This design comes from an exercise in tuning for small area, a short achievable clock period and few clock cycles per item on the open sky130 flow, not from production work.
In this exercise RTL edits were held to simulation tests only and were not proved equivalent to the original.
Not every run is shown, and edits may drop behaviour that the tests do not exercise.

--- flow/design.v ---
module rsa_row #(parameter K = 0, parameter W = 12) (
    input  [W-1:0]  R, B,
    input  [11:0]   X, TB,
    input           en,
    output [W-1:0]  RO,
    output [11:0]   XO,
    output          qo
);
    localparam WR = W - K;
    localparam WX = 12 - K;
    wire [WR:0]   c;
    wire [WR-1:0] d;
    wire [WX:0]   cx;
    wire [WX-1:0] sx;
    assign c[0]  = 1'b1;
    assign cx[0] = 1'b0;
    genvar j;
    generate for (j = 0; j < WR; j = j + 1) begin : bt
        wire x = R[K+j];
        wire y = ~B[j];
        assign d[j]   = x ^ y ^ c[j];
        assign c[j+1] = (x & y) | (x & c[j]) | (y & c[j]);
    end endgenerate
    wire q = en & c[WR];
    wire [WX-1:0] tb = TB[WX-1:0] & {WX{q}};
    generate for (j = 0; j < WX; j = j + 1) begin : bx
        wire x = X[K+j];
        wire y = tb[j];
        assign sx[j]   = x ^ y ^ cx[j];
        assign cx[j+1] = (x & y) | (x & cx[j]) | (y & cx[j]);
    end endgenerate
    assign qo = q;
    generate if (K == 0) begin : k0
        assign RO = q ? d : R;
        assign XO = sx;
    end else begin : kn
        assign RO = {q ? d : R[W-1:K], R[K-1:0]};
        assign XO = {sx, X[K-1:0]};
    end endgenerate
endmodule
module rsa_add #(parameter W = 12) (
    input  [W-1:0] a, b,
    input          ci,
    output [W-1:0] s,
    output         co
);
    wire [W:0] c;
    assign c[0] = ci;
    genvar j;
    generate for (j = 0; j < W; j = j + 1) begin : bt
        assign s[j]   = a[j] ^ b[j] ^ c[j];
        assign c[j+1] = (a[j] & b[j]) | (a[j] & c[j]) | (b[j] & c[j]);
    end endgenerate
    assign co = c[W];
endmodule
module rsa_cneg #(parameter W = 12) (
    input  [W-1:0] x,
    input          n,
    output [W-1:0] y
);
    wire [W-1:0] xi = x ^ {W{n}};
    wire [W:0]   c;
    assign c[0] = n;
    genvar j;
    generate for (j = 0; j < W; j = j + 1) begin : bt
        assign y[j]   = xi[j] ^ c[j];
        assign c[j+1] = xi[j] & c[j];
    end endgenerate
endmodule
module rsa_prep (
    input  [5:0]  p, q,
    output [11:0] N, Eu
);
    wire [11:0] acc [0:5];
    assign acc[0] = {6'd0, p & {6{q[0]}}};
    genvar i;
    generate for (i = 1; i < 6; i = i + 1) begin : mr
        wire [6:0] s;
        wire       co;
        rsa_add #(.W(6)) u_a (.a(acc[i-1][i+5:i]), .b(p & {6{q[i]}}), .ci(1'b0), .s(s[5:0]), .co(co));
        assign s[6] = co;
        if (i < 5) begin : lo
            assign acc[i] = {{(5-i){1'b0}}, s, acc[i-1][i-1:0]};
        end else begin : hi
            assign acc[i] = {s[6:0], acc[i-1][4:0]};
        end
    end endgenerate
    assign N = acc[5];
    wire [11:0] np = {6'h3f, ~p};
    wire [11:0] nq;
    rsa_cneg #(.W(12)) u_nq (.x({6'd0, q}), .n(1'b1), .y(nq));
    wire [11:0] cs = N ^ np ^ nq;
    wire [11:0] cc = (N & np) | (N & nq) | (np & nq);
    wire        co2;
    rsa_add #(.W(12)) u_e (.a(cs), .b({cc[10:0], 1'b1}), .ci(1'b1), .s(Eu), .co(co2));
endmodule
module rsa_key #(parameter WIDTH = 6) (
    input                    clk,
    input                    rst_n,
    input                    in_valid,
    output                   in_ready,
    input  [WIDTH-1:0]       IN_P,
    input  [WIDTH-1:0]       IN_Q,
    input  [WIDTH*2-1:0]     IN_E,
    output reg               out_valid,
    output reg [WIDTH*2-1:0] OUT_N,
    output reg [WIDTH*2-1:0] OUT_D
);
assign in_ready = 1'b1;
reg v0;
reg [5:0] p0, q0;
reg [11:0] e0;
always @(posedge clk or negedge rst_n)
    if (~rst_n) v0 <= 1'b0; else v0 <= in_valid;
always @(posedge clk) begin p0 <= IN_P; q0 <= IN_Q; e0 <= IN_E; end
wire [11:0] c_N, c_Eu, c_A0, c_B0;
rsa_prep u_prep (.p(p0), .q(q0), .N(c_N), .Eu(c_Eu));
rsa_cneg #(.W(12)) u_na (.x(c_Eu), .n(c_Eu[11]), .y(c_A0));
rsa_cneg #(.W(12)) u_nb (.x(e0), .n(e0[11]), .y(c_B0));
wire        c_sp0 = ~(c_Eu[11] ^ e0[11]);
wire [11:0] c1_Bw = c_B0;
wire [11:0] c2_A;
wire [11:0] c3_X;
rsa_row #(.K(11), .W(12)) u_d0_k11 (.R(c_A0), .B(c1_Bw), .X(12'd0), .TB(12'd1), .en((|c_B0 & ~|c1_Bw[11:1])), .RO(c2_A), .XO(c3_X), .qo());
wire [11:0] c4_Bw = c_B0;
wire [11:0] c5_A;
wire [11:0] c6_X;
rsa_row #(.K(10), .W(12)) u_d0_k10 (.R(c2_A), .B(c4_Bw), .X(c3_X), .TB(12'd1), .en((|c_B0 & ~|c4_Bw[11:2])), .RO(c5_A), .XO(c6_X), .qo());
wire [11:0] c7_Bw = c_B0;
wire [11:0] c8_A;
wire [11:0] c9_X;
rsa_row #(.K(9), .W(12)) u_d0_k9 (.R(c5_A), .B(c7_Bw), .X(c6_X), .TB(12'd1), .en((|c_B0 & ~|c7_Bw[11:3])), .RO(c8_A), .XO(c9_X), .qo());
wire [11:0] c10_Bw = c_B0;
wire [11:0] c11_A;
wire [11:0] c12_X;
rsa_row #(.K(8), .W(12)) u_d0_k8 (.R(c8_A), .B(c10_Bw), .X(c9_X), .TB(12'd1), .en((|c_B0 & ~|c10_Bw[11:4])), .RO(c11_A), .XO(c12_X), .qo());
wire [11:0] c13_Bw = c_B0;
wire [11:0] c14_A;
wire [11:0] c15_X;
rsa_row #(.K(7), .W(12)) u_d0_k7 (.R(c11_A), .B(c13_Bw), .X(c12_X), .TB(12'd1), .en((|c_B0 & ~|c13_Bw[11:5])), .RO(c14_A), .XO(c15_X), .qo());
wire [11:0] c16_Bw = c_B0;
wire [11:0] c17_A;
wire [11:0] c18_X;
rsa_row #(.K(6), .W(12)) u_d0_k6 (.R(c14_A), .B(c16_Bw), .X(c15_X), .TB(12'd1), .en((|c_B0 & ~|c16_Bw[11:6])), .RO(c17_A), .XO(c18_X), .qo());
wire [11:0] c19_Bw = c_B0;
wire [11:0] c20_A;
wire [11:0] c21_X;
rsa_row #(.K(5), .W(12)) u_d0_k5 (.R(c17_A), .B(c19_Bw), .X(c18_X), .TB(12'd1), .en((|c_B0 & ~|c19_Bw[11:7])), .RO(c20_A), .XO(c21_X), .qo());
wire [11:0] c22_Bw = c_B0;
wire [11:0] c23_A;
wire [11:0] c24_X;
rsa_row #(.K(4), .W(12)) u_d0_k4 (.R(c20_A), .B(c22_Bw), .X(c21_X), .TB(12'd1), .en((|c_B0 & ~|c22_Bw[11:8])), .RO(c23_A), .XO(c24_X), .qo());
wire [11:0] c25_Bw = c_B0;
wire [11:0] c26_A;
wire [11:0] c27_X;
rsa_row #(.K(3), .W(12)) u_d0_k3 (.R(c23_A), .B(c25_Bw), .X(c24_X), .TB(12'd1), .en((|c_B0 & ~|c25_Bw[11:9])), .RO(c26_A), .XO(c27_X), .qo());
wire [11:0] c28_Bw = c_B0;
wire [11:0] c29_A;
wire [11:0] c30_X;
rsa_row #(.K(2), .W(12)) u_d0_k2 (.R(c26_A), .B(c28_Bw), .X(c27_X), .TB(12'd1), .en((|c_B0 & ~|c28_Bw[11:10])), .RO(c29_A), .XO(c30_X), .qo());
wire [11:0] c31_Bw = c_B0;
wire [11:0] c32_A;
wire [11:0] c33_X;
rsa_row #(.K(1), .W(12)) u_d0_k1 (.R(c29_A), .B(c31_Bw), .X(c30_X), .TB(12'd1), .en((|c_B0 & ~|c31_Bw[11:11])), .RO(c32_A), .XO(c33_X), .qo());
reg v1;
always @(posedge clk or negedge rst_n)
    if (~rst_n) v1 <= 1'b0; else v1 <= v0;
reg [11:0] s1_A;
always @(posedge clk) s1_A <= c32_A;
reg [11:0] s1_B;
always @(posedge clk) s1_B <= c_B0;
reg [11:0] s1_X;
always @(posedge clk) s1_X <= c33_X;
reg s1_sp;
always @(posedge clk) s1_sp <= c_sp0;
reg [11:0] s1_Eu;
always @(posedge clk) s1_Eu <= c_Eu;
reg [11:0] s1_N;
always @(posedge clk) s1_N <= c_N;
wire [11:0] c34_Bw = s1_B;
wire [11:0] c35_A;
wire [11:0] c36_X;
rsa_row #(.K(0), .W(12)) u_d0_k0 (.R(s1_A), .B(c34_Bw), .X(s1_X), .TB(12'd1), .en((|s1_B)), .RO(c35_A), .XO(c36_X), .qo());
wire c37_bnz = |s1_B;
wire [11:0] c38_A = s1_B;
wire [10:0] c39_B = c37_bnz ? c35_A[10:0] : 11'd0;
wire [11:0] c40_X = 12'd1;
wire [11:0] c41_TB = c36_X;
wire c42_par = c37_bnz ? ~1'b0 : 1'b0;
wire c43_sw = c37_bnz ? 1'b0 : ~1'b0;
wire [11:0] c44_Bw = c39_B;
wire [11:0] c45_A;
wire [11:0] c46_X;
rsa_row #(.K(11), .W(12)) u_d1_k11 (.R(c38_A), .B(c44_Bw), .X(c40_X), .TB(c41_TB), .en((|c39_B & ~|c44_Bw[11:1])), .RO(c45_A), .XO(c46_X), .qo());
wire [11:0] c47_Bw = c39_B;
wire [11:0] c48_A;
wire [11:0] c49_X;
rsa_row #(.K(10), .W(12)) u_d1_k10 (.R(c45_A), .B(c47_Bw), .X(c46_X), .TB(c41_TB), .en((|c39_B & ~|c47_Bw[11:2])), .RO(c48_A), .XO(c49_X), .qo());
wire [11:0] c50_Bw = c39_B;
wire [11:0] c51_A;
wire [11:0] c52_X;
rsa_row #(.K(9), .W(12)) u_d1_k9 (.R(c48_A), .B(c50_Bw), .X(c49_X), .TB(c41_TB), .en((|c39_B & ~|c50_Bw[11:3])), .RO(c51_A), .XO(c52_X), .qo());
wire [11:0] c53_Bw = c39_B;
wire [11:0] c54_A;
wire [11:0] c55_X;
rsa_row #(.K(8), .W(12)) u_d1_k8 (.R(c51_A), .B(c53_Bw), .X(c52_X), .TB(c41_TB), .en((|c39_B & ~|c53_Bw[11:4])), .RO(c54_A), .XO(c55_X), .qo());
wire [11:0] c56_Bw = c39_B;
wire [11:0] c57_A;
wire [11:0] c58_X;
rsa_row #(.K(7), .W(12)) u_d1_k7 (.R(c54_A), .B(c56_Bw), .X(c55_X), .TB(c41_TB), .en((|c39_B & ~|c56_Bw[11:5])), .RO(c57_A), .XO(c58_X), .qo());
wire [11:0] c59_Bw = c39_B;
wire [11:0] c60_A;
wire [11:0] c61_X;
rsa_row #(.K(6), .W(12)) u_d1_k6 (.R(c57_A), .B(c59_Bw), .X(c58_X), .TB(c41_TB), .en((|c39_B & ~|c59_Bw[11:6])), .RO(c60_A), .XO(c61_X), .qo());
wire [11:0] c62_Bw = c39_B;
wire [11:0] c63_A;
wire [11:0] c64_X;
rsa_row #(.K(5), .W(12)) u_d1_k5 (.R(c60_A), .B(c62_Bw), .X(c61_X), .TB(c41_TB), .en((|c39_B & ~|c62_Bw[11:7])), .RO(c63_A), .XO(c64_X), .qo());
wire [11:0] c65_Bw = c39_B;
wire [11:0] c66_A;
wire [11:0] c67_X;
rsa_row #(.K(4), .W(12)) u_d1_k4 (.R(c63_A), .B(c65_Bw), .X(c64_X), .TB(c41_TB), .en((|c39_B & ~|c65_Bw[11:8])), .RO(c66_A), .XO(c67_X), .qo());
wire [11:0] c68_Bw = c39_B;
wire [11:0] c69_A;
wire [11:0] c70_X;
rsa_row #(.K(3), .W(12)) u_d1_k3 (.R(c66_A), .B(c68_Bw), .X(c67_X), .TB(c41_TB), .en((|c39_B & ~|c68_Bw[11:9])), .RO(c69_A), .XO(c70_X), .qo());
wire [11:0] c71_Bw = c39_B;
wire [11:0] c72_A;
wire [11:0] c73_X;
rsa_row #(.K(2), .W(12)) u_d1_k2 (.R(c69_A), .B(c71_Bw), .X(c70_X), .TB(c41_TB), .en((|c39_B & ~|c71_Bw[11:10])), .RO(c72_A), .XO(c73_X), .qo());
wire [11:0] c74_Bw = c39_B;
wire [11:0] c75_A;
wire [11:0] c76_X;
rsa_row #(.K(1), .W(12)) u_d1_k1 (.R(c72_A), .B(c74_Bw), .X(c73_X), .TB(c41_TB), .en((|c39_B & ~|c74_Bw[11:11])), .RO(c75_A), .XO(c76_X), .qo());
reg v2;
always @(posedge clk or negedge rst_n)
    if (~rst_n) v2 <= 1'b0; else v2 <= v1;
reg [11:0] s2_A;
always @(posedge clk) s2_A <= c75_A;
reg [10:0] s2_B;
always @(posedge clk) s2_B <= c39_B;
reg [11:0] s2_X;
always @(posedge clk) s2_X <= c76_X;
reg [11:0] s2_TB;
always @(posedge clk) s2_TB <= c41_TB;
reg s2_par;
always @(posedge clk) s2_par <= c42_par;
reg s2_sw;
always @(posedge clk) s2_sw <= c43_sw;
reg s2_sp;
always @(posedge clk) s2_sp <= s1_sp;
reg [11:0] s2_Eu;
always @(posedge clk) s2_Eu <= s1_Eu;
reg [11:0] s2_N;
always @(posedge clk) s2_N <= s1_N;
wire [11:0] c77_Bw = s2_B;
wire [11:0] c78_A;
wire [11:0] c79_X;
rsa_row #(.K(0), .W(12)) u_d1_k0 (.R(s2_A), .B(c77_Bw), .X(s2_X), .TB(s2_TB), .en((|s2_B)), .RO(c78_A), .XO(c79_X), .qo());
wire c80_bnz = |s2_B;
wire [10:0] c81_A = s2_B;
wire [9:0] c82_B = c80_bnz ? c78_A[9:0] : 10'd0;
wire [11:0] c83_X = s2_TB;
wire [11:0] c84_TB = c79_X;
wire c85_par = c80_bnz ? ~s2_par : s2_par;
wire c86_sw = c80_bnz ? s2_sw : ~s2_sw;
wire [10:0] c87_Bw = c82_B;
wire [10:0] c88_A;
wire [11:0] c89_X;
rsa_row #(.K(10), .W(11)) u_d2_k10 (.R(c81_A), .B(c87_Bw), .X(c83_X), .TB(c84_TB), .en((|c82_B & ~|c87_Bw[10:1])), .RO(c88_A), .XO(c89_X), .qo());
wire [10:0] c90_Bw = c82_B;
wire [10:0] c91_A;
wire [11:0] c92_X;
rsa_row #(.K(9), .W(11)) u_d2_k9 (.R(c88_A), .B(c90_Bw), .X(c89_X), .TB(c84_TB), .en((|c82_B & ~|c90_Bw[10:2])), .RO(c91_A), .XO(c92_X), .qo());
wire [10:0] c93_Bw = c82_B;
wire [10:0] c94_A;
wire [11:0] c95_X;
rsa_row #(.K(8), .W(11)) u_d2_k8 (.R(c91_A), .B(c93_Bw), .X(c92_X), .TB(c84_TB), .en((|c82_B & ~|c93_Bw[10:3])), .RO(c94_A), .XO(c95_X), .qo());
wire [10:0] c96_Bw = c82_B;
wire [10:0] c97_A;
wire [11:0] c98_X;
rsa_row #(.K(7), .W(11)) u_d2_k7 (.R(c94_A), .B(c96_Bw), .X(c95_X), .TB(c84_TB), .en((|c82_B & ~|c96_Bw[10:4])), .RO(c97_A), .XO(c98_X), .qo());
wire [10:0] c99_Bw = c82_B;
wire [10:0] c100_A;
wire [11:0] c101_X;
rsa_row #(.K(6), .W(11)) u_d2_k6 (.R(c97_A), .B(c99_Bw), .X(c98_X), .TB(c84_TB), .en((|c82_B & ~|c99_Bw[10:5])), .RO(c100_A), .XO(c101_X), .qo());
wire [10:0] c102_Bw = c82_B;
wire [10:0] c103_A;
wire [11:0] c104_X;
rsa_row #(.K(5), .W(11)) u_d2_k5 (.R(c100_A), .B(c102_Bw), .X(c101_X), .TB(c84_TB), .en((|c82_B & ~|c102_Bw[10:6])), .RO(c103_A), .XO(c104_X), .qo());
wire [10:0] c105_Bw = c82_B;
wire [10:0] c106_A;
wire [11:0] c107_X;
rsa_row #(.K(4), .W(11)) u_d2_k4 (.R(c103_A), .B(c105_Bw), .X(c104_X), .TB(c84_TB), .en((|c82_B & ~|c105_Bw[10:7])), .RO(c106_A), .XO(c107_X), .qo());
wire [10:0] c108_Bw = c82_B;
wire [10:0] c109_A;
wire [11:0] c110_X;
rsa_row #(.K(3), .W(11)) u_d2_k3 (.R(c106_A), .B(c108_Bw), .X(c107_X), .TB(c84_TB), .en((|c82_B & ~|c108_Bw[10:8])), .RO(c109_A), .XO(c110_X), .qo());
wire [10:0] c111_Bw = c82_B;
wire [10:0] c112_A;
wire [11:0] c113_X;
rsa_row #(.K(2), .W(11)) u_d2_k2 (.R(c109_A), .B(c111_Bw), .X(c110_X), .TB(c84_TB), .en((|c82_B & ~|c111_Bw[10:9])), .RO(c112_A), .XO(c113_X), .qo());
wire [10:0] c114_Bw = c82_B;
wire [10:0] c115_A;
wire [11:0] c116_X;
rsa_row #(.K(1), .W(11)) u_d2_k1 (.R(c112_A), .B(c114_Bw), .X(c113_X), .TB(c84_TB), .en((|c82_B & ~|c114_Bw[10:10])), .RO(c115_A), .XO(c116_X), .qo());
wire [10:0] c117_Bw = c82_B;
wire [10:0] c118_A;
wire [11:0] c119_X;
rsa_row #(.K(0), .W(11)) u_d2_k0 (.R(c115_A), .B(c117_Bw), .X(c116_X), .TB(c84_TB), .en((|c82_B)), .RO(c118_A), .XO(c119_X), .qo());
wire c120_bnz = |c82_B;
wire [9:0] c121_A = c82_B;
wire [9:0] c122_B = c120_bnz ? c118_A[9:0] : 10'd0;
wire [11:0] c123_X = c84_TB;
wire [11:0] c124_TB = c119_X;
wire c125_par = c120_bnz ? ~c85_par : c85_par;
wire c126_sw = c120_bnz ? c86_sw : ~c86_sw;
wire [9:0] c127_Bw = c122_B;
wire [9:0] c128_A;
wire [11:0] c129_X;
rsa_row #(.K(9), .W(10)) u_d3_k9 (.R(c121_A), .B(c127_Bw), .X(c123_X), .TB(c124_TB), .en((|c122_B & ~|c127_Bw[9:1])), .RO(c128_A), .XO(c129_X), .qo());
reg v3;
always @(posedge clk or negedge rst_n)
    if (~rst_n) v3 <= 1'b0; else v3 <= v2;
reg [9:0] s3_A;
always @(posedge clk) s3_A <= c128_A;
reg [9:0] s3_B;
always @(posedge clk) s3_B <= c122_B;
reg [11:0] s3_X;
always @(posedge clk) s3_X <= c129_X;
reg [11:0] s3_TB;
always @(posedge clk) s3_TB <= c124_TB;
reg s3_par;
always @(posedge clk) s3_par <= c125_par;
reg s3_sw;
always @(posedge clk) s3_sw <= c126_sw;
reg s3_sp;
always @(posedge clk) s3_sp <= s2_sp;
reg [11:0] s3_Eu;
always @(posedge clk) s3_Eu <= s2_Eu;
reg [11:0] s3_N;
always @(posedge clk) s3_N <= s2_N;
wire [9:0] c130_Bw = s3_B;
wire [9:0] c131_A;
wire [11:0] c132_X;
rsa_row #(.K(8), .W(10)) u_d3_k8 (.R(s3_A), .B(c130_Bw), .X(s3_X), .TB(s3_TB), .en((|s3_B & ~|c130_Bw[9:2])), .RO(c131_A), .XO(c132_X), .qo());
wire [9:0] c133_Bw = s3_B;
wire [9:0] c134_A;
wire [11:0] c135_X;
rsa_row #(.K(7), .W(10)) u_d3_k7 (.R(c131_A), .B(c133_Bw), .X(c132_X), .TB(s3_TB), .en((|s3_B & ~|c133_Bw[9:3])), .RO(c134_A), .XO(c135_X), .qo());
wire [9:0] c136_Bw = s3_B;
wire [9:0] c137_A;
wire [11:0] c138_X;
rsa_row #(.K(6), .W(10)) u_d3_k6 (.R(c134_A), .B(c136_Bw), .X(c135_X), .TB(s3_TB), .en((|s3_B & ~|c136_Bw[9:4])), .RO(c137_A), .XO(c138_X), .qo());
wire [9:0] c139_Bw = s3_B;
wire [9:0] c140_A;
wire [11:0] c141_X;
rsa_row #(.K(5), .W(10)) u_d3_k5 (.R(c137_A), .B(c139_Bw), .X(c138_X), .TB(s3_TB), .en((|s3_B & ~|c139_Bw[9:5])), .RO(c140_A), .XO(c141_X), .qo());
wire [9:0] c142_Bw = s3_B;
wire [9:0] c143_A;
wire [11:0] c144_X;
rsa_row #(.K(4), .W(10)) u_d3_k4 (.R(c140_A), .B(c142_Bw), .X(c141_X), .TB(s3_TB), .en((|s3_B & ~|c142_Bw[9:6])), .RO(c143_A), .XO(c144_X), .qo());
wire [9:0] c145_Bw = s3_B;
wire [9:0] c146_A;
wire [11:0] c147_X;
rsa_row #(.K(3), .W(10)) u_d3_k3 (.R(c143_A), .B(c145_Bw), .X(c144_X), .TB(s3_TB), .en((|s3_B & ~|c145_Bw[9:7])), .RO(c146_A), .XO(c147_X), .qo());
wire [9:0] c148_Bw = s3_B;
wire [9:0] c149_A;
wire [11:0] c150_X;
rsa_row #(.K(2), .W(10)) u_d3_k2 (.R(c146_A), .B(c148_Bw), .X(c147_X), .TB(s3_TB), .en((|s3_B & ~|c148_Bw[9:8])), .RO(c149_A), .XO(c150_X), .qo());
wire [9:0] c151_Bw = s3_B;
wire [9:0] c152_A;
wire [11:0] c153_X;
rsa_row #(.K(1), .W(10)) u_d3_k1 (.R(c149_A), .B(c151_Bw), .X(c150_X), .TB(s3_TB), .en((|s3_B & ~|c151_Bw[9:9])), .RO(c152_A), .XO(c153_X), .qo());
wire [9:0] c154_Bw = s3_B;
wire [9:0] c155_A;
wire [11:0] c156_X;
rsa_row #(.K(0), .W(10)) u_d3_k0 (.R(c152_A), .B(c154_Bw), .X(c153_X), .TB(s3_TB), .en((|s3_B)), .RO(c155_A), .XO(c156_X), .qo());
wire c157_bnz = |s3_B;
wire [9:0] c158_A = s3_B;
wire [8:0] c159_B = c157_bnz ? c155_A[8:0] : 9'd0;
wire [11:0] c160_X = s3_TB;
wire [11:0] c161_TB = c156_X;
wire c162_par = c157_bnz ? ~s3_par : s3_par;
wire c163_sw = c157_bnz ? s3_sw : ~s3_sw;
wire [9:0] c164_Bw = c159_B;
wire [9:0] c165_A;
wire [11:0] c166_X;
rsa_row #(.K(9), .W(10)) u_d4_k9 (.R(c158_A), .B(c164_Bw), .X(c160_X), .TB(c161_TB), .en((|c159_B & ~|c164_Bw[9:1])), .RO(c165_A), .XO(c166_X), .qo());
wire [9:0] c167_Bw = c159_B;
wire [9:0] c168_A;
wire [11:0] c169_X;
rsa_row #(.K(8), .W(10)) u_d4_k8 (.R(c165_A), .B(c167_Bw), .X(c166_X), .TB(c161_TB), .en((|c159_B & ~|c167_Bw[9:2])), .RO(c168_A), .XO(c169_X), .qo());
wire [9:0] c170_Bw = c159_B;
wire [9:0] c171_A;
wire [11:0] c172_X;
rsa_row #(.K(7), .W(10)) u_d4_k7 (.R(c168_A), .B(c170_Bw), .X(c169_X), .TB(c161_TB), .en((|c159_B & ~|c170_Bw[9:3])), .RO(c171_A), .XO(c172_X), .qo());
wire [9:0] c173_Bw = c159_B;
wire [9:0] c174_A;
wire [11:0] c175_X;
rsa_row #(.K(6), .W(10)) u_d4_k6 (.R(c171_A), .B(c173_Bw), .X(c172_X), .TB(c161_TB), .en((|c159_B & ~|c173_Bw[9:4])), .RO(c174_A), .XO(c175_X), .qo());
wire [9:0] c176_Bw = c159_B;
wire [9:0] c177_A;
wire [11:0] c178_X;
rsa_row #(.K(5), .W(10)) u_d4_k5 (.R(c174_A), .B(c176_Bw), .X(c175_X), .TB(c161_TB), .en((|c159_B & ~|c176_Bw[9:5])), .RO(c177_A), .XO(c178_X), .qo());
wire [9:0] c179_Bw = c159_B;
wire [9:0] c180_A;
wire [11:0] c181_X;
rsa_row #(.K(4), .W(10)) u_d4_k4 (.R(c177_A), .B(c179_Bw), .X(c178_X), .TB(c161_TB), .en((|c159_B & ~|c179_Bw[9:6])), .RO(c180_A), .XO(c181_X), .qo());
reg v4;
always @(posedge clk or negedge rst_n)
    if (~rst_n) v4 <= 1'b0; else v4 <= v3;
reg [9:0] s4_A;
always @(posedge clk) s4_A <= c180_A;
reg [8:0] s4_B;
always @(posedge clk) s4_B <= c159_B;
reg [11:0] s4_X;
always @(posedge clk) s4_X <= c181_X;
reg [11:0] s4_TB;
always @(posedge clk) s4_TB <= c161_TB;
reg s4_par;
always @(posedge clk) s4_par <= c162_par;
reg s4_sw;
always @(posedge clk) s4_sw <= c163_sw;
reg s4_sp;
always @(posedge clk) s4_sp <= s3_sp;
reg [11:0] s4_Eu;
always @(posedge clk) s4_Eu <= s3_Eu;
reg [11:0] s4_N;
always @(posedge clk) s4_N <= s3_N;
wire [9:0] c182_Bw = s4_B;
wire [9:0] c183_A;
wire [11:0] c184_X;
rsa_row #(.K(3), .W(10)) u_d4_k3 (.R(s4_A), .B(c182_Bw), .X(s4_X), .TB(s4_TB), .en((|s4_B & ~|c182_Bw[9:7])), .RO(c183_A), .XO(c184_X), .qo());
wire [9:0] c185_Bw = s4_B;
wire [9:0] c186_A;
wire [11:0] c187_X;
rsa_row #(.K(2), .W(10)) u_d4_k2 (.R(c183_A), .B(c185_Bw), .X(c184_X), .TB(s4_TB), .en((|s4_B & ~|c185_Bw[9:8])), .RO(c186_A), .XO(c187_X), .qo());
wire [9:0] c188_Bw = s4_B;
wire [9:0] c189_A;
wire [11:0] c190_X;
rsa_row #(.K(1), .W(10)) u_d4_k1 (.R(c186_A), .B(c188_Bw), .X(c187_X), .TB(s4_TB), .en((|s4_B & ~|c188_Bw[9:9])), .RO(c189_A), .XO(c190_X), .qo());
wire [9:0] c191_Bw = s4_B;
wire [9:0] c192_A;
wire [11:0] c193_X;
rsa_row #(.K(0), .W(10)) u_d4_k0 (.R(c189_A), .B(c191_Bw), .X(c190_X), .TB(s4_TB), .en((|s4_B)), .RO(c192_A), .XO(c193_X), .qo());
wire c194_bnz = |s4_B;
wire [8:0] c195_A = s4_B;
wire [8:0] c196_B = c194_bnz ? c192_A[8:0] : 9'd0;
wire [11:0] c197_X = s4_TB;
wire [11:0] c198_TB = c193_X;
wire c199_par = c194_bnz ? ~s4_par : s4_par;
wire c200_sw = c194_bnz ? s4_sw : ~s4_sw;
wire [8:0] c201_Bw = c196_B;
wire [8:0] c202_A;
wire [11:0] c203_X;
rsa_row #(.K(8), .W(9)) u_d5_k8 (.R(c195_A), .B(c201_Bw), .X(c197_X), .TB(c198_TB), .en((|c196_B & ~|c201_Bw[8:1])), .RO(c202_A), .XO(c203_X), .qo());
wire [8:0] c204_Bw = c196_B;
wire [8:0] c205_A;
wire [11:0] c206_X;
rsa_row #(.K(7), .W(9)) u_d5_k7 (.R(c202_A), .B(c204_Bw), .X(c203_X), .TB(c198_TB), .en((|c196_B & ~|c204_Bw[8:2])), .RO(c205_A), .XO(c206_X), .qo());
wire [8:0] c207_Bw = c196_B;
wire [8:0] c208_A;
wire [11:0] c209_X;
rsa_row #(.K(6), .W(9)) u_d5_k6 (.R(c205_A), .B(c207_Bw), .X(c206_X), .TB(c198_TB), .en((|c196_B & ~|c207_Bw[8:3])), .RO(c208_A), .XO(c209_X), .qo());
wire [8:0] c210_Bw = c196_B;
wire [8:0] c211_A;
wire [11:0] c212_X;
rsa_row #(.K(5), .W(9)) u_d5_k5 (.R(c208_A), .B(c210_Bw), .X(c209_X), .TB(c198_TB), .en((|c196_B & ~|c210_Bw[8:4])), .RO(c211_A), .XO(c212_X), .qo());
wire [8:0] c213_Bw = c196_B;
wire [8:0] c214_A;
wire [11:0] c215_X;
rsa_row #(.K(4), .W(9)) u_d5_k4 (.R(c211_A), .B(c213_Bw), .X(c212_X), .TB(c198_TB), .en((|c196_B & ~|c213_Bw[8:5])), .RO(c214_A), .XO(c215_X), .qo());
wire [8:0] c216_Bw = c196_B;
wire [8:0] c217_A;
wire [11:0] c218_X;
rsa_row #(.K(3), .W(9)) u_d5_k3 (.R(c214_A), .B(c216_Bw), .X(c215_X), .TB(c198_TB), .en((|c196_B & ~|c216_Bw[8:6])), .RO(c217_A), .XO(c218_X), .qo());
wire [8:0] c219_Bw = c196_B;
wire [8:0] c220_A;
wire [11:0] c221_X;
rsa_row #(.K(2), .W(9)) u_d5_k2 (.R(c217_A), .B(c219_Bw), .X(c218_X), .TB(c198_TB), .en((|c196_B & ~|c219_Bw[8:7])), .RO(c220_A), .XO(c221_X), .qo());
wire [8:0] c222_Bw = c196_B;
wire [8:0] c223_A;
wire [11:0] c224_X;
rsa_row #(.K(1), .W(9)) u_d5_k1 (.R(c220_A), .B(c222_Bw), .X(c221_X), .TB(c198_TB), .en((|c196_B & ~|c222_Bw[8:8])), .RO(c223_A), .XO(c224_X), .qo());
wire [8:0] c225_Bw = c196_B;
wire [8:0] c226_A;
wire [11:0] c227_X;
rsa_row #(.K(0), .W(9)) u_d5_k0 (.R(c223_A), .B(c225_Bw), .X(c224_X), .TB(c198_TB), .en((|c196_B)), .RO(c226_A), .XO(c227_X), .qo());
wire c228_bnz = |c196_B;
wire [8:0] c229_A = c196_B;
wire [7:0] c230_B = c228_bnz ? c226_A[7:0] : 8'd0;
wire [11:0] c231_X = c198_TB;
wire [11:0] c232_TB = c227_X;
wire c233_par = c228_bnz ? ~c199_par : c199_par;
wire c234_sw = c228_bnz ? c200_sw : ~c200_sw;
wire f_z = ~|c230_B;
wire [11:0] f_u = (f_z & ~c234_sw) ? c231_X : c232_TB;
wire f_neg = s4_sp & ~(f_z ? c233_par : ~c233_par);
wire [11:0] f_Eu = s4_Eu;
wire f_m = (f_neg & |f_u) | f_u[11];   
wire [11:0] f_df, f_ndf;
wire f_ge;
rsa_add #(.W(12)) u_df (.a(f_u), .b(~f_Eu), .ci(1'b1), .s(f_df), .co(f_ge));
rsa_cneg #(.W(12)) u_nd (.x(f_df), .n(1'b1), .y(f_ndf));
wire f_gt = f_ge & |f_df;
wire [11:0] f_D = f_m ? f_ndf : f_gt ? f_df : f_u;
always @(posedge clk or negedge rst_n)
    if (~rst_n) out_valid <= 1'b0; else out_valid <= v4;
always @(posedge clk) begin OUT_N <= s4_N; OUT_D <= f_D; end
endmodule
--- flow/run.sh ---
#!/bin/bash
# synth_recipe.tcl (not shown) runs the flow's synth.tcl, then flattens the netlist and writes it again
# the make line also repeats each setting of config.mk as NAME=value (left out here)
make -C /OpenROAD-flow-scripts/flow DESIGN_CONFIG=/design/flow/config.mk WORK_HOME=/design/flow/orfs CLKGATE_MAP_FILE= SYNTH_SCRIPT=/design/flow/synth_recipe.tcl finish
--- flow/config.mk ---
export PLATFORM = sky130hd
export DESIGN_NAME = rsa_key
export DESIGN_NICKNAME = rsa_key
export VERILOG_FILES = /design/flow/design.v
export SDC_FILE = /design/flow/constraint.sdc
export NUM_CORES = 4
export LEC_CHECK = 0
export ABC_AREA = 1
export CAP_MARGIN = 20
export CORE_MARGIN = 2
export CORE_UTILIZATION = 40
export SLEW_MARGIN = 20
--- flow/constraint.sdc ---
create_clock -name core_clock -period 210.0 [get_ports {clk}]
set_input_delay 42.0000 -clock core_clock [delete_from_list [all_inputs] [get_ports {clk}]]
set_output_delay 42.0000 -clock core_clock [all_outputs]
set_load 0.01 [all_outputs]
==> results.json, run 1 <==
{
  "final-clk-cell-share_pct": 3.57,
  "grt_setup_unrepaired": "no",
  "grt-ovfl-total": 0,
  "taps": 1070,
  "synthMuxAreaShare_pct": 1.28,
  "sh_seq_area_pct": 18.4,
  "rr_startpoint": "s2_B[0]",
  "cts_root_buffer": "clkbuf_16",
  "gp_congestion": 0.863,
  "syn_inst": 3677,
  "skew_ps": 30.7,
  "cp_data_required_time_ps": 168000,
  "yosysMostFrequentCell": "nand2_1",
  "cp-start-kind": "register",
  "start_util_pct": 40.2,
  "period_needed_ps": 43400,
  "rrSetupSlack_ps": 167090,
  "die_width_microns": 291,
  "drv_slew": 0,
  "antenna_found_initial": 0,
  "place_hpwl_microns": 60700,
  "coreArea_sq_um": 81800,
  "synth-compound-area-share_pct": 3.33,
  "holdWs_ps": 318,
  "cp_max_fo": 1,
  "grt_pass1_wl_microns": 122000,
  "synth_ff_type": "dfxtp_1",
  "hold_path_class": "reg2reg",
  "critPathMaxStageDelay_ps": 550,
  "antenna_left": 0,
  "antennaDiodeCount": 0,
  "crit_chain": "clkdlybuf4s50_1",
  "vias": 22417,
  "worstSetupPathType": "reg2out",
  "synth_top_area_share_pct": 37.5,
  "top_usage_layer": "met2",
  "multi_input_area_share_pct": 65.0,
  "non_clock_buffer_area_share_pct": 1.68,
  "clkbuf_count": 48,
  "crit_slowest_cell": "clkdlybuf4s50_1",
  "critPathArrivalTime_ps": 1400,
  "cts.htree.levels": 2,
  "yosysTopAreaCell": "fa_1",
  "numPortBuffers": 51,
  "multi_input_gates": 2557,
  "min_from": "s3_Eu[11]",
  "path_buf_inv": 1,
  "drc_errors": 0,
  "yosys-top-cells-count": "nand2_1 (777), inv_1 (687), fa_1 (617), nor2_1 (388), dfxtp_1 (321)",
  "first_global_vias": 23219,
  "ys_seq_elements": 327,
  "outcome": "no timing/DRC/antenna violations",
  "avgSynthCellArea_sq_um": 8.95,
  "use_met1_pct": 24.7,
  "fp-row-count": 105,
  "slew_headroom_pct": 42.5,
  "grtUsageMet2_pct": 29.9,
  "cts_tree": "yes",
  "drive_above_1_share_pct": 5.06,
  "cts.sinks": 327,
  "cp-end-kind": "output port",
  "use_met3_pct": 1.98,
  "seq_cell_count": 327,
  "synth.distinct_cells": 62,
  "grt_max_degree": 24,
  "n_all_buffers": 63,
  "yosys_warnings": 2,
  "die_h_microns": 291,
  "ys_seq_area_share_pct": 20.0,
  "cp-startpoint": "OUT_D[10]",
  "first_iter_violations": 1034,
  "wl_met2_microns": 34400
}
Testbench counts for the RTL of run 1, summed over its fixed seeds: cycles 2,448, items 2,400.
[run 1: cells in the final DEF (no fill, tap or decap), types with 8 or more instances in the layout]
| cell type | netlist | layout |
|---|---|---|
| nand2_1 | 777 | 777 |
| inv_1 | 687 | 687 |
| fa_1 | 617 | 617 |
| nor2_1 | 388 | 388 |
| dfxtp_1 | 321 | 321 |
| ha_1 | 165 | 165 |
| nand3_1 | 92 | 92 |
| o21ai_0 | 80 | 80 |
| xor2_1 | 79 | 79 |
| a31oi_1 | 56 | 56 |
| clkdlybuf4s50_1 | 0 | 51 |
| xnor2_1 | 50 | 50 |
| mux2i_1 | 42 | 42 |
| clkbuf_16 | 0 | 38 |
| nand2_2 | 27 | 27 |
| nand3_2 | 24 | 24 |
| nand4_1 | 20 | 20 |
| nor3_1 | 18 | 18 |
| clkinv_1 | 17 | 17 |
| inv_2 | 15 | 15 |
| o21ai_1 | 14 | 14 |
| and2_1 | 12 | 12 |
| buf_4 | 4 | 12 |
| nand2_4 | 10 | 10 |
| o21bai_1 | 8 | 8 |
[run 1: sequential cells by signal (all words and copies together), names as in the netlist, 12 cells and up]
signal	cells
OUT_D	12
OUT_N	12
e0	12
s1_A	12
s1_B	12
s1_N	12
s2_A	12
s2_Eu	12
s2_N	12
s2_TB	12
s3_Eu	12
s3_N	12
s3_TB	12
s3_X	12
s4_Eu	12
s4_N	12
s4_TB	12
s4_X	12
[run 1: path summary, 6_finish.rpt]
kind / endpoint / cells after the start
setup / recovery: OUT_D[10] / 1
min in group asynchronous: v3 / 1
hold / removal: s4_Eu[11] / 0
setup reg to reg: s3_TB[11] / 134
hold reg to reg: s4_Eu[11] / 0
max in group asynchronous: out_valid / 1
[run 1: cells by family after synthesis]
family	count (synthesis)
XOR/XNOR	129
multiplexers	42
flip-flops	327
AND/OR/NAND/NOR	1423
AO/OA/AOI/OAI	180
adder cells (fa/ha/maj)	782
buffers and inverters	793
other	1
[run 1: metrics by stage]
step	cells	cell area [sq um]	worst slack, ps
floorplan	3677	32900	167620
global placement	4738	34500	167160
detailed placement	4738	34500	167150
CTS	4802	35700	166560
global route	4802	35700	164320
finish	4802	35700	166600
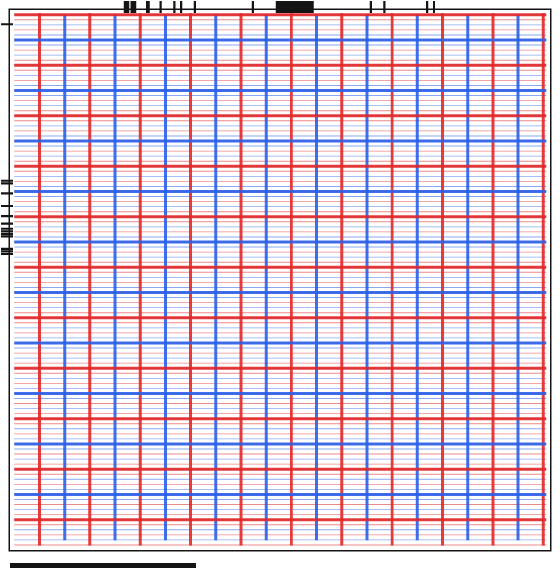
**Above:** run 1 (power grid).
Scale bar: 100 microns. Pins as bars on the die edge.
| net | colour |
|---|---|
| VSS | red |
| VDD | blue |
met5 straps: 21
met4 straps: 21
rows: 105
signal pins: 53

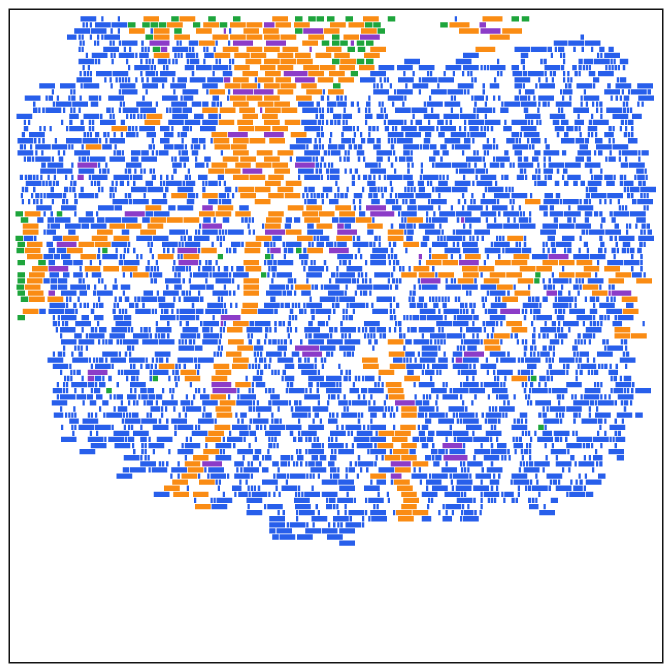
**Above:** run 1 (cells coloured by class).
| class | colour | cells |
|---|---|---|
| flip-flops | orange | 327 |
| all other logic | blue | 3278 |
| other buffers and delay cells | green | 63 |
| clock drivers and dummy loads | purple | 64 |

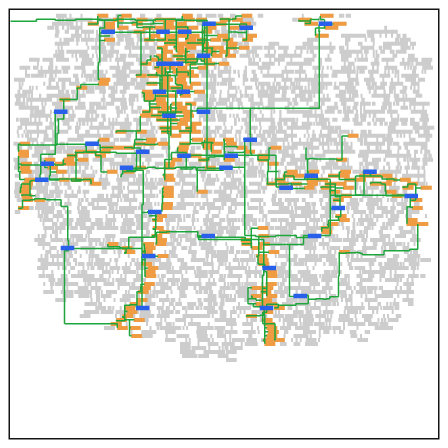
**Above:** run 1 (routed clock nets over the placement).
[flip-flops] orange | count: 327
[cells driving clock nets] blue | count: 37
[clock wires] green | length: 4560 microns
routed clock nets: 38

## Run 2: files that changed since run 1, shown whole
==> flow/design.v <==
module rsa_row #(parameter K = 0, parameter W = 12) (
    input  [W-1:0]  R, B,
    input  [11:0]   X, TB,
    input           en,
    output [W-1:0]  RO,
    output [11:0]   XO,
    output          qo
);
    localparam WR = W - K;
    localparam WX = 12 - K;
    wire [WR:0]   c;
    wire [WR-1:0] d;
    wire [WX:0]   cx;
    wire [WX-1:0] sx;
    assign c[0]  = 1'b1;
    assign cx[0] = 1'b0;
    genvar j;
    generate for (j = 0; j < WR; j = j + 1) begin : bt
        wire x = R[K+j];
        wire y = ~B[j];
        assign d[j]   = x ^ y ^ c[j];
        assign c[j+1] = (x & y) | (x & c[j]) | (y & c[j]);
    end endgenerate
    wire q = en & c[WR];
    wire [WX-1:0] tb = TB[WX-1:0] & {WX{q}};
    generate for (j = 0; j < WX; j = j + 1) begin : bx
        wire x = X[K+j];
        wire y = tb[j];
        assign sx[j]   = x ^ y ^ cx[j];
        assign cx[j+1] = (x & y) | (x & cx[j]) | (y & cx[j]);
    end endgenerate
    assign qo = q;
    generate if (K == 0) begin : k0
        assign RO = q ? d : R;
        assign XO = sx;
    end else begin : kn
        assign RO = {q ? d : R[W-1:K], R[K-1:0]};
        assign XO = {sx, X[K-1:0]};
    end endgenerate
endmodule
module rsa_add #(parameter W = 12) (
    input  [W-1:0] a, b,
    input          ci,
    output [W-1:0] s,
    output         co
);
    wire [W:0] c;
    assign c[0] = ci;
    genvar j;
    generate for (j = 0; j < W; j = j + 1) begin : bt
        assign s[j]   = a[j] ^ b[j] ^ c[j];
        assign c[j+1] = (a[j] & b[j]) | (a[j] & c[j]) | (b[j] & c[j]);
    end endgenerate
    assign co = c[W];
endmodule
module rsa_cneg #(parameter W = 12) (
    input  [W-1:0] x,
    input          n,
    output [W-1:0] y
);
    wire [W-1:0] xi = x ^ {W{n}};
    wire [W:0]   c;
    assign c[0] = n;
    genvar j;
    generate for (j = 0; j < W; j = j + 1) begin : bt
        assign y[j]   = xi[j] ^ c[j];
        assign c[j+1] = xi[j] & c[j];
    end endgenerate
endmodule
module rsa_prep (
    input  [5:0]  p, q,
    output [11:0] N, Eu
);
    wire [11:0] acc [0:5];
    assign acc[0] = {6'd0, p & {6{q[0]}}};
    genvar i;
    generate for (i = 1; i < 6; i = i + 1) begin : mr
        wire [6:0] s;
        wire       co;
        rsa_add #(.W(6)) u_a (.a(acc[i-1][i+5:i]), .b(p & {6{q[i]}}), .ci(1'b0), .s(s[5:0]), .co(co));
        assign s[6] = co;
        if (i < 5) begin : lo
            assign acc[i] = {{(5-i){1'b0}}, s, acc[i-1][i-1:0]};
        end else begin : hi
            assign acc[i] = {s[6:0], acc[i-1][4:0]};
        end
    end endgenerate
    assign N = acc[5];
    wire [11:0] np = {6'h3f, ~p};
    wire [11:0] nq;
    rsa_cneg #(.W(12)) u_nq (.x({6'd0, q}), .n(1'b1), .y(nq));
    wire [11:0] cs = N ^ np ^ nq;
    wire [11:0] cc = (N & np) | (N & nq) | (np & nq);
    wire        co2;
    rsa_add #(.W(12)) u_e (.a(cs), .b({cc[10:0], 1'b1}), .ci(1'b1), .s(Eu), .co(co2));
endmodule
module rsa_rrow #(parameter K = 0, parameter W = 12) (
    input  [W-1:0]  R, B,
    input           en,
    output [W-1:0]  RO,
    output          qo
);
    localparam WR = W - K;
    wire [WR:0]   c;
    wire [WR-1:0] d;
    assign c[0] = 1'b1;
    genvar j;
    generate for (j = 0; j < WR; j = j + 1) begin : bt
        wire x = R[K+j];
        wire y = ~B[j];
        assign d[j]   = x ^ y ^ c[j];
        assign c[j+1] = (x & y) | (x & c[j]) | (y & c[j]);
    end endgenerate
    wire q = en & c[WR];
    assign qo = q;
    generate if (K == 0) begin : k0
        assign RO = q ? d : R;
    end else begin : kn
        assign RO = {q ? d : R[W-1:K], R[K-1:0]};
    end endgenerate
endmodule
module rsa_tb4 #(parameter I = 0) (
    input  [11:0] X, TB,
    input         q2, q1, q0,
    output [11:0] XO
);
    localparam WX = 12 - 2 * I;
    wire one = q1 ^ q0;
    wire two = (q2 & ~q1 & ~q0) | (~q2 & q1 & q0);
    wire neg = q2;
    wire [WX-1:0] tb  = TB[WX-1:0];
    wire [WX-1:0] tb2 = {TB[WX-2:0], 1'b0};
    wire [WX-1:0] pp  = ((tb & {WX{one}}) | (tb2 & {WX{two}})) ^ {WX{neg}};
    wire [WX:0]   c;
    wire [WX-1:0] s;
    assign c[0] = neg;
    genvar j;
    generate for (j = 0; j < WX; j = j + 1) begin : bt
        wire x = X[2*I+j];
        wire y = pp[j];
        assign s[j]   = x ^ y ^ c[j];
        assign c[j+1] = (x & y) | (x & c[j]) | (y & c[j]);
    end endgenerate
    generate if (I == 0) begin : i0
        assign XO = s;
    end else begin : in
        assign XO = {s, X[2*I-1:0]};
    end endgenerate
endmodule
module rsa_key #(parameter WIDTH = 6) (
    input                    clk,
    input                    rst_n,
    input                    in_valid,
    output                   in_ready,
    input  [WIDTH-1:0]       IN_P,
    input  [WIDTH-1:0]       IN_Q,
    input  [WIDTH*2-1:0]     IN_E,
    output reg               out_valid,
    output reg [WIDTH*2-1:0] OUT_N,
    output reg [WIDTH*2-1:0] OUT_D
);
assign in_ready = 1'b1;
reg v0;
reg [5:0] p0, q0;
reg [11:0] e0;
always @(posedge clk or negedge rst_n)
    if (~rst_n) v0 <= 1'b0; else v0 <= in_valid;
always @(posedge clk) begin p0 <= IN_P; q0 <= IN_Q; e0 <= IN_E; end
wire [11:0] c_N, c_Eu, c_A0, c_B0;
rsa_prep u_prep (.p(p0), .q(q0), .N(c_N), .Eu(c_Eu));
rsa_cneg #(.W(12)) u_na (.x(c_Eu), .n(c_Eu[11]), .y(c_A0));
rsa_cneg #(.W(12)) u_nb (.x(e0), .n(e0[11]), .y(c_B0));
wire        c_sp0 = ~(c_Eu[11] ^ e0[11]);
wire [11:0] c1_Bw = c_B0;
wire [11:0] c2_A;
wire c3_q;
rsa_rrow #(.K(11), .W(12)) u_d0_k11 (.R(c_A0), .B(c1_Bw), .en((|c_B0 & ~|c1_Bw[11:1])), .RO(c2_A), .qo(c3_q));
wire [11:0] c4_Bw = c_B0;
wire [11:0] c5_A;
wire c6_q;
rsa_rrow #(.K(10), .W(12)) u_d0_k10 (.R(c2_A), .B(c4_Bw), .en((|c_B0 & ~|c4_Bw[11:2])), .RO(c5_A), .qo(c6_q));
wire [11:0] c7_Bw = c_B0;
wire [11:0] c8_A;
wire c9_q;
rsa_rrow #(.K(9), .W(12)) u_d0_k9 (.R(c5_A), .B(c7_Bw), .en((|c_B0 & ~|c7_Bw[11:3])), .RO(c8_A), .qo(c9_q));
wire [11:0] c10_Bw = c_B0;
wire [11:0] c11_A;
wire c12_q;
rsa_rrow #(.K(8), .W(12)) u_d0_k8 (.R(c8_A), .B(c10_Bw), .en((|c_B0 & ~|c10_Bw[11:4])), .RO(c11_A), .qo(c12_q));
wire [11:0] c13_Bw = c_B0;
wire [11:0] c14_A;
wire c15_q;
rsa_rrow #(.K(7), .W(12)) u_d0_k7 (.R(c11_A), .B(c13_Bw), .en((|c_B0 & ~|c13_Bw[11:5])), .RO(c14_A), .qo(c15_q));
wire [11:0] c16_Bw = c_B0;
wire [11:0] c17_A;
wire c18_q;
rsa_rrow #(.K(6), .W(12)) u_d0_k6 (.R(c14_A), .B(c16_Bw), .en((|c_B0 & ~|c16_Bw[11:6])), .RO(c17_A), .qo(c18_q));
wire [11:0] c19_Bw = c_B0;
wire [11:0] c20_A;
wire c21_q;
rsa_rrow #(.K(5), .W(12)) u_d0_k5 (.R(c17_A), .B(c19_Bw), .en((|c_B0 & ~|c19_Bw[11:7])), .RO(c20_A), .qo(c21_q));
wire [11:0] c22_Bw = c_B0;
wire [11:0] c23_A;
wire c24_q;
rsa_rrow #(.K(4), .W(12)) u_d0_k4 (.R(c20_A), .B(c22_Bw), .en((|c_B0 & ~|c22_Bw[11:8])), .RO(c23_A), .qo(c24_q));
wire [11:0] c25_Bw = c_B0;
wire [11:0] c26_A;
wire c27_q;
rsa_rrow #(.K(3), .W(12)) u_d0_k3 (.R(c23_A), .B(c25_Bw), .en((|c_B0 & ~|c25_Bw[11:9])), .RO(c26_A), .qo(c27_q));
wire [11:0] c28_Bw = c_B0;
wire [11:0] c29_A;
wire c30_q;
rsa_rrow #(.K(2), .W(12)) u_d0_k2 (.R(c26_A), .B(c28_Bw), .en((|c_B0 & ~|c28_Bw[11:10])), .RO(c29_A), .qo(c30_q));
wire [11:0] c31_Bw = c_B0;
wire [11:0] c32_A;
wire c33_q;
rsa_rrow #(.K(1), .W(12)) u_d0_k1 (.R(c29_A), .B(c31_Bw), .en((|c_B0 & ~|c31_Bw[11:11])), .RO(c32_A), .qo(c33_q));
reg v1;
always @(posedge clk or negedge rst_n)
    if (~rst_n) v1 <= 1'b0; else v1 <= v0;
reg [11:0] s1_A;
always @(posedge clk) s1_A <= c32_A;
reg [11:0] s1_B;
always @(posedge clk) s1_B <= c_B0;
reg s1_sp;
always @(posedge clk) s1_sp <= c_sp0;
reg [11:0] s1_Eu;
always @(posedge clk) s1_Eu <= c_Eu;
reg [11:0] s1_N;
always @(posedge clk) s1_N <= c_N;
reg s1_q11;
always @(posedge clk) s1_q11 <= c3_q;
reg s1_q10;
always @(posedge clk) s1_q10 <= c6_q;
reg s1_q9;
always @(posedge clk) s1_q9 <= c9_q;
reg s1_q8;
always @(posedge clk) s1_q8 <= c12_q;
reg s1_q7;
always @(posedge clk) s1_q7 <= c15_q;
reg s1_q6;
always @(posedge clk) s1_q6 <= c18_q;
reg s1_q5;
always @(posedge clk) s1_q5 <= c21_q;
reg s1_q4;
always @(posedge clk) s1_q4 <= c24_q;
reg s1_q3;
always @(posedge clk) s1_q3 <= c27_q;
reg s1_q2;
always @(posedge clk) s1_q2 <= c30_q;
reg s1_q1;
always @(posedge clk) s1_q1 <= c33_q;
wire [11:0] c34_Bw = s1_B;
wire [11:0] c35_A;
wire c36_q;
rsa_rrow #(.K(0), .W(12)) u_d0_k0 (.R(s1_A), .B(c34_Bw), .en((|s1_B)), .RO(c35_A), .qo(c36_q));
wire [11:0] c37_Q = {s1_q11, s1_q10, s1_q9, s1_q8, s1_q7, s1_q6, s1_q5, s1_q4, s1_q3, s1_q2, s1_q1, c36_q};
wire c38_bnz = |s1_B;
wire [11:0] c39_A = s1_B;
wire [10:0] c40_B = c38_bnz ? c35_A[10:0] : 11'd0;
wire [11:0] c41_X = 12'd1;
wire [11:0] c42_TB = c37_Q;
wire c43_par = c38_bnz ? ~1'b0 : 1'b0;
wire c44_sw = c38_bnz ? 1'b0 : ~1'b0;
wire [11:0] c45_Bw = c40_B;
wire [11:0] c46_A;
wire c47_q;
rsa_rrow #(.K(11), .W(12)) u_d1_k11 (.R(c39_A), .B(c45_Bw), .en((|c40_B & ~|c45_Bw[11:1])), .RO(c46_A), .qo(c47_q));
wire [11:0] c48_Bw = c40_B;
wire [11:0] c49_A;
wire c50_q;
rsa_rrow #(.K(10), .W(12)) u_d1_k10 (.R(c46_A), .B(c48_Bw), .en((|c40_B & ~|c48_Bw[11:2])), .RO(c49_A), .qo(c50_q));
wire [11:0] c51_Bw = c40_B;
wire [11:0] c52_A;
wire c53_q;
rsa_rrow #(.K(9), .W(12)) u_d1_k9 (.R(c49_A), .B(c51_Bw), .en((|c40_B & ~|c51_Bw[11:3])), .RO(c52_A), .qo(c53_q));
wire [11:0] c54_X;
rsa_tb4 #(.I(5)) u_t1_i5 (.X(c41_X), .TB(c42_TB), .q2(c47_q), .q1(c50_q), .q0(c53_q), .XO(c54_X));
wire [11:0] c55_Bw = c40_B;
wire [11:0] c56_A;
wire c57_q;
rsa_rrow #(.K(8), .W(12)) u_d1_k8 (.R(c52_A), .B(c55_Bw), .en((|c40_B & ~|c55_Bw[11:4])), .RO(c56_A), .qo(c57_q));
wire [11:0] c58_Bw = c40_B;
wire [11:0] c59_A;
wire c60_q;
rsa_rrow #(.K(7), .W(12)) u_d1_k7 (.R(c56_A), .B(c58_Bw), .en((|c40_B & ~|c58_Bw[11:5])), .RO(c59_A), .qo(c60_q));
wire [11:0] c61_X;
rsa_tb4 #(.I(4)) u_t1_i4 (.X(c54_X), .TB(c42_TB), .q2(c53_q), .q1(c57_q), .q0(c60_q), .XO(c61_X));
wire [11:0] c62_Bw = c40_B;
wire [11:0] c63_A;
wire c64_q;
rsa_rrow #(.K(6), .W(12)) u_d1_k6 (.R(c59_A), .B(c62_Bw), .en((|c40_B & ~|c62_Bw[11:6])), .RO(c63_A), .qo(c64_q));
wire [11:0] c65_Bw = c40_B;
wire [11:0] c66_A;
wire c67_q;
rsa_rrow #(.K(5), .W(12)) u_d1_k5 (.R(c63_A), .B(c65_Bw), .en((|c40_B & ~|c65_Bw[11:7])), .RO(c66_A), .qo(c67_q));
wire [11:0] c68_X;
rsa_tb4 #(.I(3)) u_t1_i3 (.X(c61_X), .TB(c42_TB), .q2(c60_q), .q1(c64_q), .q0(c67_q), .XO(c68_X));
wire [11:0] c69_Bw = c40_B;
wire [11:0] c70_A;
wire c71_q;
rsa_rrow #(.K(4), .W(12)) u_d1_k4 (.R(c66_A), .B(c69_Bw), .en((|c40_B & ~|c69_Bw[11:8])), .RO(c70_A), .qo(c71_q));
wire [11:0] c72_Bw = c40_B;
wire [11:0] c73_A;
wire c74_q;
rsa_rrow #(.K(3), .W(12)) u_d1_k3 (.R(c70_A), .B(c72_Bw), .en((|c40_B & ~|c72_Bw[11:9])), .RO(c73_A), .qo(c74_q));
wire [11:0] c75_X;
rsa_tb4 #(.I(2)) u_t1_i2 (.X(c68_X), .TB(c42_TB), .q2(c67_q), .q1(c71_q), .q0(c74_q), .XO(c75_X));
wire [11:0] c76_Bw = c40_B;
wire [11:0] c77_A;
wire c78_q;
rsa_rrow #(.K(2), .W(12)) u_d1_k2 (.R(c73_A), .B(c76_Bw), .en((|c40_B & ~|c76_Bw[11:10])), .RO(c77_A), .qo(c78_q));
wire [11:0] c79_Bw = c40_B;
wire [11:0] c80_A;
wire c81_q;
rsa_rrow #(.K(1), .W(12)) u_d1_k1 (.R(c77_A), .B(c79_Bw), .en((|c40_B & ~|c79_Bw[11:11])), .RO(c80_A), .qo(c81_q));
wire [11:0] c82_X;
rsa_tb4 #(.I(1)) u_t1_i1 (.X(c75_X), .TB(c42_TB), .q2(c74_q), .q1(c78_q), .q0(c81_q), .XO(c82_X));
wire [11:0] c83_Bw = c40_B;
wire [11:0] c84_A;
wire c85_q;
rsa_rrow #(.K(0), .W(12)) u_d1_k0 (.R(c80_A), .B(c83_Bw), .en((|c40_B)), .RO(c84_A), .qo(c85_q));
reg v2;
always @(posedge clk or negedge rst_n)
    if (~rst_n) v2 <= 1'b0; else v2 <= v1;
reg [11:0] s2_A;
always @(posedge clk) s2_A <= c84_A;
reg [10:0] s2_B;
always @(posedge clk) s2_B <= c40_B;
reg [11:0] s2_X;
always @(posedge clk) s2_X <= c82_X;
reg [11:0] s2_TB;
always @(posedge clk) s2_TB <= c42_TB;
reg s2_par;
always @(posedge clk) s2_par <= c43_par;
reg s2_sw;
always @(posedge clk) s2_sw <= c44_sw;
reg s2_sp;
always @(posedge clk) s2_sp <= s1_sp;
reg [11:0] s2_Eu;
always @(posedge clk) s2_Eu <= s1_Eu;
reg [11:0] s2_N;
always @(posedge clk) s2_N <= s1_N;
reg s2_q1;
always @(posedge clk) s2_q1 <= c81_q;
reg s2_q0;
always @(posedge clk) s2_q0 <= c85_q;
wire [11:0] c86_X;
rsa_tb4 #(.I(0)) u_t1_i0 (.X(s2_X), .TB(s2_TB), .q2(s2_q1), .q1(s2_q0), .q0(1'b0), .XO(c86_X));
wire c87_bnz = |s2_B;
wire [10:0] c88_A = s2_B;
wire [9:0] c89_B = c87_bnz ? s2_A[9:0] : 10'd0;
wire [11:0] c90_X = s2_TB;
wire [11:0] c91_TB = c86_X;
wire c92_par = c87_bnz ? ~s2_par : s2_par;
wire c93_sw = c87_bnz ? s2_sw : ~s2_sw;
wire [10:0] c94_Bw = c89_B;
wire [10:0] c95_A;
wire c96_q;
rsa_rrow #(.K(10), .W(11)) u_d2_k10 (.R(c88_A), .B(c94_Bw), .en((|c89_B & ~|c94_Bw[10:1])), .RO(c95_A), .qo(c96_q));
wire [10:0] c97_Bw = c89_B;
wire [10:0] c98_A;
wire c99_q;
rsa_rrow #(.K(9), .W(11)) u_d2_k9 (.R(c95_A), .B(c97_Bw), .en((|c89_B & ~|c97_Bw[10:2])), .RO(c98_A), .qo(c99_q));
wire [11:0] c100_X;
rsa_tb4 #(.I(5)) u_t2_i5 (.X(c90_X), .TB(c91_TB), .q2(1'b0), .q1(c96_q), .q0(c99_q), .XO(c100_X));
wire [10:0] c101_Bw = c89_B;
wire [10:0] c102_A;
wire c103_q;
rsa_rrow #(.K(8), .W(11)) u_d2_k8 (.R(c98_A), .B(c101_Bw), .en((|c89_B & ~|c101_Bw[10:3])), .RO(c102_A), .qo(c103_q));
wire [10:0] c104_Bw = c89_B;
wire [10:0] c105_A;
wire c106_q;
rsa_rrow #(.K(7), .W(11)) u_d2_k7 (.R(c102_A), .B(c104_Bw), .en((|c89_B & ~|c104_Bw[10:4])), .RO(c105_A), .qo(c106_q));
wire [11:0] c107_X;
rsa_tb4 #(.I(4)) u_t2_i4 (.X(c100_X), .TB(c91_TB), .q2(c99_q), .q1(c103_q), .q0(c106_q), .XO(c107_X));
wire [10:0] c108_Bw = c89_B;
wire [10:0] c109_A;
wire c110_q;
rsa_rrow #(.K(6), .W(11)) u_d2_k6 (.R(c105_A), .B(c108_Bw), .en((|c89_B & ~|c108_Bw[10:5])), .RO(c109_A), .qo(c110_q));
wire [10:0] c111_Bw = c89_B;
wire [10:0] c112_A;
wire c113_q;
rsa_rrow #(.K(5), .W(11)) u_d2_k5 (.R(c109_A), .B(c111_Bw), .en((|c89_B & ~|c111_Bw[10:6])), .RO(c112_A), .qo(c113_q));
wire [11:0] c114_X;
rsa_tb4 #(.I(3)) u_t2_i3 (.X(c107_X), .TB(c91_TB), .q2(c106_q), .q1(c110_q), .q0(c113_q), .XO(c114_X));
wire [10:0] c115_Bw = c89_B;
wire [10:0] c116_A;
wire c117_q;
rsa_rrow #(.K(4), .W(11)) u_d2_k4 (.R(c112_A), .B(c115_Bw), .en((|c89_B & ~|c115_Bw[10:7])), .RO(c116_A), .qo(c117_q));
wire [10:0] c118_Bw = c89_B;
wire [10:0] c119_A;
wire c120_q;
rsa_rrow #(.K(3), .W(11)) u_d2_k3 (.R(c116_A), .B(c118_Bw), .en((|c89_B & ~|c118_Bw[10:8])), .RO(c119_A), .qo(c120_q));
wire [11:0] c121_X;
rsa_tb4 #(.I(2)) u_t2_i2 (.X(c114_X), .TB(c91_TB), .q2(c113_q), .q1(c117_q), .q0(c120_q), .XO(c121_X));
wire [10:0] c122_Bw = c89_B;
wire [10:0] c123_A;
wire c124_q;
rsa_rrow #(.K(2), .W(11)) u_d2_k2 (.R(c119_A), .B(c122_Bw), .en((|c89_B & ~|c122_Bw[10:9])), .RO(c123_A), .qo(c124_q));
wire [10:0] c125_Bw = c89_B;
wire [10:0] c126_A;
wire c127_q;
rsa_rrow #(.K(1), .W(11)) u_d2_k1 (.R(c123_A), .B(c125_Bw), .en((|c89_B & ~|c125_Bw[10:10])), .RO(c126_A), .qo(c127_q));
wire [11:0] c128_X;
rsa_tb4 #(.I(1)) u_t2_i1 (.X(c121_X), .TB(c91_TB), .q2(c120_q), .q1(c124_q), .q0(c127_q), .XO(c128_X));
wire [10:0] c129_Bw = c89_B;
wire [10:0] c130_A;
wire c131_q;
rsa_rrow #(.K(0), .W(11)) u_d2_k0 (.R(c126_A), .B(c129_Bw), .en((|c89_B)), .RO(c130_A), .qo(c131_q));
wire [11:0] c132_X;
rsa_tb4 #(.I(0)) u_t2_i0 (.X(c128_X), .TB(c91_TB), .q2(c127_q), .q1(c131_q), .q0(1'b0), .XO(c132_X));
wire c133_bnz = |c89_B;
wire [9:0] c134_A = c89_B;
wire [9:0] c135_B = c133_bnz ? c130_A[9:0] : 10'd0;
wire [11:0] c136_X = c91_TB;
wire [11:0] c137_TB = c132_X;
wire c138_par = c133_bnz ? ~c92_par : c92_par;
wire c139_sw = c133_bnz ? c93_sw : ~c93_sw;
wire [9:0] c140_Bw = c135_B;
wire [9:0] c141_A;
wire c142_q;
rsa_rrow #(.K(9), .W(10)) u_d3_k9 (.R(c134_A), .B(c140_Bw), .en((|c135_B & ~|c140_Bw[9:1])), .RO(c141_A), .qo(c142_q));
wire [11:0] c143_X;
rsa_tb4 #(.I(5)) u_t3_i5 (.X(c136_X), .TB(c137_TB), .q2(1'b0), .q1(1'b0), .q0(c142_q), .XO(c143_X));
reg v3;
always @(posedge clk or negedge rst_n)
    if (~rst_n) v3 <= 1'b0; else v3 <= v2;
reg [9:0] s3_A;
always @(posedge clk) s3_A <= c141_A;
reg [9:0] s3_B;
always @(posedge clk) s3_B <= c135_B;
reg [11:0] s3_X;
always @(posedge clk) s3_X <= c143_X;
reg [11:0] s3_TB;
always @(posedge clk) s3_TB <= c137_TB;
reg s3_par;
always @(posedge clk) s3_par <= c138_par;
reg s3_sw;
always @(posedge clk) s3_sw <= c139_sw;
reg s3_sp;
always @(posedge clk) s3_sp <= s2_sp;
reg [11:0] s3_Eu;
always @(posedge clk) s3_Eu <= s2_Eu;
reg [11:0] s3_N;
always @(posedge clk) s3_N <= s2_N;
reg s3_q9;
always @(posedge clk) s3_q9 <= c142_q;
wire [9:0] c144_Bw = s3_B;
wire [9:0] c145_A;
wire c146_q;
rsa_rrow #(.K(8), .W(10)) u_d3_k8 (.R(s3_A), .B(c144_Bw), .en((|s3_B & ~|c144_Bw[9:2])), .RO(c145_A), .qo(c146_q));
wire [9:0] c147_Bw = s3_B;
wire [9:0] c148_A;
wire c149_q;
rsa_rrow #(.K(7), .W(10)) u_d3_k7 (.R(c145_A), .B(c147_Bw), .en((|s3_B & ~|c147_Bw[9:3])), .RO(c148_A), .qo(c149_q));
wire [11:0] c150_X;
rsa_tb4 #(.I(4)) u_t3_i4 (.X(s3_X), .TB(s3_TB), .q2(s3_q9), .q1(c146_q), .q0(c149_q), .XO(c150_X));
wire [9:0] c151_Bw = s3_B;
wire [9:0] c152_A;
wire c153_q;
rsa_rrow #(.K(6), .W(10)) u_d3_k6 (.R(c148_A), .B(c151_Bw), .en((|s3_B & ~|c151_Bw[9:4])), .RO(c152_A), .qo(c153_q));
wire [9:0] c154_Bw = s3_B;
wire [9:0] c155_A;
wire c156_q;
rsa_rrow #(.K(5), .W(10)) u_d3_k5 (.R(c152_A), .B(c154_Bw), .en((|s3_B & ~|c154_Bw[9:5])), .RO(c155_A), .qo(c156_q));
wire [11:0] c157_X;
rsa_tb4 #(.I(3)) u_t3_i3 (.X(c150_X), .TB(s3_TB), .q2(c149_q), .q1(c153_q), .q0(c156_q), .XO(c157_X));
wire [9:0] c158_Bw = s3_B;
wire [9:0] c159_A;
wire c160_q;
rsa_rrow #(.K(4), .W(10)) u_d3_k4 (.R(c155_A), .B(c158_Bw), .en((|s3_B & ~|c158_Bw[9:6])), .RO(c159_A), .qo(c160_q));
wire [9:0] c161_Bw = s3_B;
wire [9:0] c162_A;
wire c163_q;
rsa_rrow #(.K(3), .W(10)) u_d3_k3 (.R(c159_A), .B(c161_Bw), .en((|s3_B & ~|c161_Bw[9:7])), .RO(c162_A), .qo(c163_q));
wire [11:0] c164_X;
rsa_tb4 #(.I(2)) u_t3_i2 (.X(c157_X), .TB(s3_TB), .q2(c156_q), .q1(c160_q), .q0(c163_q), .XO(c164_X));
wire [9:0] c165_Bw = s3_B;
wire [9:0] c166_A;
wire c167_q;
rsa_rrow #(.K(2), .W(10)) u_d3_k2 (.R(c162_A), .B(c165_Bw), .en((|s3_B & ~|c165_Bw[9:8])), .RO(c166_A), .qo(c167_q));
wire [9:0] c168_Bw = s3_B;
wire [9:0] c169_A;
wire c170_q;
rsa_rrow #(.K(1), .W(10)) u_d3_k1 (.R(c166_A), .B(c168_Bw), .en((|s3_B & ~|c168_Bw[9:9])), .RO(c169_A), .qo(c170_q));
wire [11:0] c171_X;
rsa_tb4 #(.I(1)) u_t3_i1 (.X(c164_X), .TB(s3_TB), .q2(c163_q), .q1(c167_q), .q0(c170_q), .XO(c171_X));
wire [9:0] c172_Bw = s3_B;
wire [9:0] c173_A;
wire c174_q;
rsa_rrow #(.K(0), .W(10)) u_d3_k0 (.R(c169_A), .B(c172_Bw), .en((|s3_B)), .RO(c173_A), .qo(c174_q));
wire [11:0] c175_X;
rsa_tb4 #(.I(0)) u_t3_i0 (.X(c171_X), .TB(s3_TB), .q2(c170_q), .q1(c174_q), .q0(1'b0), .XO(c175_X));
wire c176_bnz = |s3_B;
wire [9:0] c177_A = s3_B;
wire [8:0] c178_B = c176_bnz ? c173_A[8:0] : 9'd0;
wire [11:0] c179_X = s3_TB;
wire [11:0] c180_TB = c175_X;
wire c181_par = c176_bnz ? ~s3_par : s3_par;
wire c182_sw = c176_bnz ? s3_sw : ~s3_sw;
wire [9:0] c183_Bw = c178_B;
wire [9:0] c184_A;
wire c185_q;
rsa_rrow #(.K(9), .W(10)) u_d4_k9 (.R(c177_A), .B(c183_Bw), .en((|c178_B & ~|c183_Bw[9:1])), .RO(c184_A), .qo(c185_q));
wire [11:0] c186_X;
rsa_tb4 #(.I(5)) u_t4_i5 (.X(c179_X), .TB(c180_TB), .q2(1'b0), .q1(1'b0), .q0(c185_q), .XO(c186_X));
wire [9:0] c187_Bw = c178_B;
wire [9:0] c188_A;
wire c189_q;
rsa_rrow #(.K(8), .W(10)) u_d4_k8 (.R(c184_A), .B(c187_Bw), .en((|c178_B & ~|c187_Bw[9:2])), .RO(c188_A), .qo(c189_q));
wire [9:0] c190_Bw = c178_B;
wire [9:0] c191_A;
wire c192_q;
rsa_rrow #(.K(7), .W(10)) u_d4_k7 (.R(c188_A), .B(c190_Bw), .en((|c178_B & ~|c190_Bw[9:3])), .RO(c191_A), .qo(c192_q));
wire [11:0] c193_X;
rsa_tb4 #(.I(4)) u_t4_i4 (.X(c186_X), .TB(c180_TB), .q2(c185_q), .q1(c189_q), .q0(c192_q), .XO(c193_X));
wire [9:0] c194_Bw = c178_B;
wire [9:0] c195_A;
wire c196_q;
rsa_rrow #(.K(6), .W(10)) u_d4_k6 (.R(c191_A), .B(c194_Bw), .en((|c178_B & ~|c194_Bw[9:4])), .RO(c195_A), .qo(c196_q));
wire [9:0] c197_Bw = c178_B;
wire [9:0] c198_A;
wire c199_q;
rsa_rrow #(.K(5), .W(10)) u_d4_k5 (.R(c195_A), .B(c197_Bw), .en((|c178_B & ~|c197_Bw[9:5])), .RO(c198_A), .qo(c199_q));
wire [11:0] c200_X;
rsa_tb4 #(.I(3)) u_t4_i3 (.X(c193_X), .TB(c180_TB), .q2(c192_q), .q1(c196_q), .q0(c199_q), .XO(c200_X));
wire [9:0] c201_Bw = c178_B;
wire [9:0] c202_A;
wire c203_q;
rsa_rrow #(.K(4), .W(10)) u_d4_k4 (.R(c198_A), .B(c201_Bw), .en((|c178_B & ~|c201_Bw[9:6])), .RO(c202_A), .qo(c203_q));
reg v4;
always @(posedge clk or negedge rst_n)
    if (~rst_n) v4 <= 1'b0; else v4 <= v3;
reg [9:0] s4_A;
always @(posedge clk) s4_A <= c202_A;
reg [8:0] s4_B;
always @(posedge clk) s4_B <= c178_B;
reg [11:0] s4_X;
always @(posedge clk) s4_X <= c200_X;
reg [11:0] s4_TB;
always @(posedge clk) s4_TB <= c180_TB;
reg s4_par;
always @(posedge clk) s4_par <= c181_par;
reg s4_sw;
always @(posedge clk) s4_sw <= c182_sw;
reg s4_sp;
always @(posedge clk) s4_sp <= s3_sp;
reg [11:0] s4_Eu;
always @(posedge clk) s4_Eu <= s3_Eu;
reg [11:0] s4_N;
always @(posedge clk) s4_N <= s3_N;
reg s4_q5;
always @(posedge clk) s4_q5 <= c199_q;
reg s4_q4;
always @(posedge clk) s4_q4 <= c203_q;
wire [9:0] c204_Bw = s4_B;
wire [9:0] c205_A;
wire c206_q;
rsa_rrow #(.K(3), .W(10)) u_d4_k3 (.R(s4_A), .B(c204_Bw), .en((|s4_B & ~|c204_Bw[9:7])), .RO(c205_A), .qo(c206_q));
wire [11:0] c207_X;
rsa_tb4 #(.I(2)) u_t4_i2 (.X(s4_X), .TB(s4_TB), .q2(s4_q5), .q1(s4_q4), .q0(c206_q), .XO(c207_X));
wire [9:0] c208_Bw = s4_B;
wire [9:0] c209_A;
wire c210_q;
rsa_rrow #(.K(2), .W(10)) u_d4_k2 (.R(c205_A), .B(c208_Bw), .en((|s4_B & ~|c208_Bw[9:8])), .RO(c209_A), .qo(c210_q));
wire [9:0] c211_Bw = s4_B;
wire [9:0] c212_A;
wire c213_q;
rsa_rrow #(.K(1), .W(10)) u_d4_k1 (.R(c209_A), .B(c211_Bw), .en((|s4_B & ~|c211_Bw[9:9])), .RO(c212_A), .qo(c213_q));
wire [11:0] c214_X;
rsa_tb4 #(.I(1)) u_t4_i1 (.X(c207_X), .TB(s4_TB), .q2(c206_q), .q1(c210_q), .q0(c213_q), .XO(c214_X));
wire [9:0] c215_Bw = s4_B;
wire [9:0] c216_A;
wire c217_q;
rsa_rrow #(.K(0), .W(10)) u_d4_k0 (.R(c212_A), .B(c215_Bw), .en((|s4_B)), .RO(c216_A), .qo(c217_q));
wire [11:0] c218_X;
rsa_tb4 #(.I(0)) u_t4_i0 (.X(c214_X), .TB(s4_TB), .q2(c213_q), .q1(c217_q), .q0(1'b0), .XO(c218_X));
wire c219_bnz = |s4_B;
wire [8:0] c220_A = s4_B;
wire [8:0] c221_B = c219_bnz ? c216_A[8:0] : 9'd0;
wire [11:0] c222_X = s4_TB;
wire [11:0] c223_TB = c218_X;
wire c224_par = c219_bnz ? ~s4_par : s4_par;
wire c225_sw = c219_bnz ? s4_sw : ~s4_sw;
wire [8:0] c226_Bw = c221_B;
wire [8:0] c227_A;
wire c228_q;
rsa_rrow #(.K(8), .W(9)) u_d5_k8 (.R(c220_A), .B(c226_Bw), .en((|c221_B & ~|c226_Bw[8:1])), .RO(c227_A), .qo(c228_q));
wire [8:0] c229_Bw = c221_B;
wire [8:0] c230_A;
wire c231_q;
rsa_rrow #(.K(7), .W(9)) u_d5_k7 (.R(c227_A), .B(c229_Bw), .en((|c221_B & ~|c229_Bw[8:2])), .RO(c230_A), .qo(c231_q));
wire [11:0] c232_X;
rsa_tb4 #(.I(4)) u_t5_i4 (.X(c222_X), .TB(c223_TB), .q2(1'b0), .q1(c228_q), .q0(c231_q), .XO(c232_X));
wire [8:0] c233_Bw = c221_B;
wire [8:0] c234_A;
wire c235_q;
rsa_rrow #(.K(6), .W(9)) u_d5_k6 (.R(c230_A), .B(c233_Bw), .en((|c221_B & ~|c233_Bw[8:3])), .RO(c234_A), .qo(c235_q));
wire [8:0] c236_Bw = c221_B;
wire [8:0] c237_A;
wire c238_q;
rsa_rrow #(.K(5), .W(9)) u_d5_k5 (.R(c234_A), .B(c236_Bw), .en((|c221_B & ~|c236_Bw[8:4])), .RO(c237_A), .qo(c238_q));
wire [11:0] c239_X;
rsa_tb4 #(.I(3)) u_t5_i3 (.X(c232_X), .TB(c223_TB), .q2(c231_q), .q1(c235_q), .q0(c238_q), .XO(c239_X));
wire [8:0] c240_Bw = c221_B;
wire [8:0] c241_A;
wire c242_q;
rsa_rrow #(.K(4), .W(9)) u_d5_k4 (.R(c237_A), .B(c240_Bw), .en((|c221_B & ~|c240_Bw[8:5])), .RO(c241_A), .qo(c242_q));
wire [8:0] c243_Bw = c221_B;
wire [8:0] c244_A;
wire c245_q;
rsa_rrow #(.K(3), .W(9)) u_d5_k3 (.R(c241_A), .B(c243_Bw), .en((|c221_B & ~|c243_Bw[8:6])), .RO(c244_A), .qo(c245_q));
wire [11:0] c246_X;
rsa_tb4 #(.I(2)) u_t5_i2 (.X(c239_X), .TB(c223_TB), .q2(c238_q), .q1(c242_q), .q0(c245_q), .XO(c246_X));
wire [8:0] c247_Bw = c221_B;
wire [8:0] c248_A;
wire c249_q;
rsa_rrow #(.K(2), .W(9)) u_d5_k2 (.R(c244_A), .B(c247_Bw), .en((|c221_B & ~|c247_Bw[8:7])), .RO(c248_A), .qo(c249_q));
wire [8:0] c250_Bw = c221_B;
wire [8:0] c251_A;
wire c252_q;
rsa_rrow #(.K(1), .W(9)) u_d5_k1 (.R(c248_A), .B(c250_Bw), .en((|c221_B & ~|c250_Bw[8:8])), .RO(c251_A), .qo(c252_q));
wire [11:0] c253_X;
rsa_tb4 #(.I(1)) u_t5_i1 (.X(c246_X), .TB(c223_TB), .q2(c245_q), .q1(c249_q), .q0(c252_q), .XO(c253_X));
wire [8:0] c254_Bw = c221_B;
wire [8:0] c255_A;
wire c256_q;
rsa_rrow #(.K(0), .W(9)) u_d5_k0 (.R(c251_A), .B(c254_Bw), .en((|c221_B)), .RO(c255_A), .qo(c256_q));
wire [11:0] c257_X;
rsa_tb4 #(.I(0)) u_t5_i0 (.X(c253_X), .TB(c223_TB), .q2(c252_q), .q1(c256_q), .q0(1'b0), .XO(c257_X));
wire c258_bnz = |c221_B;
wire [8:0] c259_A = c221_B;
wire [7:0] c260_B = c258_bnz ? c255_A[7:0] : 8'd0;
wire [11:0] c261_X = c223_TB;
wire [11:0] c262_TB = c257_X;
wire c263_par = c258_bnz ? ~c224_par : c224_par;
wire c264_sw = c258_bnz ? c225_sw : ~c225_sw;
wire f_z = ~|c260_B;
wire [11:0] f_u = (f_z & ~c264_sw) ? c261_X : c262_TB;
wire f_neg = s4_sp & ~(f_z ? c263_par : ~c263_par);
wire [11:0] f_Eu = s4_Eu;
wire f_m = (f_neg & |f_u) | f_u[11];   
wire [11:0] f_df, f_ndf;
wire f_ge;
rsa_add #(.W(12)) u_df (.a(f_u), .b(~f_Eu), .ci(1'b1), .s(f_df), .co(f_ge));
rsa_cneg #(.W(12)) u_nd (.x(f_df), .n(1'b1), .y(f_ndf));
wire f_gt = f_ge & |f_df;
wire [11:0] f_D = f_m ? f_ndf : f_gt ? f_df : f_u;
always @(posedge clk or negedge rst_n)
    if (~rst_n) out_valid <= 1'b0; else out_valid <= v4;
always @(posedge clk) begin OUT_N <= s4_N; OUT_D <= f_D; end
endmodule
==> flow/config.mk <==
export PLATFORM = sky130hd
export DESIGN_NAME = rsa_key
export DESIGN_NICKNAME = rsa_key
export VERILOG_FILES = /design/flow/design.v
export SDC_FILE = /design/flow/constraint.sdc
export NUM_CORES = 4
export LEC_CHECK = 0
export ABC_AREA = 1
export CAP_MARGIN = 20
export CORE_MARGIN = 2
export CORE_UTILIZATION = 65
export SLEW_MARGIN = 20
==> run 2 against run 1 <==
  * Register-to-register slack worse by 200 ps
  * Non-clock buffer count increased by 2
  * Flip-flop and latch count increased by 2
  * Sequential share of layout area is 1.2 points higher
  * Synthesized cell count decreased by 1.6%
  * Global-route usage rose by 12 points
  * First-iteration DRC count up 38%
  * Utilization is 27 points higher
  * Still clean
  * Setup slack worse by 24 ps
==> results.json, run 2 <==
{
  "setup_ws_ps": 166580,
  "drv_slew": 0,
  "preCtsSetupSlack_ps": 166860,
  "syn_area_sq_um": 31400,
  "crit_slowest_cell": "clkdlybuf4s50_1",
  "async_flop_share_pct": 1.82,
  "start_util_pct": 65.9,
  "gp_congestion": 0.935,
  "io_pins": 53,
  "final_cell_mix": "nand2_1 (776), inv_1 (614), fa_1 (497)",
  "antennaDiodeCount": 0,
  "yosysTopAreaCell": "fa_1",
  "first_global_vias": 24739,
  "cts.repair.resized": 0,
  "coreArea_sq_um": 47700,
  "holdWs_ps": 322,
  "die_width_microns": 224,
  "period_needed_ps": 43420,
  "whs_path_depth": 0,
  "area_growth_pct": 7.36,
  "crit_cells": 1,
  "drive_above_1_share_pct": 4.56,
  "grt_setup_unrepaired": "no",
  "grt_pass1_wl_microns": 121000,
  "cts_buffer_depth": 3,
  "yosysMostFrequentCell": "nand2_1",
  "cp_max_fo": 1,
  "final_cell_area_sq_um": 33800,
  "synth_ff_type": "dfxtp_1",
  "tightestPinTransition_ps": 990,
  "first_iter_violations": 1426,
  "grt-ovfl-total": 0,
  "hold_buffers": 0,
  "cts_tree": "yes",
  "cts_root_buffer": "clkbuf_16",
  "crit_chain": "clkdlybuf4s50_1",
  "multi_input_area_sq_um": 22000,
  "slew_headroom_pct": 33.7,
  "cp-end-kind": "output port",
  "critPathMaxStageDelay_ps": 540,
  "synth.distinct_cells": 53,
  "ys_seq_area_share_pct": 21.0,
  "antenna_left": 0,
  "worstSetupPathType": "reg2out",
  "cp_data_required_time_ps": 168000,
  "hold_path_class": "reg2reg",
  "yosys_warnings": 2,
  "place_hpwl_microns": 59000,
  "fp-row-count": 80,
  "critPathArrivalTime_ps": 1420,
  "skew_ps": 17.9,
  "path_buf_inv": 1,
  "drt-total-wl_microns": 71200,
  "syn_inst": 3619,
  "ys_seq_elements": 329,
  "vias_per_cell": 5.56,
  "antenna_found_initial": 0,
  "placed_area_sq_um": 32400,
  "grt_util_all_layers_pct": 30.0,
  "setup-violations-final": 0,
  "yosys-top-cells-count": "nand2_1 (776), inv_1 (614), fa_1 (497), dfxtp_1 (323), xor2_1 (232)",
  "outcome": "no timing/DRC/antenna violations",
  "synth_top_area_share_pct": 31.6,
  "avgSynthCellArea_sq_um": 8.69,
  "grt_max_degree": 22,
  "cts.sinks": 329,
  "ff2ff_path_depth": 140,
  "die_h_microns": 224,
  "layout_commonest_cell": "nand2_1",
  "numPortBuffers": 51,
  "cts.htree.levels": 2,
  "drc_errors": 0,
  "vias": 23793,
  "cp-start-kind": "register"
}
Testbench counts for the RTL of run 2, summed over its fixed seeds: cycles 2,448, items 2,400.
[run 2: cell types whose count changed in the layout (fill, tap and decap cells not counted), sizes merged, moves of 12 or more]
cell | before | now
nor3 | 20 | 33
ha | 165 | 132
xnor2 | 50 | 37
inv | 709 | 641
xor2 | 79 | 232
o21ai | 100 | 145
nor2 | 400 | 176
nand3 | 123 | 135
a21oi | 3 | 15
nand2 | 814 | 798
fa | 617 | 497
o22ai | 1 | 159
[run 2: logic make-up after synthesis]
| kind of cell | Yosys count | share of synthesized area (%) |
|---|---|---|
| AND/OR/NAND/NOR | 1203 | 16.4 |
| buffers and inverters | 736 | 9.02 |
| adder cells (fa/ha/maj) | 629 | 36.9 |
| AO/OA/AOI/OAI | 400 | 7.49 |
| flip-flops | 329 | 21.0 |
| XOR/XNOR | 269 | 7.49 |
| multiplexers | 52 | 1.66 |
| other | 1 | 0.0119 |
[run 2: cell type report]
cell class | count | share of cell area (%)
timing repair buffer | 65 | 1.82
multi-input combinational | 2554 | 65.2
inverter | 651 | 7.25
clock buffer | 49 | 3.08
sequential | 329 | 19.6
tap | 615 | 2.28
clock inverter | 16 | 0.775
[run 2: path summary, 6_finish.rpt]
check	from	end	slack [ps]
worst min-delay path	s1_Eu[8]	s2_Eu[8]	320
max in group asynchronous	rst_n	v4	168120
worst max-delay path	OUT_N[5]	OUT_N[5]	166580
worst min register to register	s1_Eu[8]	s2_Eu[8]	320
min in group asynchronous	rst_n	v0	41670
worst max register to register	s1_B[0]	s2_A[6]	166890
[run 2: through the flow]
| stage | util, % | cells |
|---|---|---|
| after floorplan | - | 3619 |
| after CTS | 70.7 | 4279 |
| after global placement | 68.0 | 4214 |
| after global routing | 70.7 | 4279 |
| after detailed placement | 68.0 | 4214 |
| final | 70.7 | 4279 |
[run 2: metal layers]
metal,up-vias,wire [microns],GRT usage [%],share of wire (%)
li1,11334,-,-,-
met1,11693,29600,38.3,42
met2,629,35700,52.3,50
met3,137,3520,4.38,4.9
met4,0,2360,10.7,3.3
met5,-,0,0,0
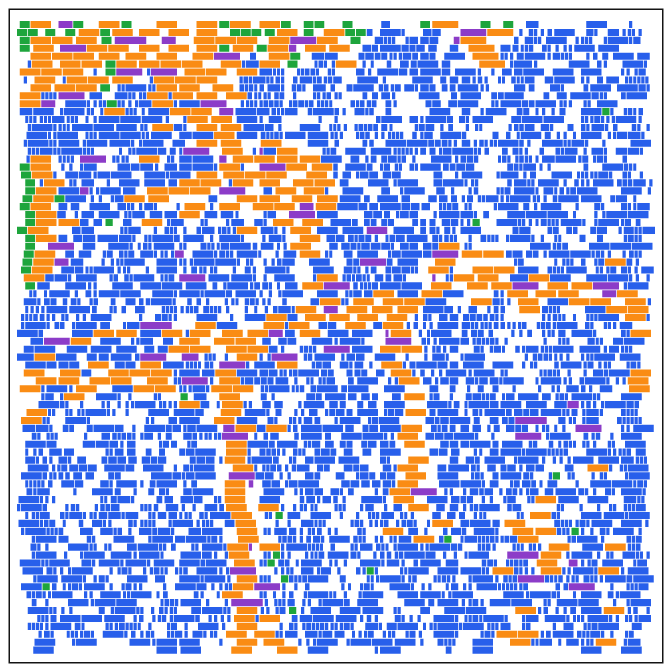
**Above:** run 2 (cells coloured by class).
| class | colour | cells |
|---|---|---|
| other buffers and delay cells | green | 65 |
| flip-flops | orange | 329 |
| clock drivers and dummy loads | purple | 65 |
| all other logic | blue | 3205 |

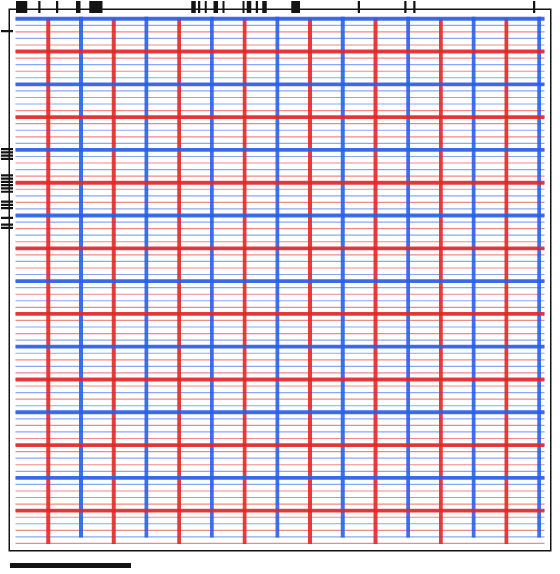
**Above:** run 2 (power grid).
Scale bar: 50 microns. Pins as bars on the die edge.
| net | colour |
|---|---|
| VDD | blue |
| VSS | red |
met5 straps: 16
rows: 80

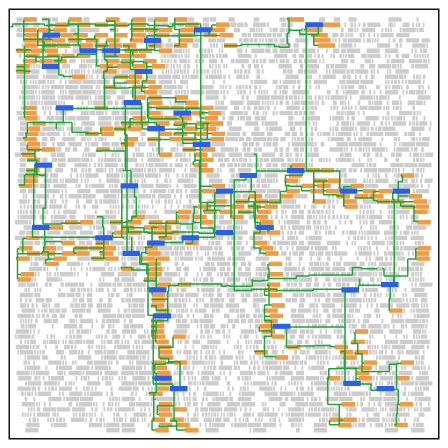
**Above:** run 2 (routed clock nets over the placement).
[clock wires] green | length: 4080 microns
[cells driving clock nets] blue | count: 36
[flip-flops] orange | count: 329
flops lie: spread over the die

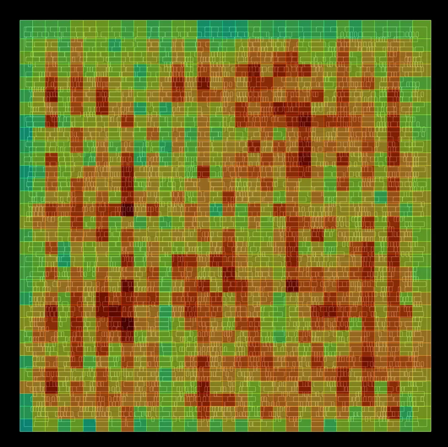
**Above:** run 2 (routing congestion).
routing usage on met2: 52.3%
wire per inst: 16.6 microns
utilization after layout: 70.7%

==> run 3, diff against run 2 <==
--- a/flow/config.mk
+++ b/flow/config.mk
@@ -8,5 +8,5 @@
 export ABC_AREA = 1
 export CAP_MARGIN = 20
 export CORE_MARGIN = 2
-export CORE_UTILIZATION = 65
+export CORE_UTILIZATION = 40
 export SLEW_MARGIN = 20
==> run 3 against run 2 <==
  * Count of clock-buffer cells in the layout decreased by 1
  * Sequential share of layout area decreased by 0.21 points
  * Utilization decreased by 27 points
  * Non-clock buffer count increased by 4
  * Flip-flop and latch count unchanged
  * Register-to-register slack improved by 470 ps
  * Maximum frequency about the same
  * Highest routed layer unchanged
  * Critical endpoint is now OUT_D[6]
  * Critical path depth unchanged
  * Still clean
  * Critical path type unchanged
==> results.json, run 3 <==
{
  "outcome": "no timing/DRC/antenna violations",
  "drive_above_1_share_pct": 4.45,
  "async_flop_share_pct": 1.82,
  "crit_chain": "clkdlybuf4s50_1",
  "cts_tree": "yes",
  "final_cell_mix": "nand2_1 (776), inv_1 (614), fa_1 (497)",
  "holdWs_ps": 321,
  "vias": 22932,
  "preCtsSetupSlack_ps": 167140,
  "fp-row-count": 102,
  "synth_ff_type": "dfxtp_1",
  "yosysMostFrequentCell": "nand2_1",
  "hold_buffers": 0,
  "first_global_vias": 23254,
  "area_growth_pct": 8.51,
  "worstSetupPathType": "reg2out",
  "ys_seq_area_share_pct": 21.0,
  "syn_inst": 3619,
  "antenna_left": 0,
  "gp_congestion": 0.869,
  "yosys-top-cells-count": "nand2_1 (776), inv_1 (614), fa_1 (497), dfxtp_1 (323), xor2_1 (232)",
  "yosysTopAreaCell": "fa_1",
  "layout_commonest_cell": "nand2_1",
  "crit_slowest_cell": "clkdlybuf4s50_1",
  "drc_errors": 0,
  "ff2ff_path_depth": 143,
  "setup_ws_ps": 166620,
  "syn_area_sq_um": 31400,
  "slew_headroom_pct": 40.1,
  "cp_data_required_time_ps": 168000,
  "path_buf_inv": 1,
  "grt_max_degree": 23,
  "hold_path_class": "reg2reg",
  "cp-start-kind": "register",
  "tightestPinTransition_ps": 894,
  "cts.sinks": 329,
  "critPathMaxStageDelay_ps": 540,
  "grt-ovfl-total": 0,
  "io_pins": 53,
  "place_hpwl_microns": 59700,
  "cp-end-kind": "output port",
  "numPortBuffers": 51,
  "synth_top_area_share_pct": 31.6,
  "yosys_warnings": 2,
  "grt_setup_unrepaired": "no",
  "cts.repair.resized": 0,
  "start_util_pct": 40.5,
  "skew_ps": 30.9
}
run 3: layout make-up:
type | count | area (sq um)
inverters | 651 | 2450
well taps | 1040 | 1300
fillers | 7851 | 43500
repair buffers | 69 | 646
flip-flops and latches | 329 | 6620
multi-input cells | 2554 | 22000
clock inverters | 11 | 96.3
diodes | 1 | 2.50
clock buffers | 48 | 1000
run 3: worst paths after layout:
| path | to | slack [ps] | from |
|---|---|---|---|
| hold reg to reg | s4_Eu[2] | 320 | s3_Eu[2] |
| hold / removal | s4_Eu[2] | 320 | s3_Eu[2] |
| max in group asynchronous | out_valid | 168080 | rst_n |
| min in group asynchronous | v3 | 41710 | rst_n |
| setup / recovery | OUT_D[6] | 166620 | OUT_D[6] |
| setup reg to reg | s2_A[4] | 167360 | s1_B[0] |
run 3: cell families (layout without fill, tap and decap cells):
| group | after synthesis | count (layout) | synth area share, % |
|---|---|---|---|
| mux | 52 | 52 | 1.66 |
| fa+ha+maj | 629 | 629 | 36.9 |
| compound gates | 400 | 400 | 7.49 |
| other cells | 1 | 2 | 0.0119 |
| simple gates | 1203 | 1203 | 16.4 |
| xor+xnor | 269 | 269 | 7.49 |
| buf+inv | 736 | 779 | 9.02 |
| flops | 329 | 329 | 21.0 |
run 3: through the flow:
| stage | area (sq um) | util, % | instances |
|---|---|---|---|
| after floorplan | 31400 | - | 3619 |
| after global placement | 33000 | 42.5 | 4643 |
| after detailed placement | 33000 | 42.5 | 4643 |
| after CTS | 34100 | 44.0 | 4702 |
| after global routing | 34100 | 44.0 | 4702 |
| final | 34100 | 44.0 | 4703 |
run 3: routing by layer:
metal  global-route usage [%]  vias to the layer above  wire length [microns]
met5                        0                        -                      0
met4                     3.95                        0                   1380
met3                     1.98                       88                   2070
met2                     31.7                      356                  35100
met1                     24.1                    11169                  32300
li1                         -                    11319                      -
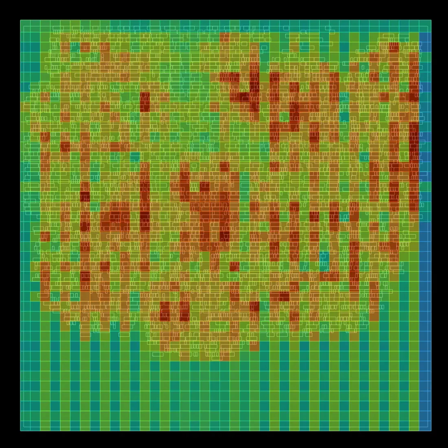
**Above:** run 3 (routing congestion).
utilization after layout: 44.0%
global route hottest layer: met2
met1 usage: 24.1%
wire per inst: 15.1 microns
GR Util All Layers: 18.1%

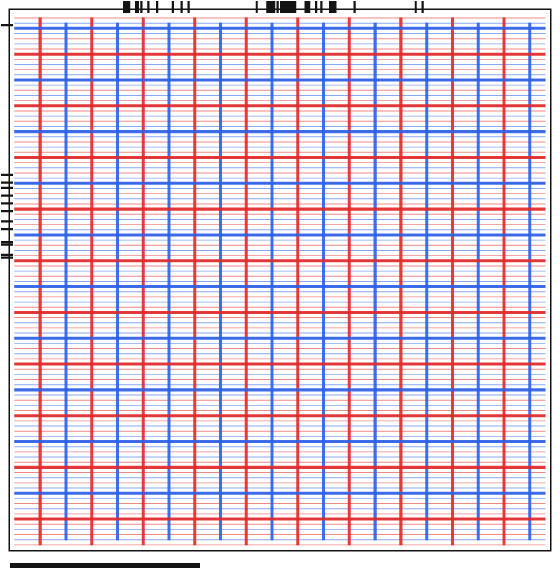
**Above:** run 3 (power grid).
Scale bar: 100 microns. Pins as bars on the die edge.
core area: 77600 sq um
width of the die: 284 microns
die height: 284 microns

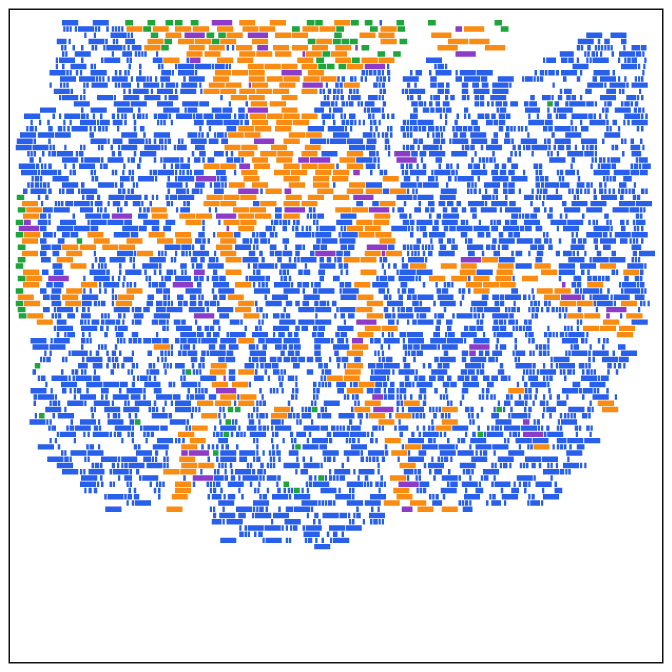
**Above:** run 3 (cells coloured by class).
| class | colour | cells |
|---|---|---|
| all other logic | blue | 3205 |
| clock drivers and dummy loads | purple | 59 |
| other buffers and delay cells | green | 69 |
| flip-flops | orange | 329 |

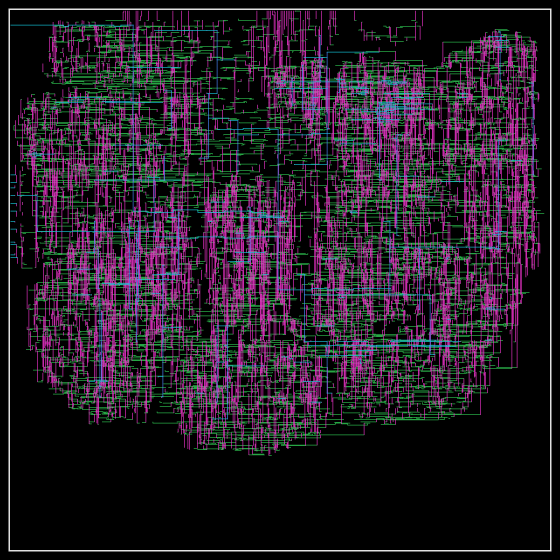
**Above:** run 3 (signal wires by layer).
| layer | colour | wire length |
|---|---|---|
| met1 | green | 32.3 mm |
| met3 | cyan | 2070 microns |
| met4 | blue | 1380 microns |
| met2 | magenta | 35.1 mm |

--- run 4: outline of the changes from run 3 ---
flow/design.v: 653 -> 637 lines; modules unchanged: 6
  rsa_key: edited, 504 -> 488 lines
--- a/flow/config.mk
+++ b/flow/config.mk
@@ -10,3 +10,5 @@
 export CORE_MARGIN = 2
 export CORE_UTILIZATION = 40
+export CTS_CLUSTER_DIAMETER = 80
+export CTS_CLUSTER_SIZE = 30
 export SLEW_MARGIN = 20
==> run 4 against run 3 <==
  * Still clean
  * Via count fell by 1.6%
  * Maximum frequency fell by 0.17%
  * Synthesized cell count fell by 0.99%
  * First-iteration DRC count fell by 19%
  * Critical path type unchanged
  * Critical endpoint is now OUT_N[0]
  * Largest cell class unchanged
==> results.json, run 4 <==
{
  "path_buf_inv": 1,
  "cts.repair.resized": 0,
  "outcome": "no timing/DRC/antenna violations",
  "cp-start-kind": "register",
  "crit_slowest_cell": "clkdlybuf4s50_1",
  "worstSetupPathType": "reg2out",
  "grt_max_degree": 31,
  "numPortBuffers": 51,
  "drc_errors": 0,
  "cts_buffer_depth": 3,
  "cts_tree": "yes",
  "drive_above_1_share_pct": 7.08,
  "rrSetupSlack_ps": 168690,
  "die_h_microns": 284,
  "synth_ff_type": "dfxtp_1",
  "antennaDiodeCount": 0,
  "yosysMostFrequentCell": "nand2_1",
  "fp-row-count": 102,
  "skew_ps": 39.4,
  "cp-end-kind": "output port",
  "cp_data_required_time_ps": 168000,
  "yosysTopAreaCell": "fa_1",
  "grt_setup_unrepaired": "no",
  "holdWs_ps": 333,
  "whs_path_depth": 0,
  "drv_slew": 0,
  "min_to": "s3_N[0]",
  "vias": 22569,
  "avgSynthCellArea_sq_um": 8.77,
  "final_cell_mix": "nand2_1 (686), inv_1 (617), fa_1 (487)",
  "r2r-end": "OUT_D[0]",
  "syn_inst": 3583,
  "tightestPinTransition_ps": 1060,
  "syn_area_sq_um": 31400,
  "first_iter_violations": 1128,
  "cts.htree.levels": 1,
  "cp-startpoint": "OUT_N[0]",
  "synth.distinct_cells": 63,
  "hold_buffers": 0,
  "first_global_vias": 23067,
  "period_needed_ps": 43460,
  "yosys-top-cells-count": "nand2_1 (686), inv_1 (617), fa_1 (487), dfxtp_1 (319), xor2_1 (222)",
  "vias_per_cell": 4.85,
  "place_hpwl_microns": 57900,
  "antenna_found_initial": 0,
  "ys_seq_area_share_pct": 20.8,
  "async_flop_share_pct": 1.85,
  "clock_latency_ps": 600,
  "grt_pass1_wl_microns": 119000,
  "setup-violations-final": 0,
  "hold_path_class": "reg2reg",
  "crit_chain": "clkdlybuf4s50_1",
  "crit_end": "OUT_N[0]",
  "crit_cells": 1,
  "layout_commonest_cell": "nand2_1",
  "slew_headroom_pct": 29.3,
  "cts.sinks": 325,
  "rr_startpoint": "s4_B[0]",
  "min_from": "s2_N[0]",
  "coreArea_sq_um": 77600,
  "synth_top_area_share_pct": 31.0,
  "start_util_pct": 40.5,
  "gp_congestion": 0.851,
  "yosys_warnings": 3,
  "cts_root_buffer": "clkbuf_16",
  "grt-ovfl-total": 0,
  "io_pins": 53,
  "ff2ff_path_depth": 147,
  "ys_seq_elements": 325,
  "drt-total-wl_microns": 68900,
  "critPathMaxStageDelay_ps": 530,
  "die_width_microns": 284
}
Testbench counts for the RTL of run 4, summed over its fixed seeds: cycles 2,448, items 2,400.
==> run 4: area by class of cell <==
cell class / instances / area [sq um]
sequential: 325 / 6540
tap: 1040 / 1300
clock inverter: 17 / 319
timing repair buffer: 73 / 676
multi-input combinational: 2510 / 22000
inverter: 669 / 2520
fill: 7776 / 43700
clock buffer: 24 / 601
==> run 4: metal layers <==
layer | vias up | GRT usage (%) | routed length, microns
li1 | 11205 | - | -
met1 | 10989 | 23.8 | 31400
met2 | 291 | 31.0 | 33900
met3 | 84 | 1.63 | 1950
met4 | 0 | 4.57 | 1640
met5 | - | 0 | 0
==> run 4: cell families (layout without fill, tap and decap cells) <==
| group | Yosys count | after routing | share of synthesized area [%] |
|---|---|---|---|
| compound gates | 396 | 396 | 7.62 |
| xor+xnor | 256 | 256 | 7.14 |
| fa+ha+maj | 619 | 619 | 36.3 |
| buf+inv | 748 | 783 | 9.25 |
| flops | 325 | 325 | 20.8 |
| mux | 48 | 48 | 1.53 |
| other cells | 1 | 1 | 0.0119 |
| simple gates | 1190 | 1190 | 17.4 |
==> run 4: through the flow <==
stage / instance area, sq um / instances / utilization, % / worst slack, ps
6_report: 33900 / 4658 / 43.7 / 166550
3_3_place_gp: 33000 / 4617 / 42.5 / 167170
2_1_floorplan: 31400 / 3583 / - / 167620
3_5_place_dp: 33000 / 4617 / 42.5 / 167160
4_1_cts: 33900 / 4658 / 43.7 / 166490
5_1_grt: 33900 / 4658 / 43.7 / 166020
==> run 4: worst register-to-register path: cells and delay by family, from the launching register on <==
kind            cells  cell delay [ps]
simple gates       48             8010
xor+xnor            3              460
buf+inv            15             2190
compound gates      8             1560
flops               1              560
fa+ha+maj          73            28510
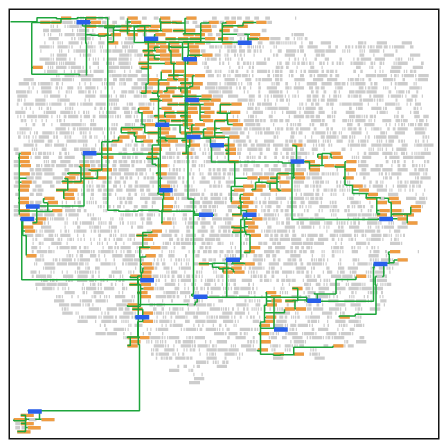
**Above:** run 4 (routed clock nets over the placement).
[flip-flops] orange | count: 325
[cells driving clock nets] blue | count: 24
[clock wires] green | length: 3950 microns
routed clock nets: 25

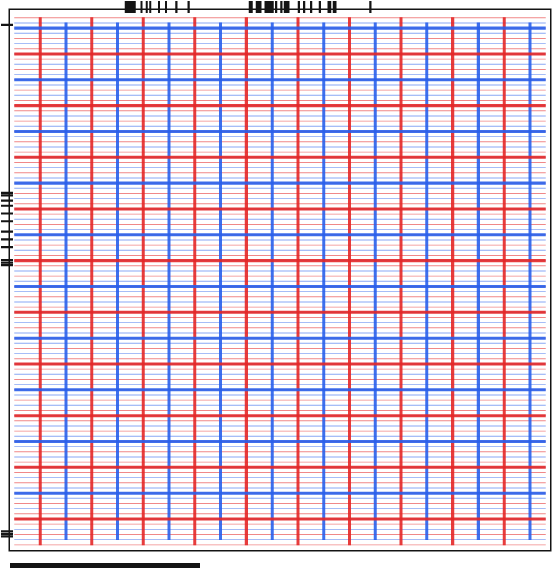
**Above:** run 4 (power grid).
Scale bar: 100 microns. Pins as bars on the die edge.
| net | colour |
|---|---|
| VSS | red |
| VDD | blue |
met5 straps: 20
met4 straps: 20
signal pins: 53
rows: 102

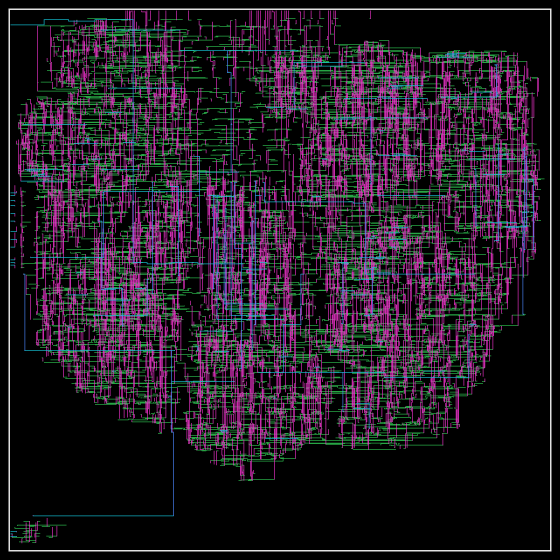
**Above:** run 4 (signal wires by layer).
| layer | colour | wire length |
|---|---|---|
| met3 | cyan | 1950 microns |
| met1 | green | 31.4 mm |
| met2 | magenta | 33.9 mm |
| met4 | blue | 1640 microns |

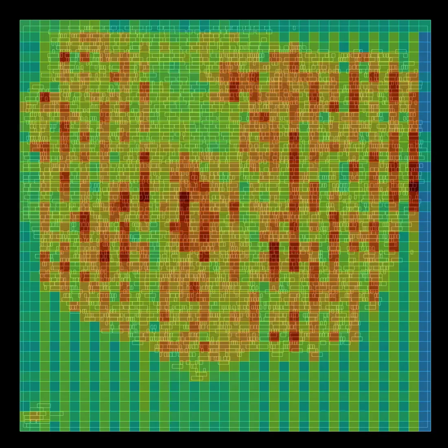
**Above:** run 4 (routing congestion).
GR Util All Layers: 17.8%
M3 GR Usage: 1.63%
routing usage on met2: 31.0%
utilization after layout: 43.7%
wire per inst: 14.8 microns

--- run 5: outline of the changes from run 4 ---
flow/design.v: 637 -> 643 lines; modules unchanged: 5
  rsa_tb4: edited, 28 -> 33 lines
  rsa_key: edited, 488 -> 489 lines
==> module rsa_tb4 as of run 5 <==
module rsa_tb4 #(parameter I = 0, parameter TW = 12) (
    input  [TW-1:0] X, TB,
    input           q2, q1, q0,
    output [TW-1:0] XO
);
    localparam WX = TW - 2 * I;
    wire one = q1 ^ q0;
    wire two = (q2 & ~q1 & ~q0) | (~q2 & q1 & q0);
    wire neg = q2;
    wire [WX-1:0] tb  = TB[WX-1:0];
    wire [WX-1:0] tb2;
    wire [WX:0]   c;
    wire [WX-1:0] s;
    generate if (WX > 1) begin : t2
        assign tb2 = {TB[WX-2:0], 1'b0};
    end else begin : t1
        assign tb2 = 1'b0;
    end endgenerate
    wire [WX-1:0] pp  = ((tb & {WX{one}}) | (tb2 & {WX{two}})) ^ {WX{neg}};
    assign c[0] = neg;
    genvar j;
    generate for (j = 0; j < WX; j = j + 1) begin : bt
        wire x = X[2*I+j];
        wire y = pp[j];
        assign s[j]   = x ^ y ^ c[j];
        assign c[j+1] = (x & y) | (x & c[j]) | (y & c[j]);
    end endgenerate
    generate if (I == 0) begin : i0
        assign XO = s;
    end else begin : in
        assign XO = {s, X[2*I-1:0]};
    end endgenerate
endmodule
==> run 5 against run 4 <==
  * Still clean
  * Setup slack improved by 20 ps
  * Via count shrank 3.4%
  * Area after synthesis down 3.3%
  * Non-clock buffer count is 4 lower
  * Cell count fell by 2.7%
  * Wire length down 5.4%
  * Critical path depth unchanged
  * Flip-flop and latch count shrank 5
  * Critical path type unchanged
==> results.json, run 5 <==
{
  "yosysTopAreaCell": "fa_1",
  "fin_cells": 4531,
  "holdWs_ps": 334,
  "ff2ff_path_depth": 143,
  "coreArea_sq_um": 75600,
  "outcome": "no timing/DRC/antenna violations",
  "tightestPinTransition_ps": 978,
  "final_cell_mix": "nand2_1 (697), inv_1 (631), fa_1 (462)",
  "numPortBuffers": 51,
  "drv_slew": 0,
  "critPathArrivalTime_ps": 1440,
  "whs_path_depth": 0,
  "cts.repair.resized": 0,
  "grt_pass1_wl_microns": 111000,
  "first_global_vias": 21734,
  "cp-startpoint": "OUT_N[1]",
  "synth.distinct_cells": 59,
  "drc_errors": 0,
  "io_pins": 53,
  "rr_startpoint": "s4_B[0]",
  "cp-end-kind": "output port",
  "vias": 21793,
  "worstSetupPathType": "reg2out",
  "n_fill_cell": 7492,
  "cts_root_buffer": "clkbuf_16",
  "path_buf_inv": 1,
  "drt-total-wl_microns": 65100,
  "area_growth_pct": 7.33,
  "synth_ff_type": "dfxtp_1",
  "critPathMaxStageDelay_ps": 540,
  "setup-violations-final": 0,
  "vias_per_cell": 4.81,
  "syn_area_sq_um": 30400,
  "min_from": "s3_Eu[9]",
  "start_util_pct": 40.2,
  "clock_latency_ps": 560,
  "die_h_microns": 280,
  "cp-start-kind": "register",
  "fp-row-count": 101,
  "gp_congestion": 0.853,
  "crit_slowest_cell": "clkdlybuf4s50_1",
  "skew_ps": 31.7,
  "yosysMostFrequentCell": "nand2_1",
  "antenna_left": 0,
  "cp_max_fo": 1,
  "ys_seq_area_share_pct": 21.2,
  "synth_top_area_share_pct": 30.5
}
Testbench counts for the RTL of run 5, summed over its fixed seeds: cycles 2,448, items 2,400.
[run 5: cell count changes after synthesis, sizes merged, moves of 13 or more]
cell   delta
a31oi    -18
fa       -25
nand3    +66
nor2     -25
o21ai    +13
o22ai    -35
xor2     -24
[run 5: worst paths after layout]
check	to	slack [ps]
min in group asynchronous	v0	41700
worst max-delay path	OUT_N[1]	166570
worst min register to register	s4_Eu[9]	330
max in group asynchronous	out_valid	168090
worst min-delay path	s4_Eu[9]	330
worst max register to register	OUT_D[10]	169940
[run 5: area by class of cell]
cell class | count | area (sq um) | area share, %
clock buffers | 23 | 543 | 1.67
clock inverters | 11 | 171 | 0.526
well taps | 978 | 1220 | 3.75
flip-flops and latches | 320 | 6440 | 19.7
repair buffers | 69 | 646 | 1.98
multi-input cells | 2463 | 21100 | 64.6
inverters | 667 | 2510 | 7.70
[run 5: stage by stage]
| stage | setup slack, ps | utilization, % | instance area (sq um) |
|---|---|---|---|
| floorplan | 167620 | - | 30400 |
| global route | 166490 | 43.1 | 32600 |
| global placement | 167170 | 42.2 | 31900 |
| detailed placement | 167150 | 42.2 | 31900 |
| finish | 166570 | 43.1 | 32600 |
| CTS | 166520 | 43.1 | 32600 |
[run 5: logic make-up after synthesis]
group / share of synthesized area (%)
AO/OA/AOI/OAI: 6.83
XOR/XNOR: 6.75
adder cells (fa/ha/maj): 35.6
buffers and inverters: 9.49
flip-flops: 21.2
multiplexers: 1.38
other: 0.0123
AND/OR/NAND/NOR: 18.7
[run 5: layer usage]
layer	GRT usage [%]	vias to the layer above	wire (microns)
met2	30.2	223	32000
met1	23.6	10533	30500
li1	-	10981	-
met5	0	-	0
met4	3.11	0	1080
met3	1.38	56	1570
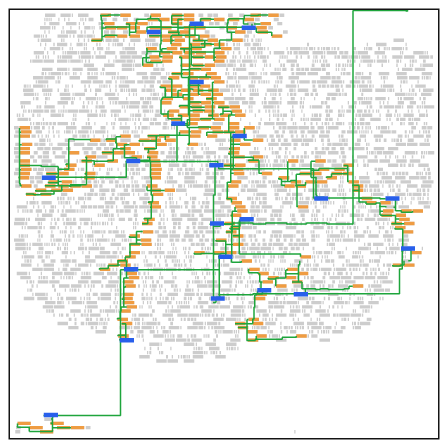
**Above:** run 5 (routed clock nets over the placement).
[clock wires] green | length: 3630 microns
[cells driving clock nets] blue | count: 21
[flip-flops] orange | count: 320
routed clock nets: 22

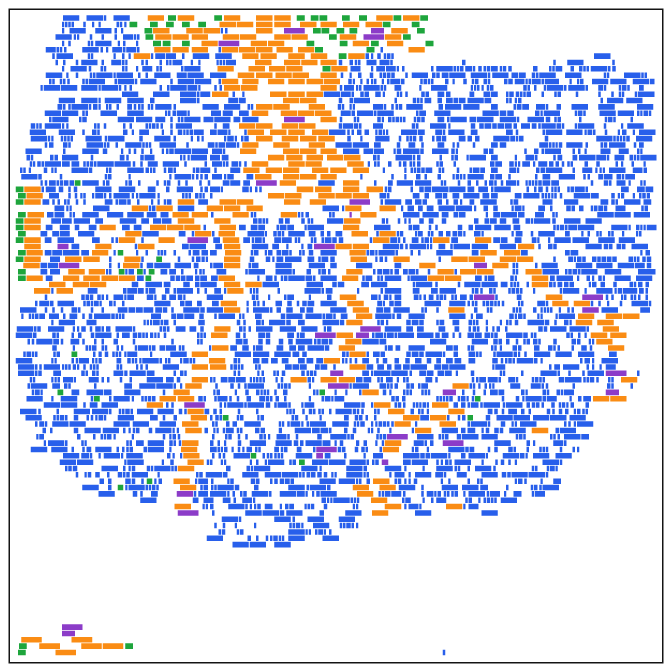
**Above:** run 5 (cells coloured by class).
| class | colour | cells |
|---|---|---|
| all other logic | blue | 3130 |
| flip-flops | orange | 320 |
| other buffers and delay cells | green | 69 |
| clock drivers and dummy loads | purple | 34 |

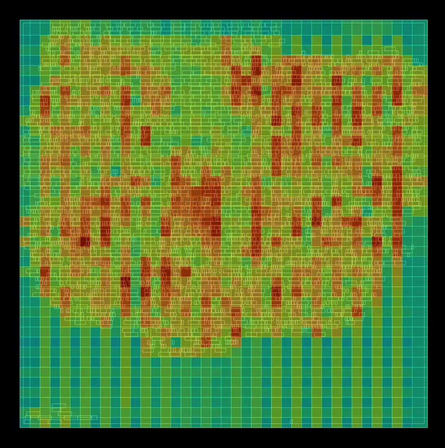
**Above:** run 5 (routing congestion).
wire per inst: 14.4 microns
utilization after layout: 43.1%
GR Util All Layers: 17.2%
routing usage on met2: 30.2%

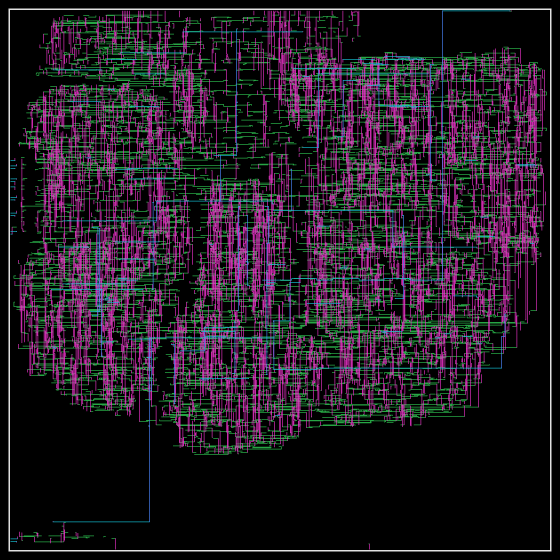
**Above:** run 5 (signal wires by layer).
| layer | colour | wire length |
|---|---|---|
| met1 | green | 30.5 mm |
| met2 | magenta | 32.0 mm |
| met3 | cyan | 1570 microns |
| met4 | blue | 1080 microns |

==> run 6, diff against run 5 <==
==> flow/flow/run.sh (new file) <==
#!/bin/bash
set -o pipefail
export BUFFER_PORTS_ARGS="-buffer_cell sky130_fd_sc_hd__buf_2"
export SYNTH_ARGS="-noabc"
bash standard.sh > standard.log 2>&1
status=$?
tail -20 standard.log
exit $status
==> flow/standard.sh (new file) <==
#!/bin/bash
# synth_recipe.tcl (not shown) runs the flow's synth.tcl, then flattens the netlist and writes it again
# the make line also repeats each setting of config.mk as NAME=value (left out here)
make -C /OpenROAD-flow-scripts/flow DESIGN_CONFIG=/design/flow/config.mk WORK_HOME=/design/flow/orfs CLKGATE_MAP_FILE= SYNTH_SCRIPT=/design/flow/synth_recipe.tcl "${@:-finish}"
removed: flow/run.sh
==> run 6 against run 5 <==
  * Clock skew grew 6.6 ps
  * Register-to-register slack lost 1800 ps
  * First-iteration DRC count up 4.1%
  * Maximum frequency up 0.92%
  * Highest routed layer unchanged
  * Cell area is 1.6% lower
  * Utilization is 0.097 points higher
==> results.json, run 6 <==
{
  "grt-ovfl-total": 0,
  "grt_pass1_wl_microns": 111000,
  "fp-row-count": 100,
  "vias_per_cell": 4.87,
  "setup_ws_ps": 166960,
  "dieArea_sq_um": 76900,
  "cpLargestDelayFamily": "flip-flops",
  "setup-violations-final": 0,
  "path_buf_inv": 1,
  "drv_slew": 0,
  "drt_pass1_iterations": 5,
  "gp_congestion": 0.871,
  "min_period_over_period_pct": 20.5,
  "area_growth_pct": 7.41,
  "cp-end-kind": "output port",
  "cp-start-kind": "register",
  "syn_nets": 3986,
  "cts.repair.resized": 0,
  "first_global_vias": 21812,
  "cts_buffer_depth": 3,
  "hold_buffers": 0,
  "drive_above_1_share_pct": 7.27,
  "ys_seq_elements": 320,
  "setup_tns_ps": 0,
  "yosys_warnings": 3,
  "async_flop_share_pct": 1.88,
  "synthTopCellsByArea": "fa_1 (32%), dfxtp_1 (21%), nand2_1 (9.2%)",
  "ys_seq_area_share_pct": 21.6,
  "first_iter_violations": 1096,
  "synth.distinct_cells": 55,
  "post_cts_buffers": 0,
  "io_pins": 53,
  "start_util_pct": 40.2,
  "fin_nets": 4021,
  "finalHoldViolations": 0,
  "cp_data_required_time_ps": 168000,
  "hold_path_class": "reg2reg",
  "syn_area_sq_um": 29900,
  "tightestPinTransition_ps": 1010,
  "synth_top_area_share_pct": 32.4,
  "grt_max_degree": 31,
  "syn_inst": 3305,
  "antenna_found_initial": 0,
  "synth_ff_type": "dfxtp_1",
  "yosysMostFrequentCell": "nand2_1",
  "yosys-top-cells-count": "nand2_1 (728), fa_1 (483), inv_1 (426), dfxtp_1 (314), xor2_1 (185)",
  "final_util_pct": 43.2,
  "fmax_mhz": 23.2,
  "clk_pin_slew_worst_paths_ps": 100,
  "antennaDiodeCount": 0,
  "critPathArrivalTime_ps": 1040,
  "worstSetupPathType": "reg2out",
  "cts.htree.levels": 1,
  "yosysTopAreaCell": "fa_1",
  "synth_enable_flop_cells": 0,
  "place_hpwl_microns": 53900,
  "clock_latency_ps": 590,
  "grt_setup_unrepaired": "no",
  "drc_errors": 0,
  "skew_ps": 38.3,
  "layout_commonest_cell": "nand2_1",
  "cts_root_buffer": "clkbuf_16",
  "cts_buffers": 22,
  "period_needed_ps": 43040,
  "final_cell_mix": "nand2_1 (728), fa_1 (483), inv_1 (426)",
  "avgSynthCellArea_sq_um": 9.03,
  "cts_tree": "yes",
  "crit_slowest_cell": "dfrtp_1",
  "cp_max_fo": 1,
  "holdWs_ps": 331,
  "cap_violations": 0,
  "crit_chain": "buf_2",
  "cts.sinks": 320,
  "antenna_left": 0,
  "outcome": "no timing/DRC/antenna violations",
  "numPortBuffers": 51,
  "critPathMaxStageDelay_ps": 360,
  "slew_headroom_pct": 32.3,
  "preCtsSetupSlack_ps": 167540
}
[run 6: layer usage]
metal	wire length (microns)	track usage, %
met2	32200	31.1
met3	1880	1.61
met4	1380	3.60
met1	28900	23.1
met5	0	0
[run 6: area by class of cell]
cell class	instances	area, sq um
repair buffers	78	458
flip-flops and latches	320	6440
inverters	463	1750
clock buffers	22	551
multi-input cells	2455	21300
fillers	7350	42100
well taps	969	1210
clock inverters	18	338
[run 6: stage by stage]
stage               area (sq um)  instances
floorplan                  29900       3305
global placement           31200       4285
detailed placement         31200       4285
CTS                        32100       4325
global route               32100       4325
finish                     32100       4325
[run 6: logic make-up after synthesis]
group / after synthesis / synth area share, %
AO/OA/AOI/OAI: 368 / 7.26
XOR/XNOR: 221 / 6.48
adder cells (fa/ha/maj): 654 / 39.5
buffers and inverters: 530 / 7.06
flip-flops: 320 / 21.6
multiplexers: 12 / 0.415
other: 1 / 0.0126
AND/OR/NAND/NOR: 1199 / 17.7
[run 6: worst paths after layout]
kind / startpoint / to / slack (ps) / cells past startpoint
hold / removal: s2_N[7] / s3_N[7] / 330 / 0
min in group asynchronous: rst_n / v1 / 41220 / 1
setup reg to reg: s4_B[0] / OUT_D[9] / 168120 / 149
hold reg to reg: s2_N[7] / s3_N[7] / 330 / 0
setup / recovery: out_valid / out_valid / 166960 / 1
max in group asynchronous: rst_n / out_valid / 168610 / 1
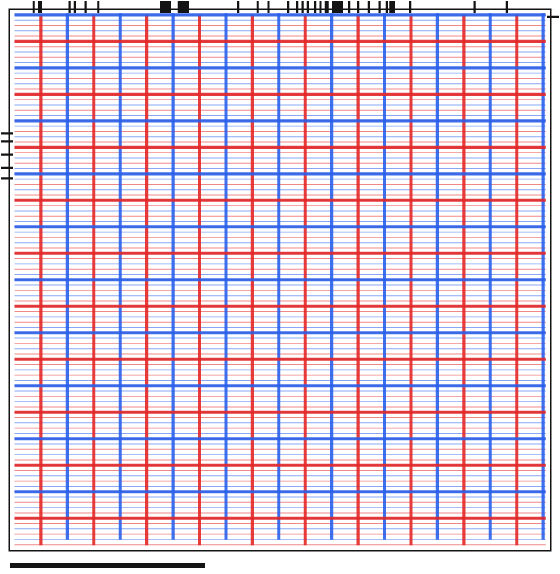
**Above:** run 6 (power grid).
Scale bar: 100 microns. Pins as bars on the die edge.
die height: 277 microns
core area: 74200 sq um
width of the die: 277 microns

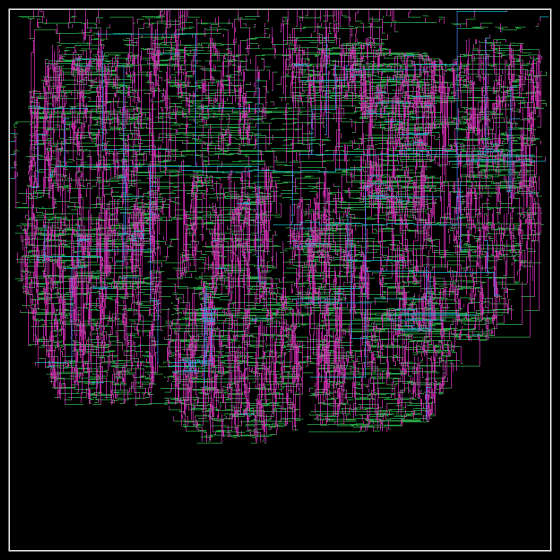
**Above:** run 6 (signal wires by layer).
Total Wirelength: 64300 microns
vias: 21059
GR Util All Layers: 17.5%
wire per inst: 14.9 microns

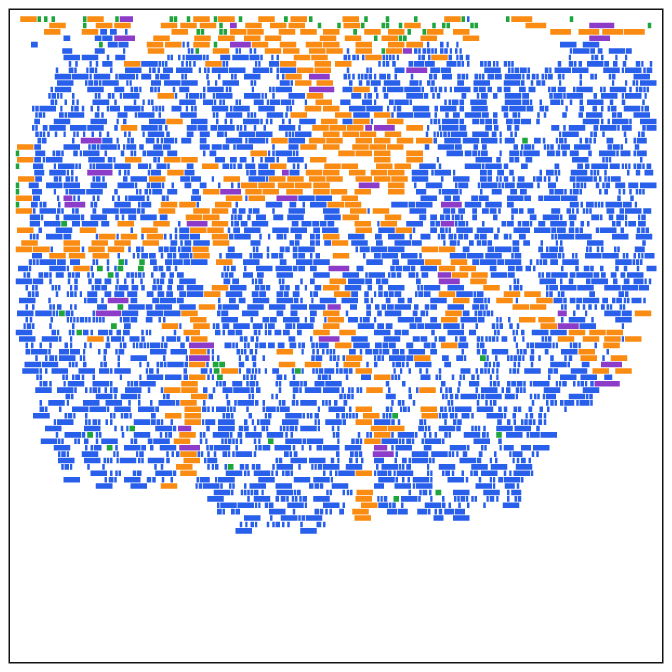
**Above:** run 6 (cells coloured by class).
| class | colour | cells |
|---|---|---|
| flip-flops | orange | 320 |
| clock drivers and dummy loads | purple | 40 |
| other buffers and delay cells | green | 78 |
| all other logic | blue | 2918 |

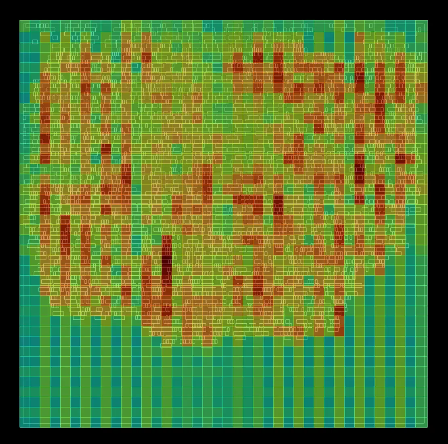
**Above:** run 6 (routing congestion).
M3 GR Usage: 1.61%
routing usage on met2: 31.1%
met1 usage: 23.1%

-- port drivers added, routing unchanged --
Ports are ideal in the flow. The routed layouts listed here were re-timed in OpenROAD. Step 1 (the two cells are an assumption about what drives the block):
set clk [get_ports {clk}]
set_driving_cell -lib_cell sky130_fd_sc_hd__clkbuf_16 $clk
set_driving_cell -lib_cell sky130_fd_sc_hd__buf_2 [delete_from_list [all_inputs] $clk]
Step 2 also shifts input and output timing later by t, the mid clock arrival at the registers, as if the neighbouring blocks saw the same clock. Slacks: ideal ports / drivers / drivers and shift; pairs: ideal ports / drivers.
run	t (ns)	setup slack, ns	worst hold slack (ns)	worst data-port slew with drivers (ns)
run 1	0.610	166.602 / 166.542 / 167.090	0.318 / 0.318 / 0.318	0.04
run 2	0.609	166.578 / 166.520 / 166.892	0.322 / 0.322 / 0.322	0.04
run 3	0.599	166.618 / 166.556 / 167.154	0.321 / 0.321 / 0.321	0.03
run 4	0.643	166.545 / 166.481 / 167.124	0.333 / 0.333 / 0.333	0.03
run 5	0.613	166.565 / 166.498 / 167.111	0.334 / 0.334 / 0.334	0.03
run 6	0.633	166.960 / 166.900 / 167.532	0.331 / 0.331 / 0.331	0.03
After both steps setup and hold are still met in every run listed.
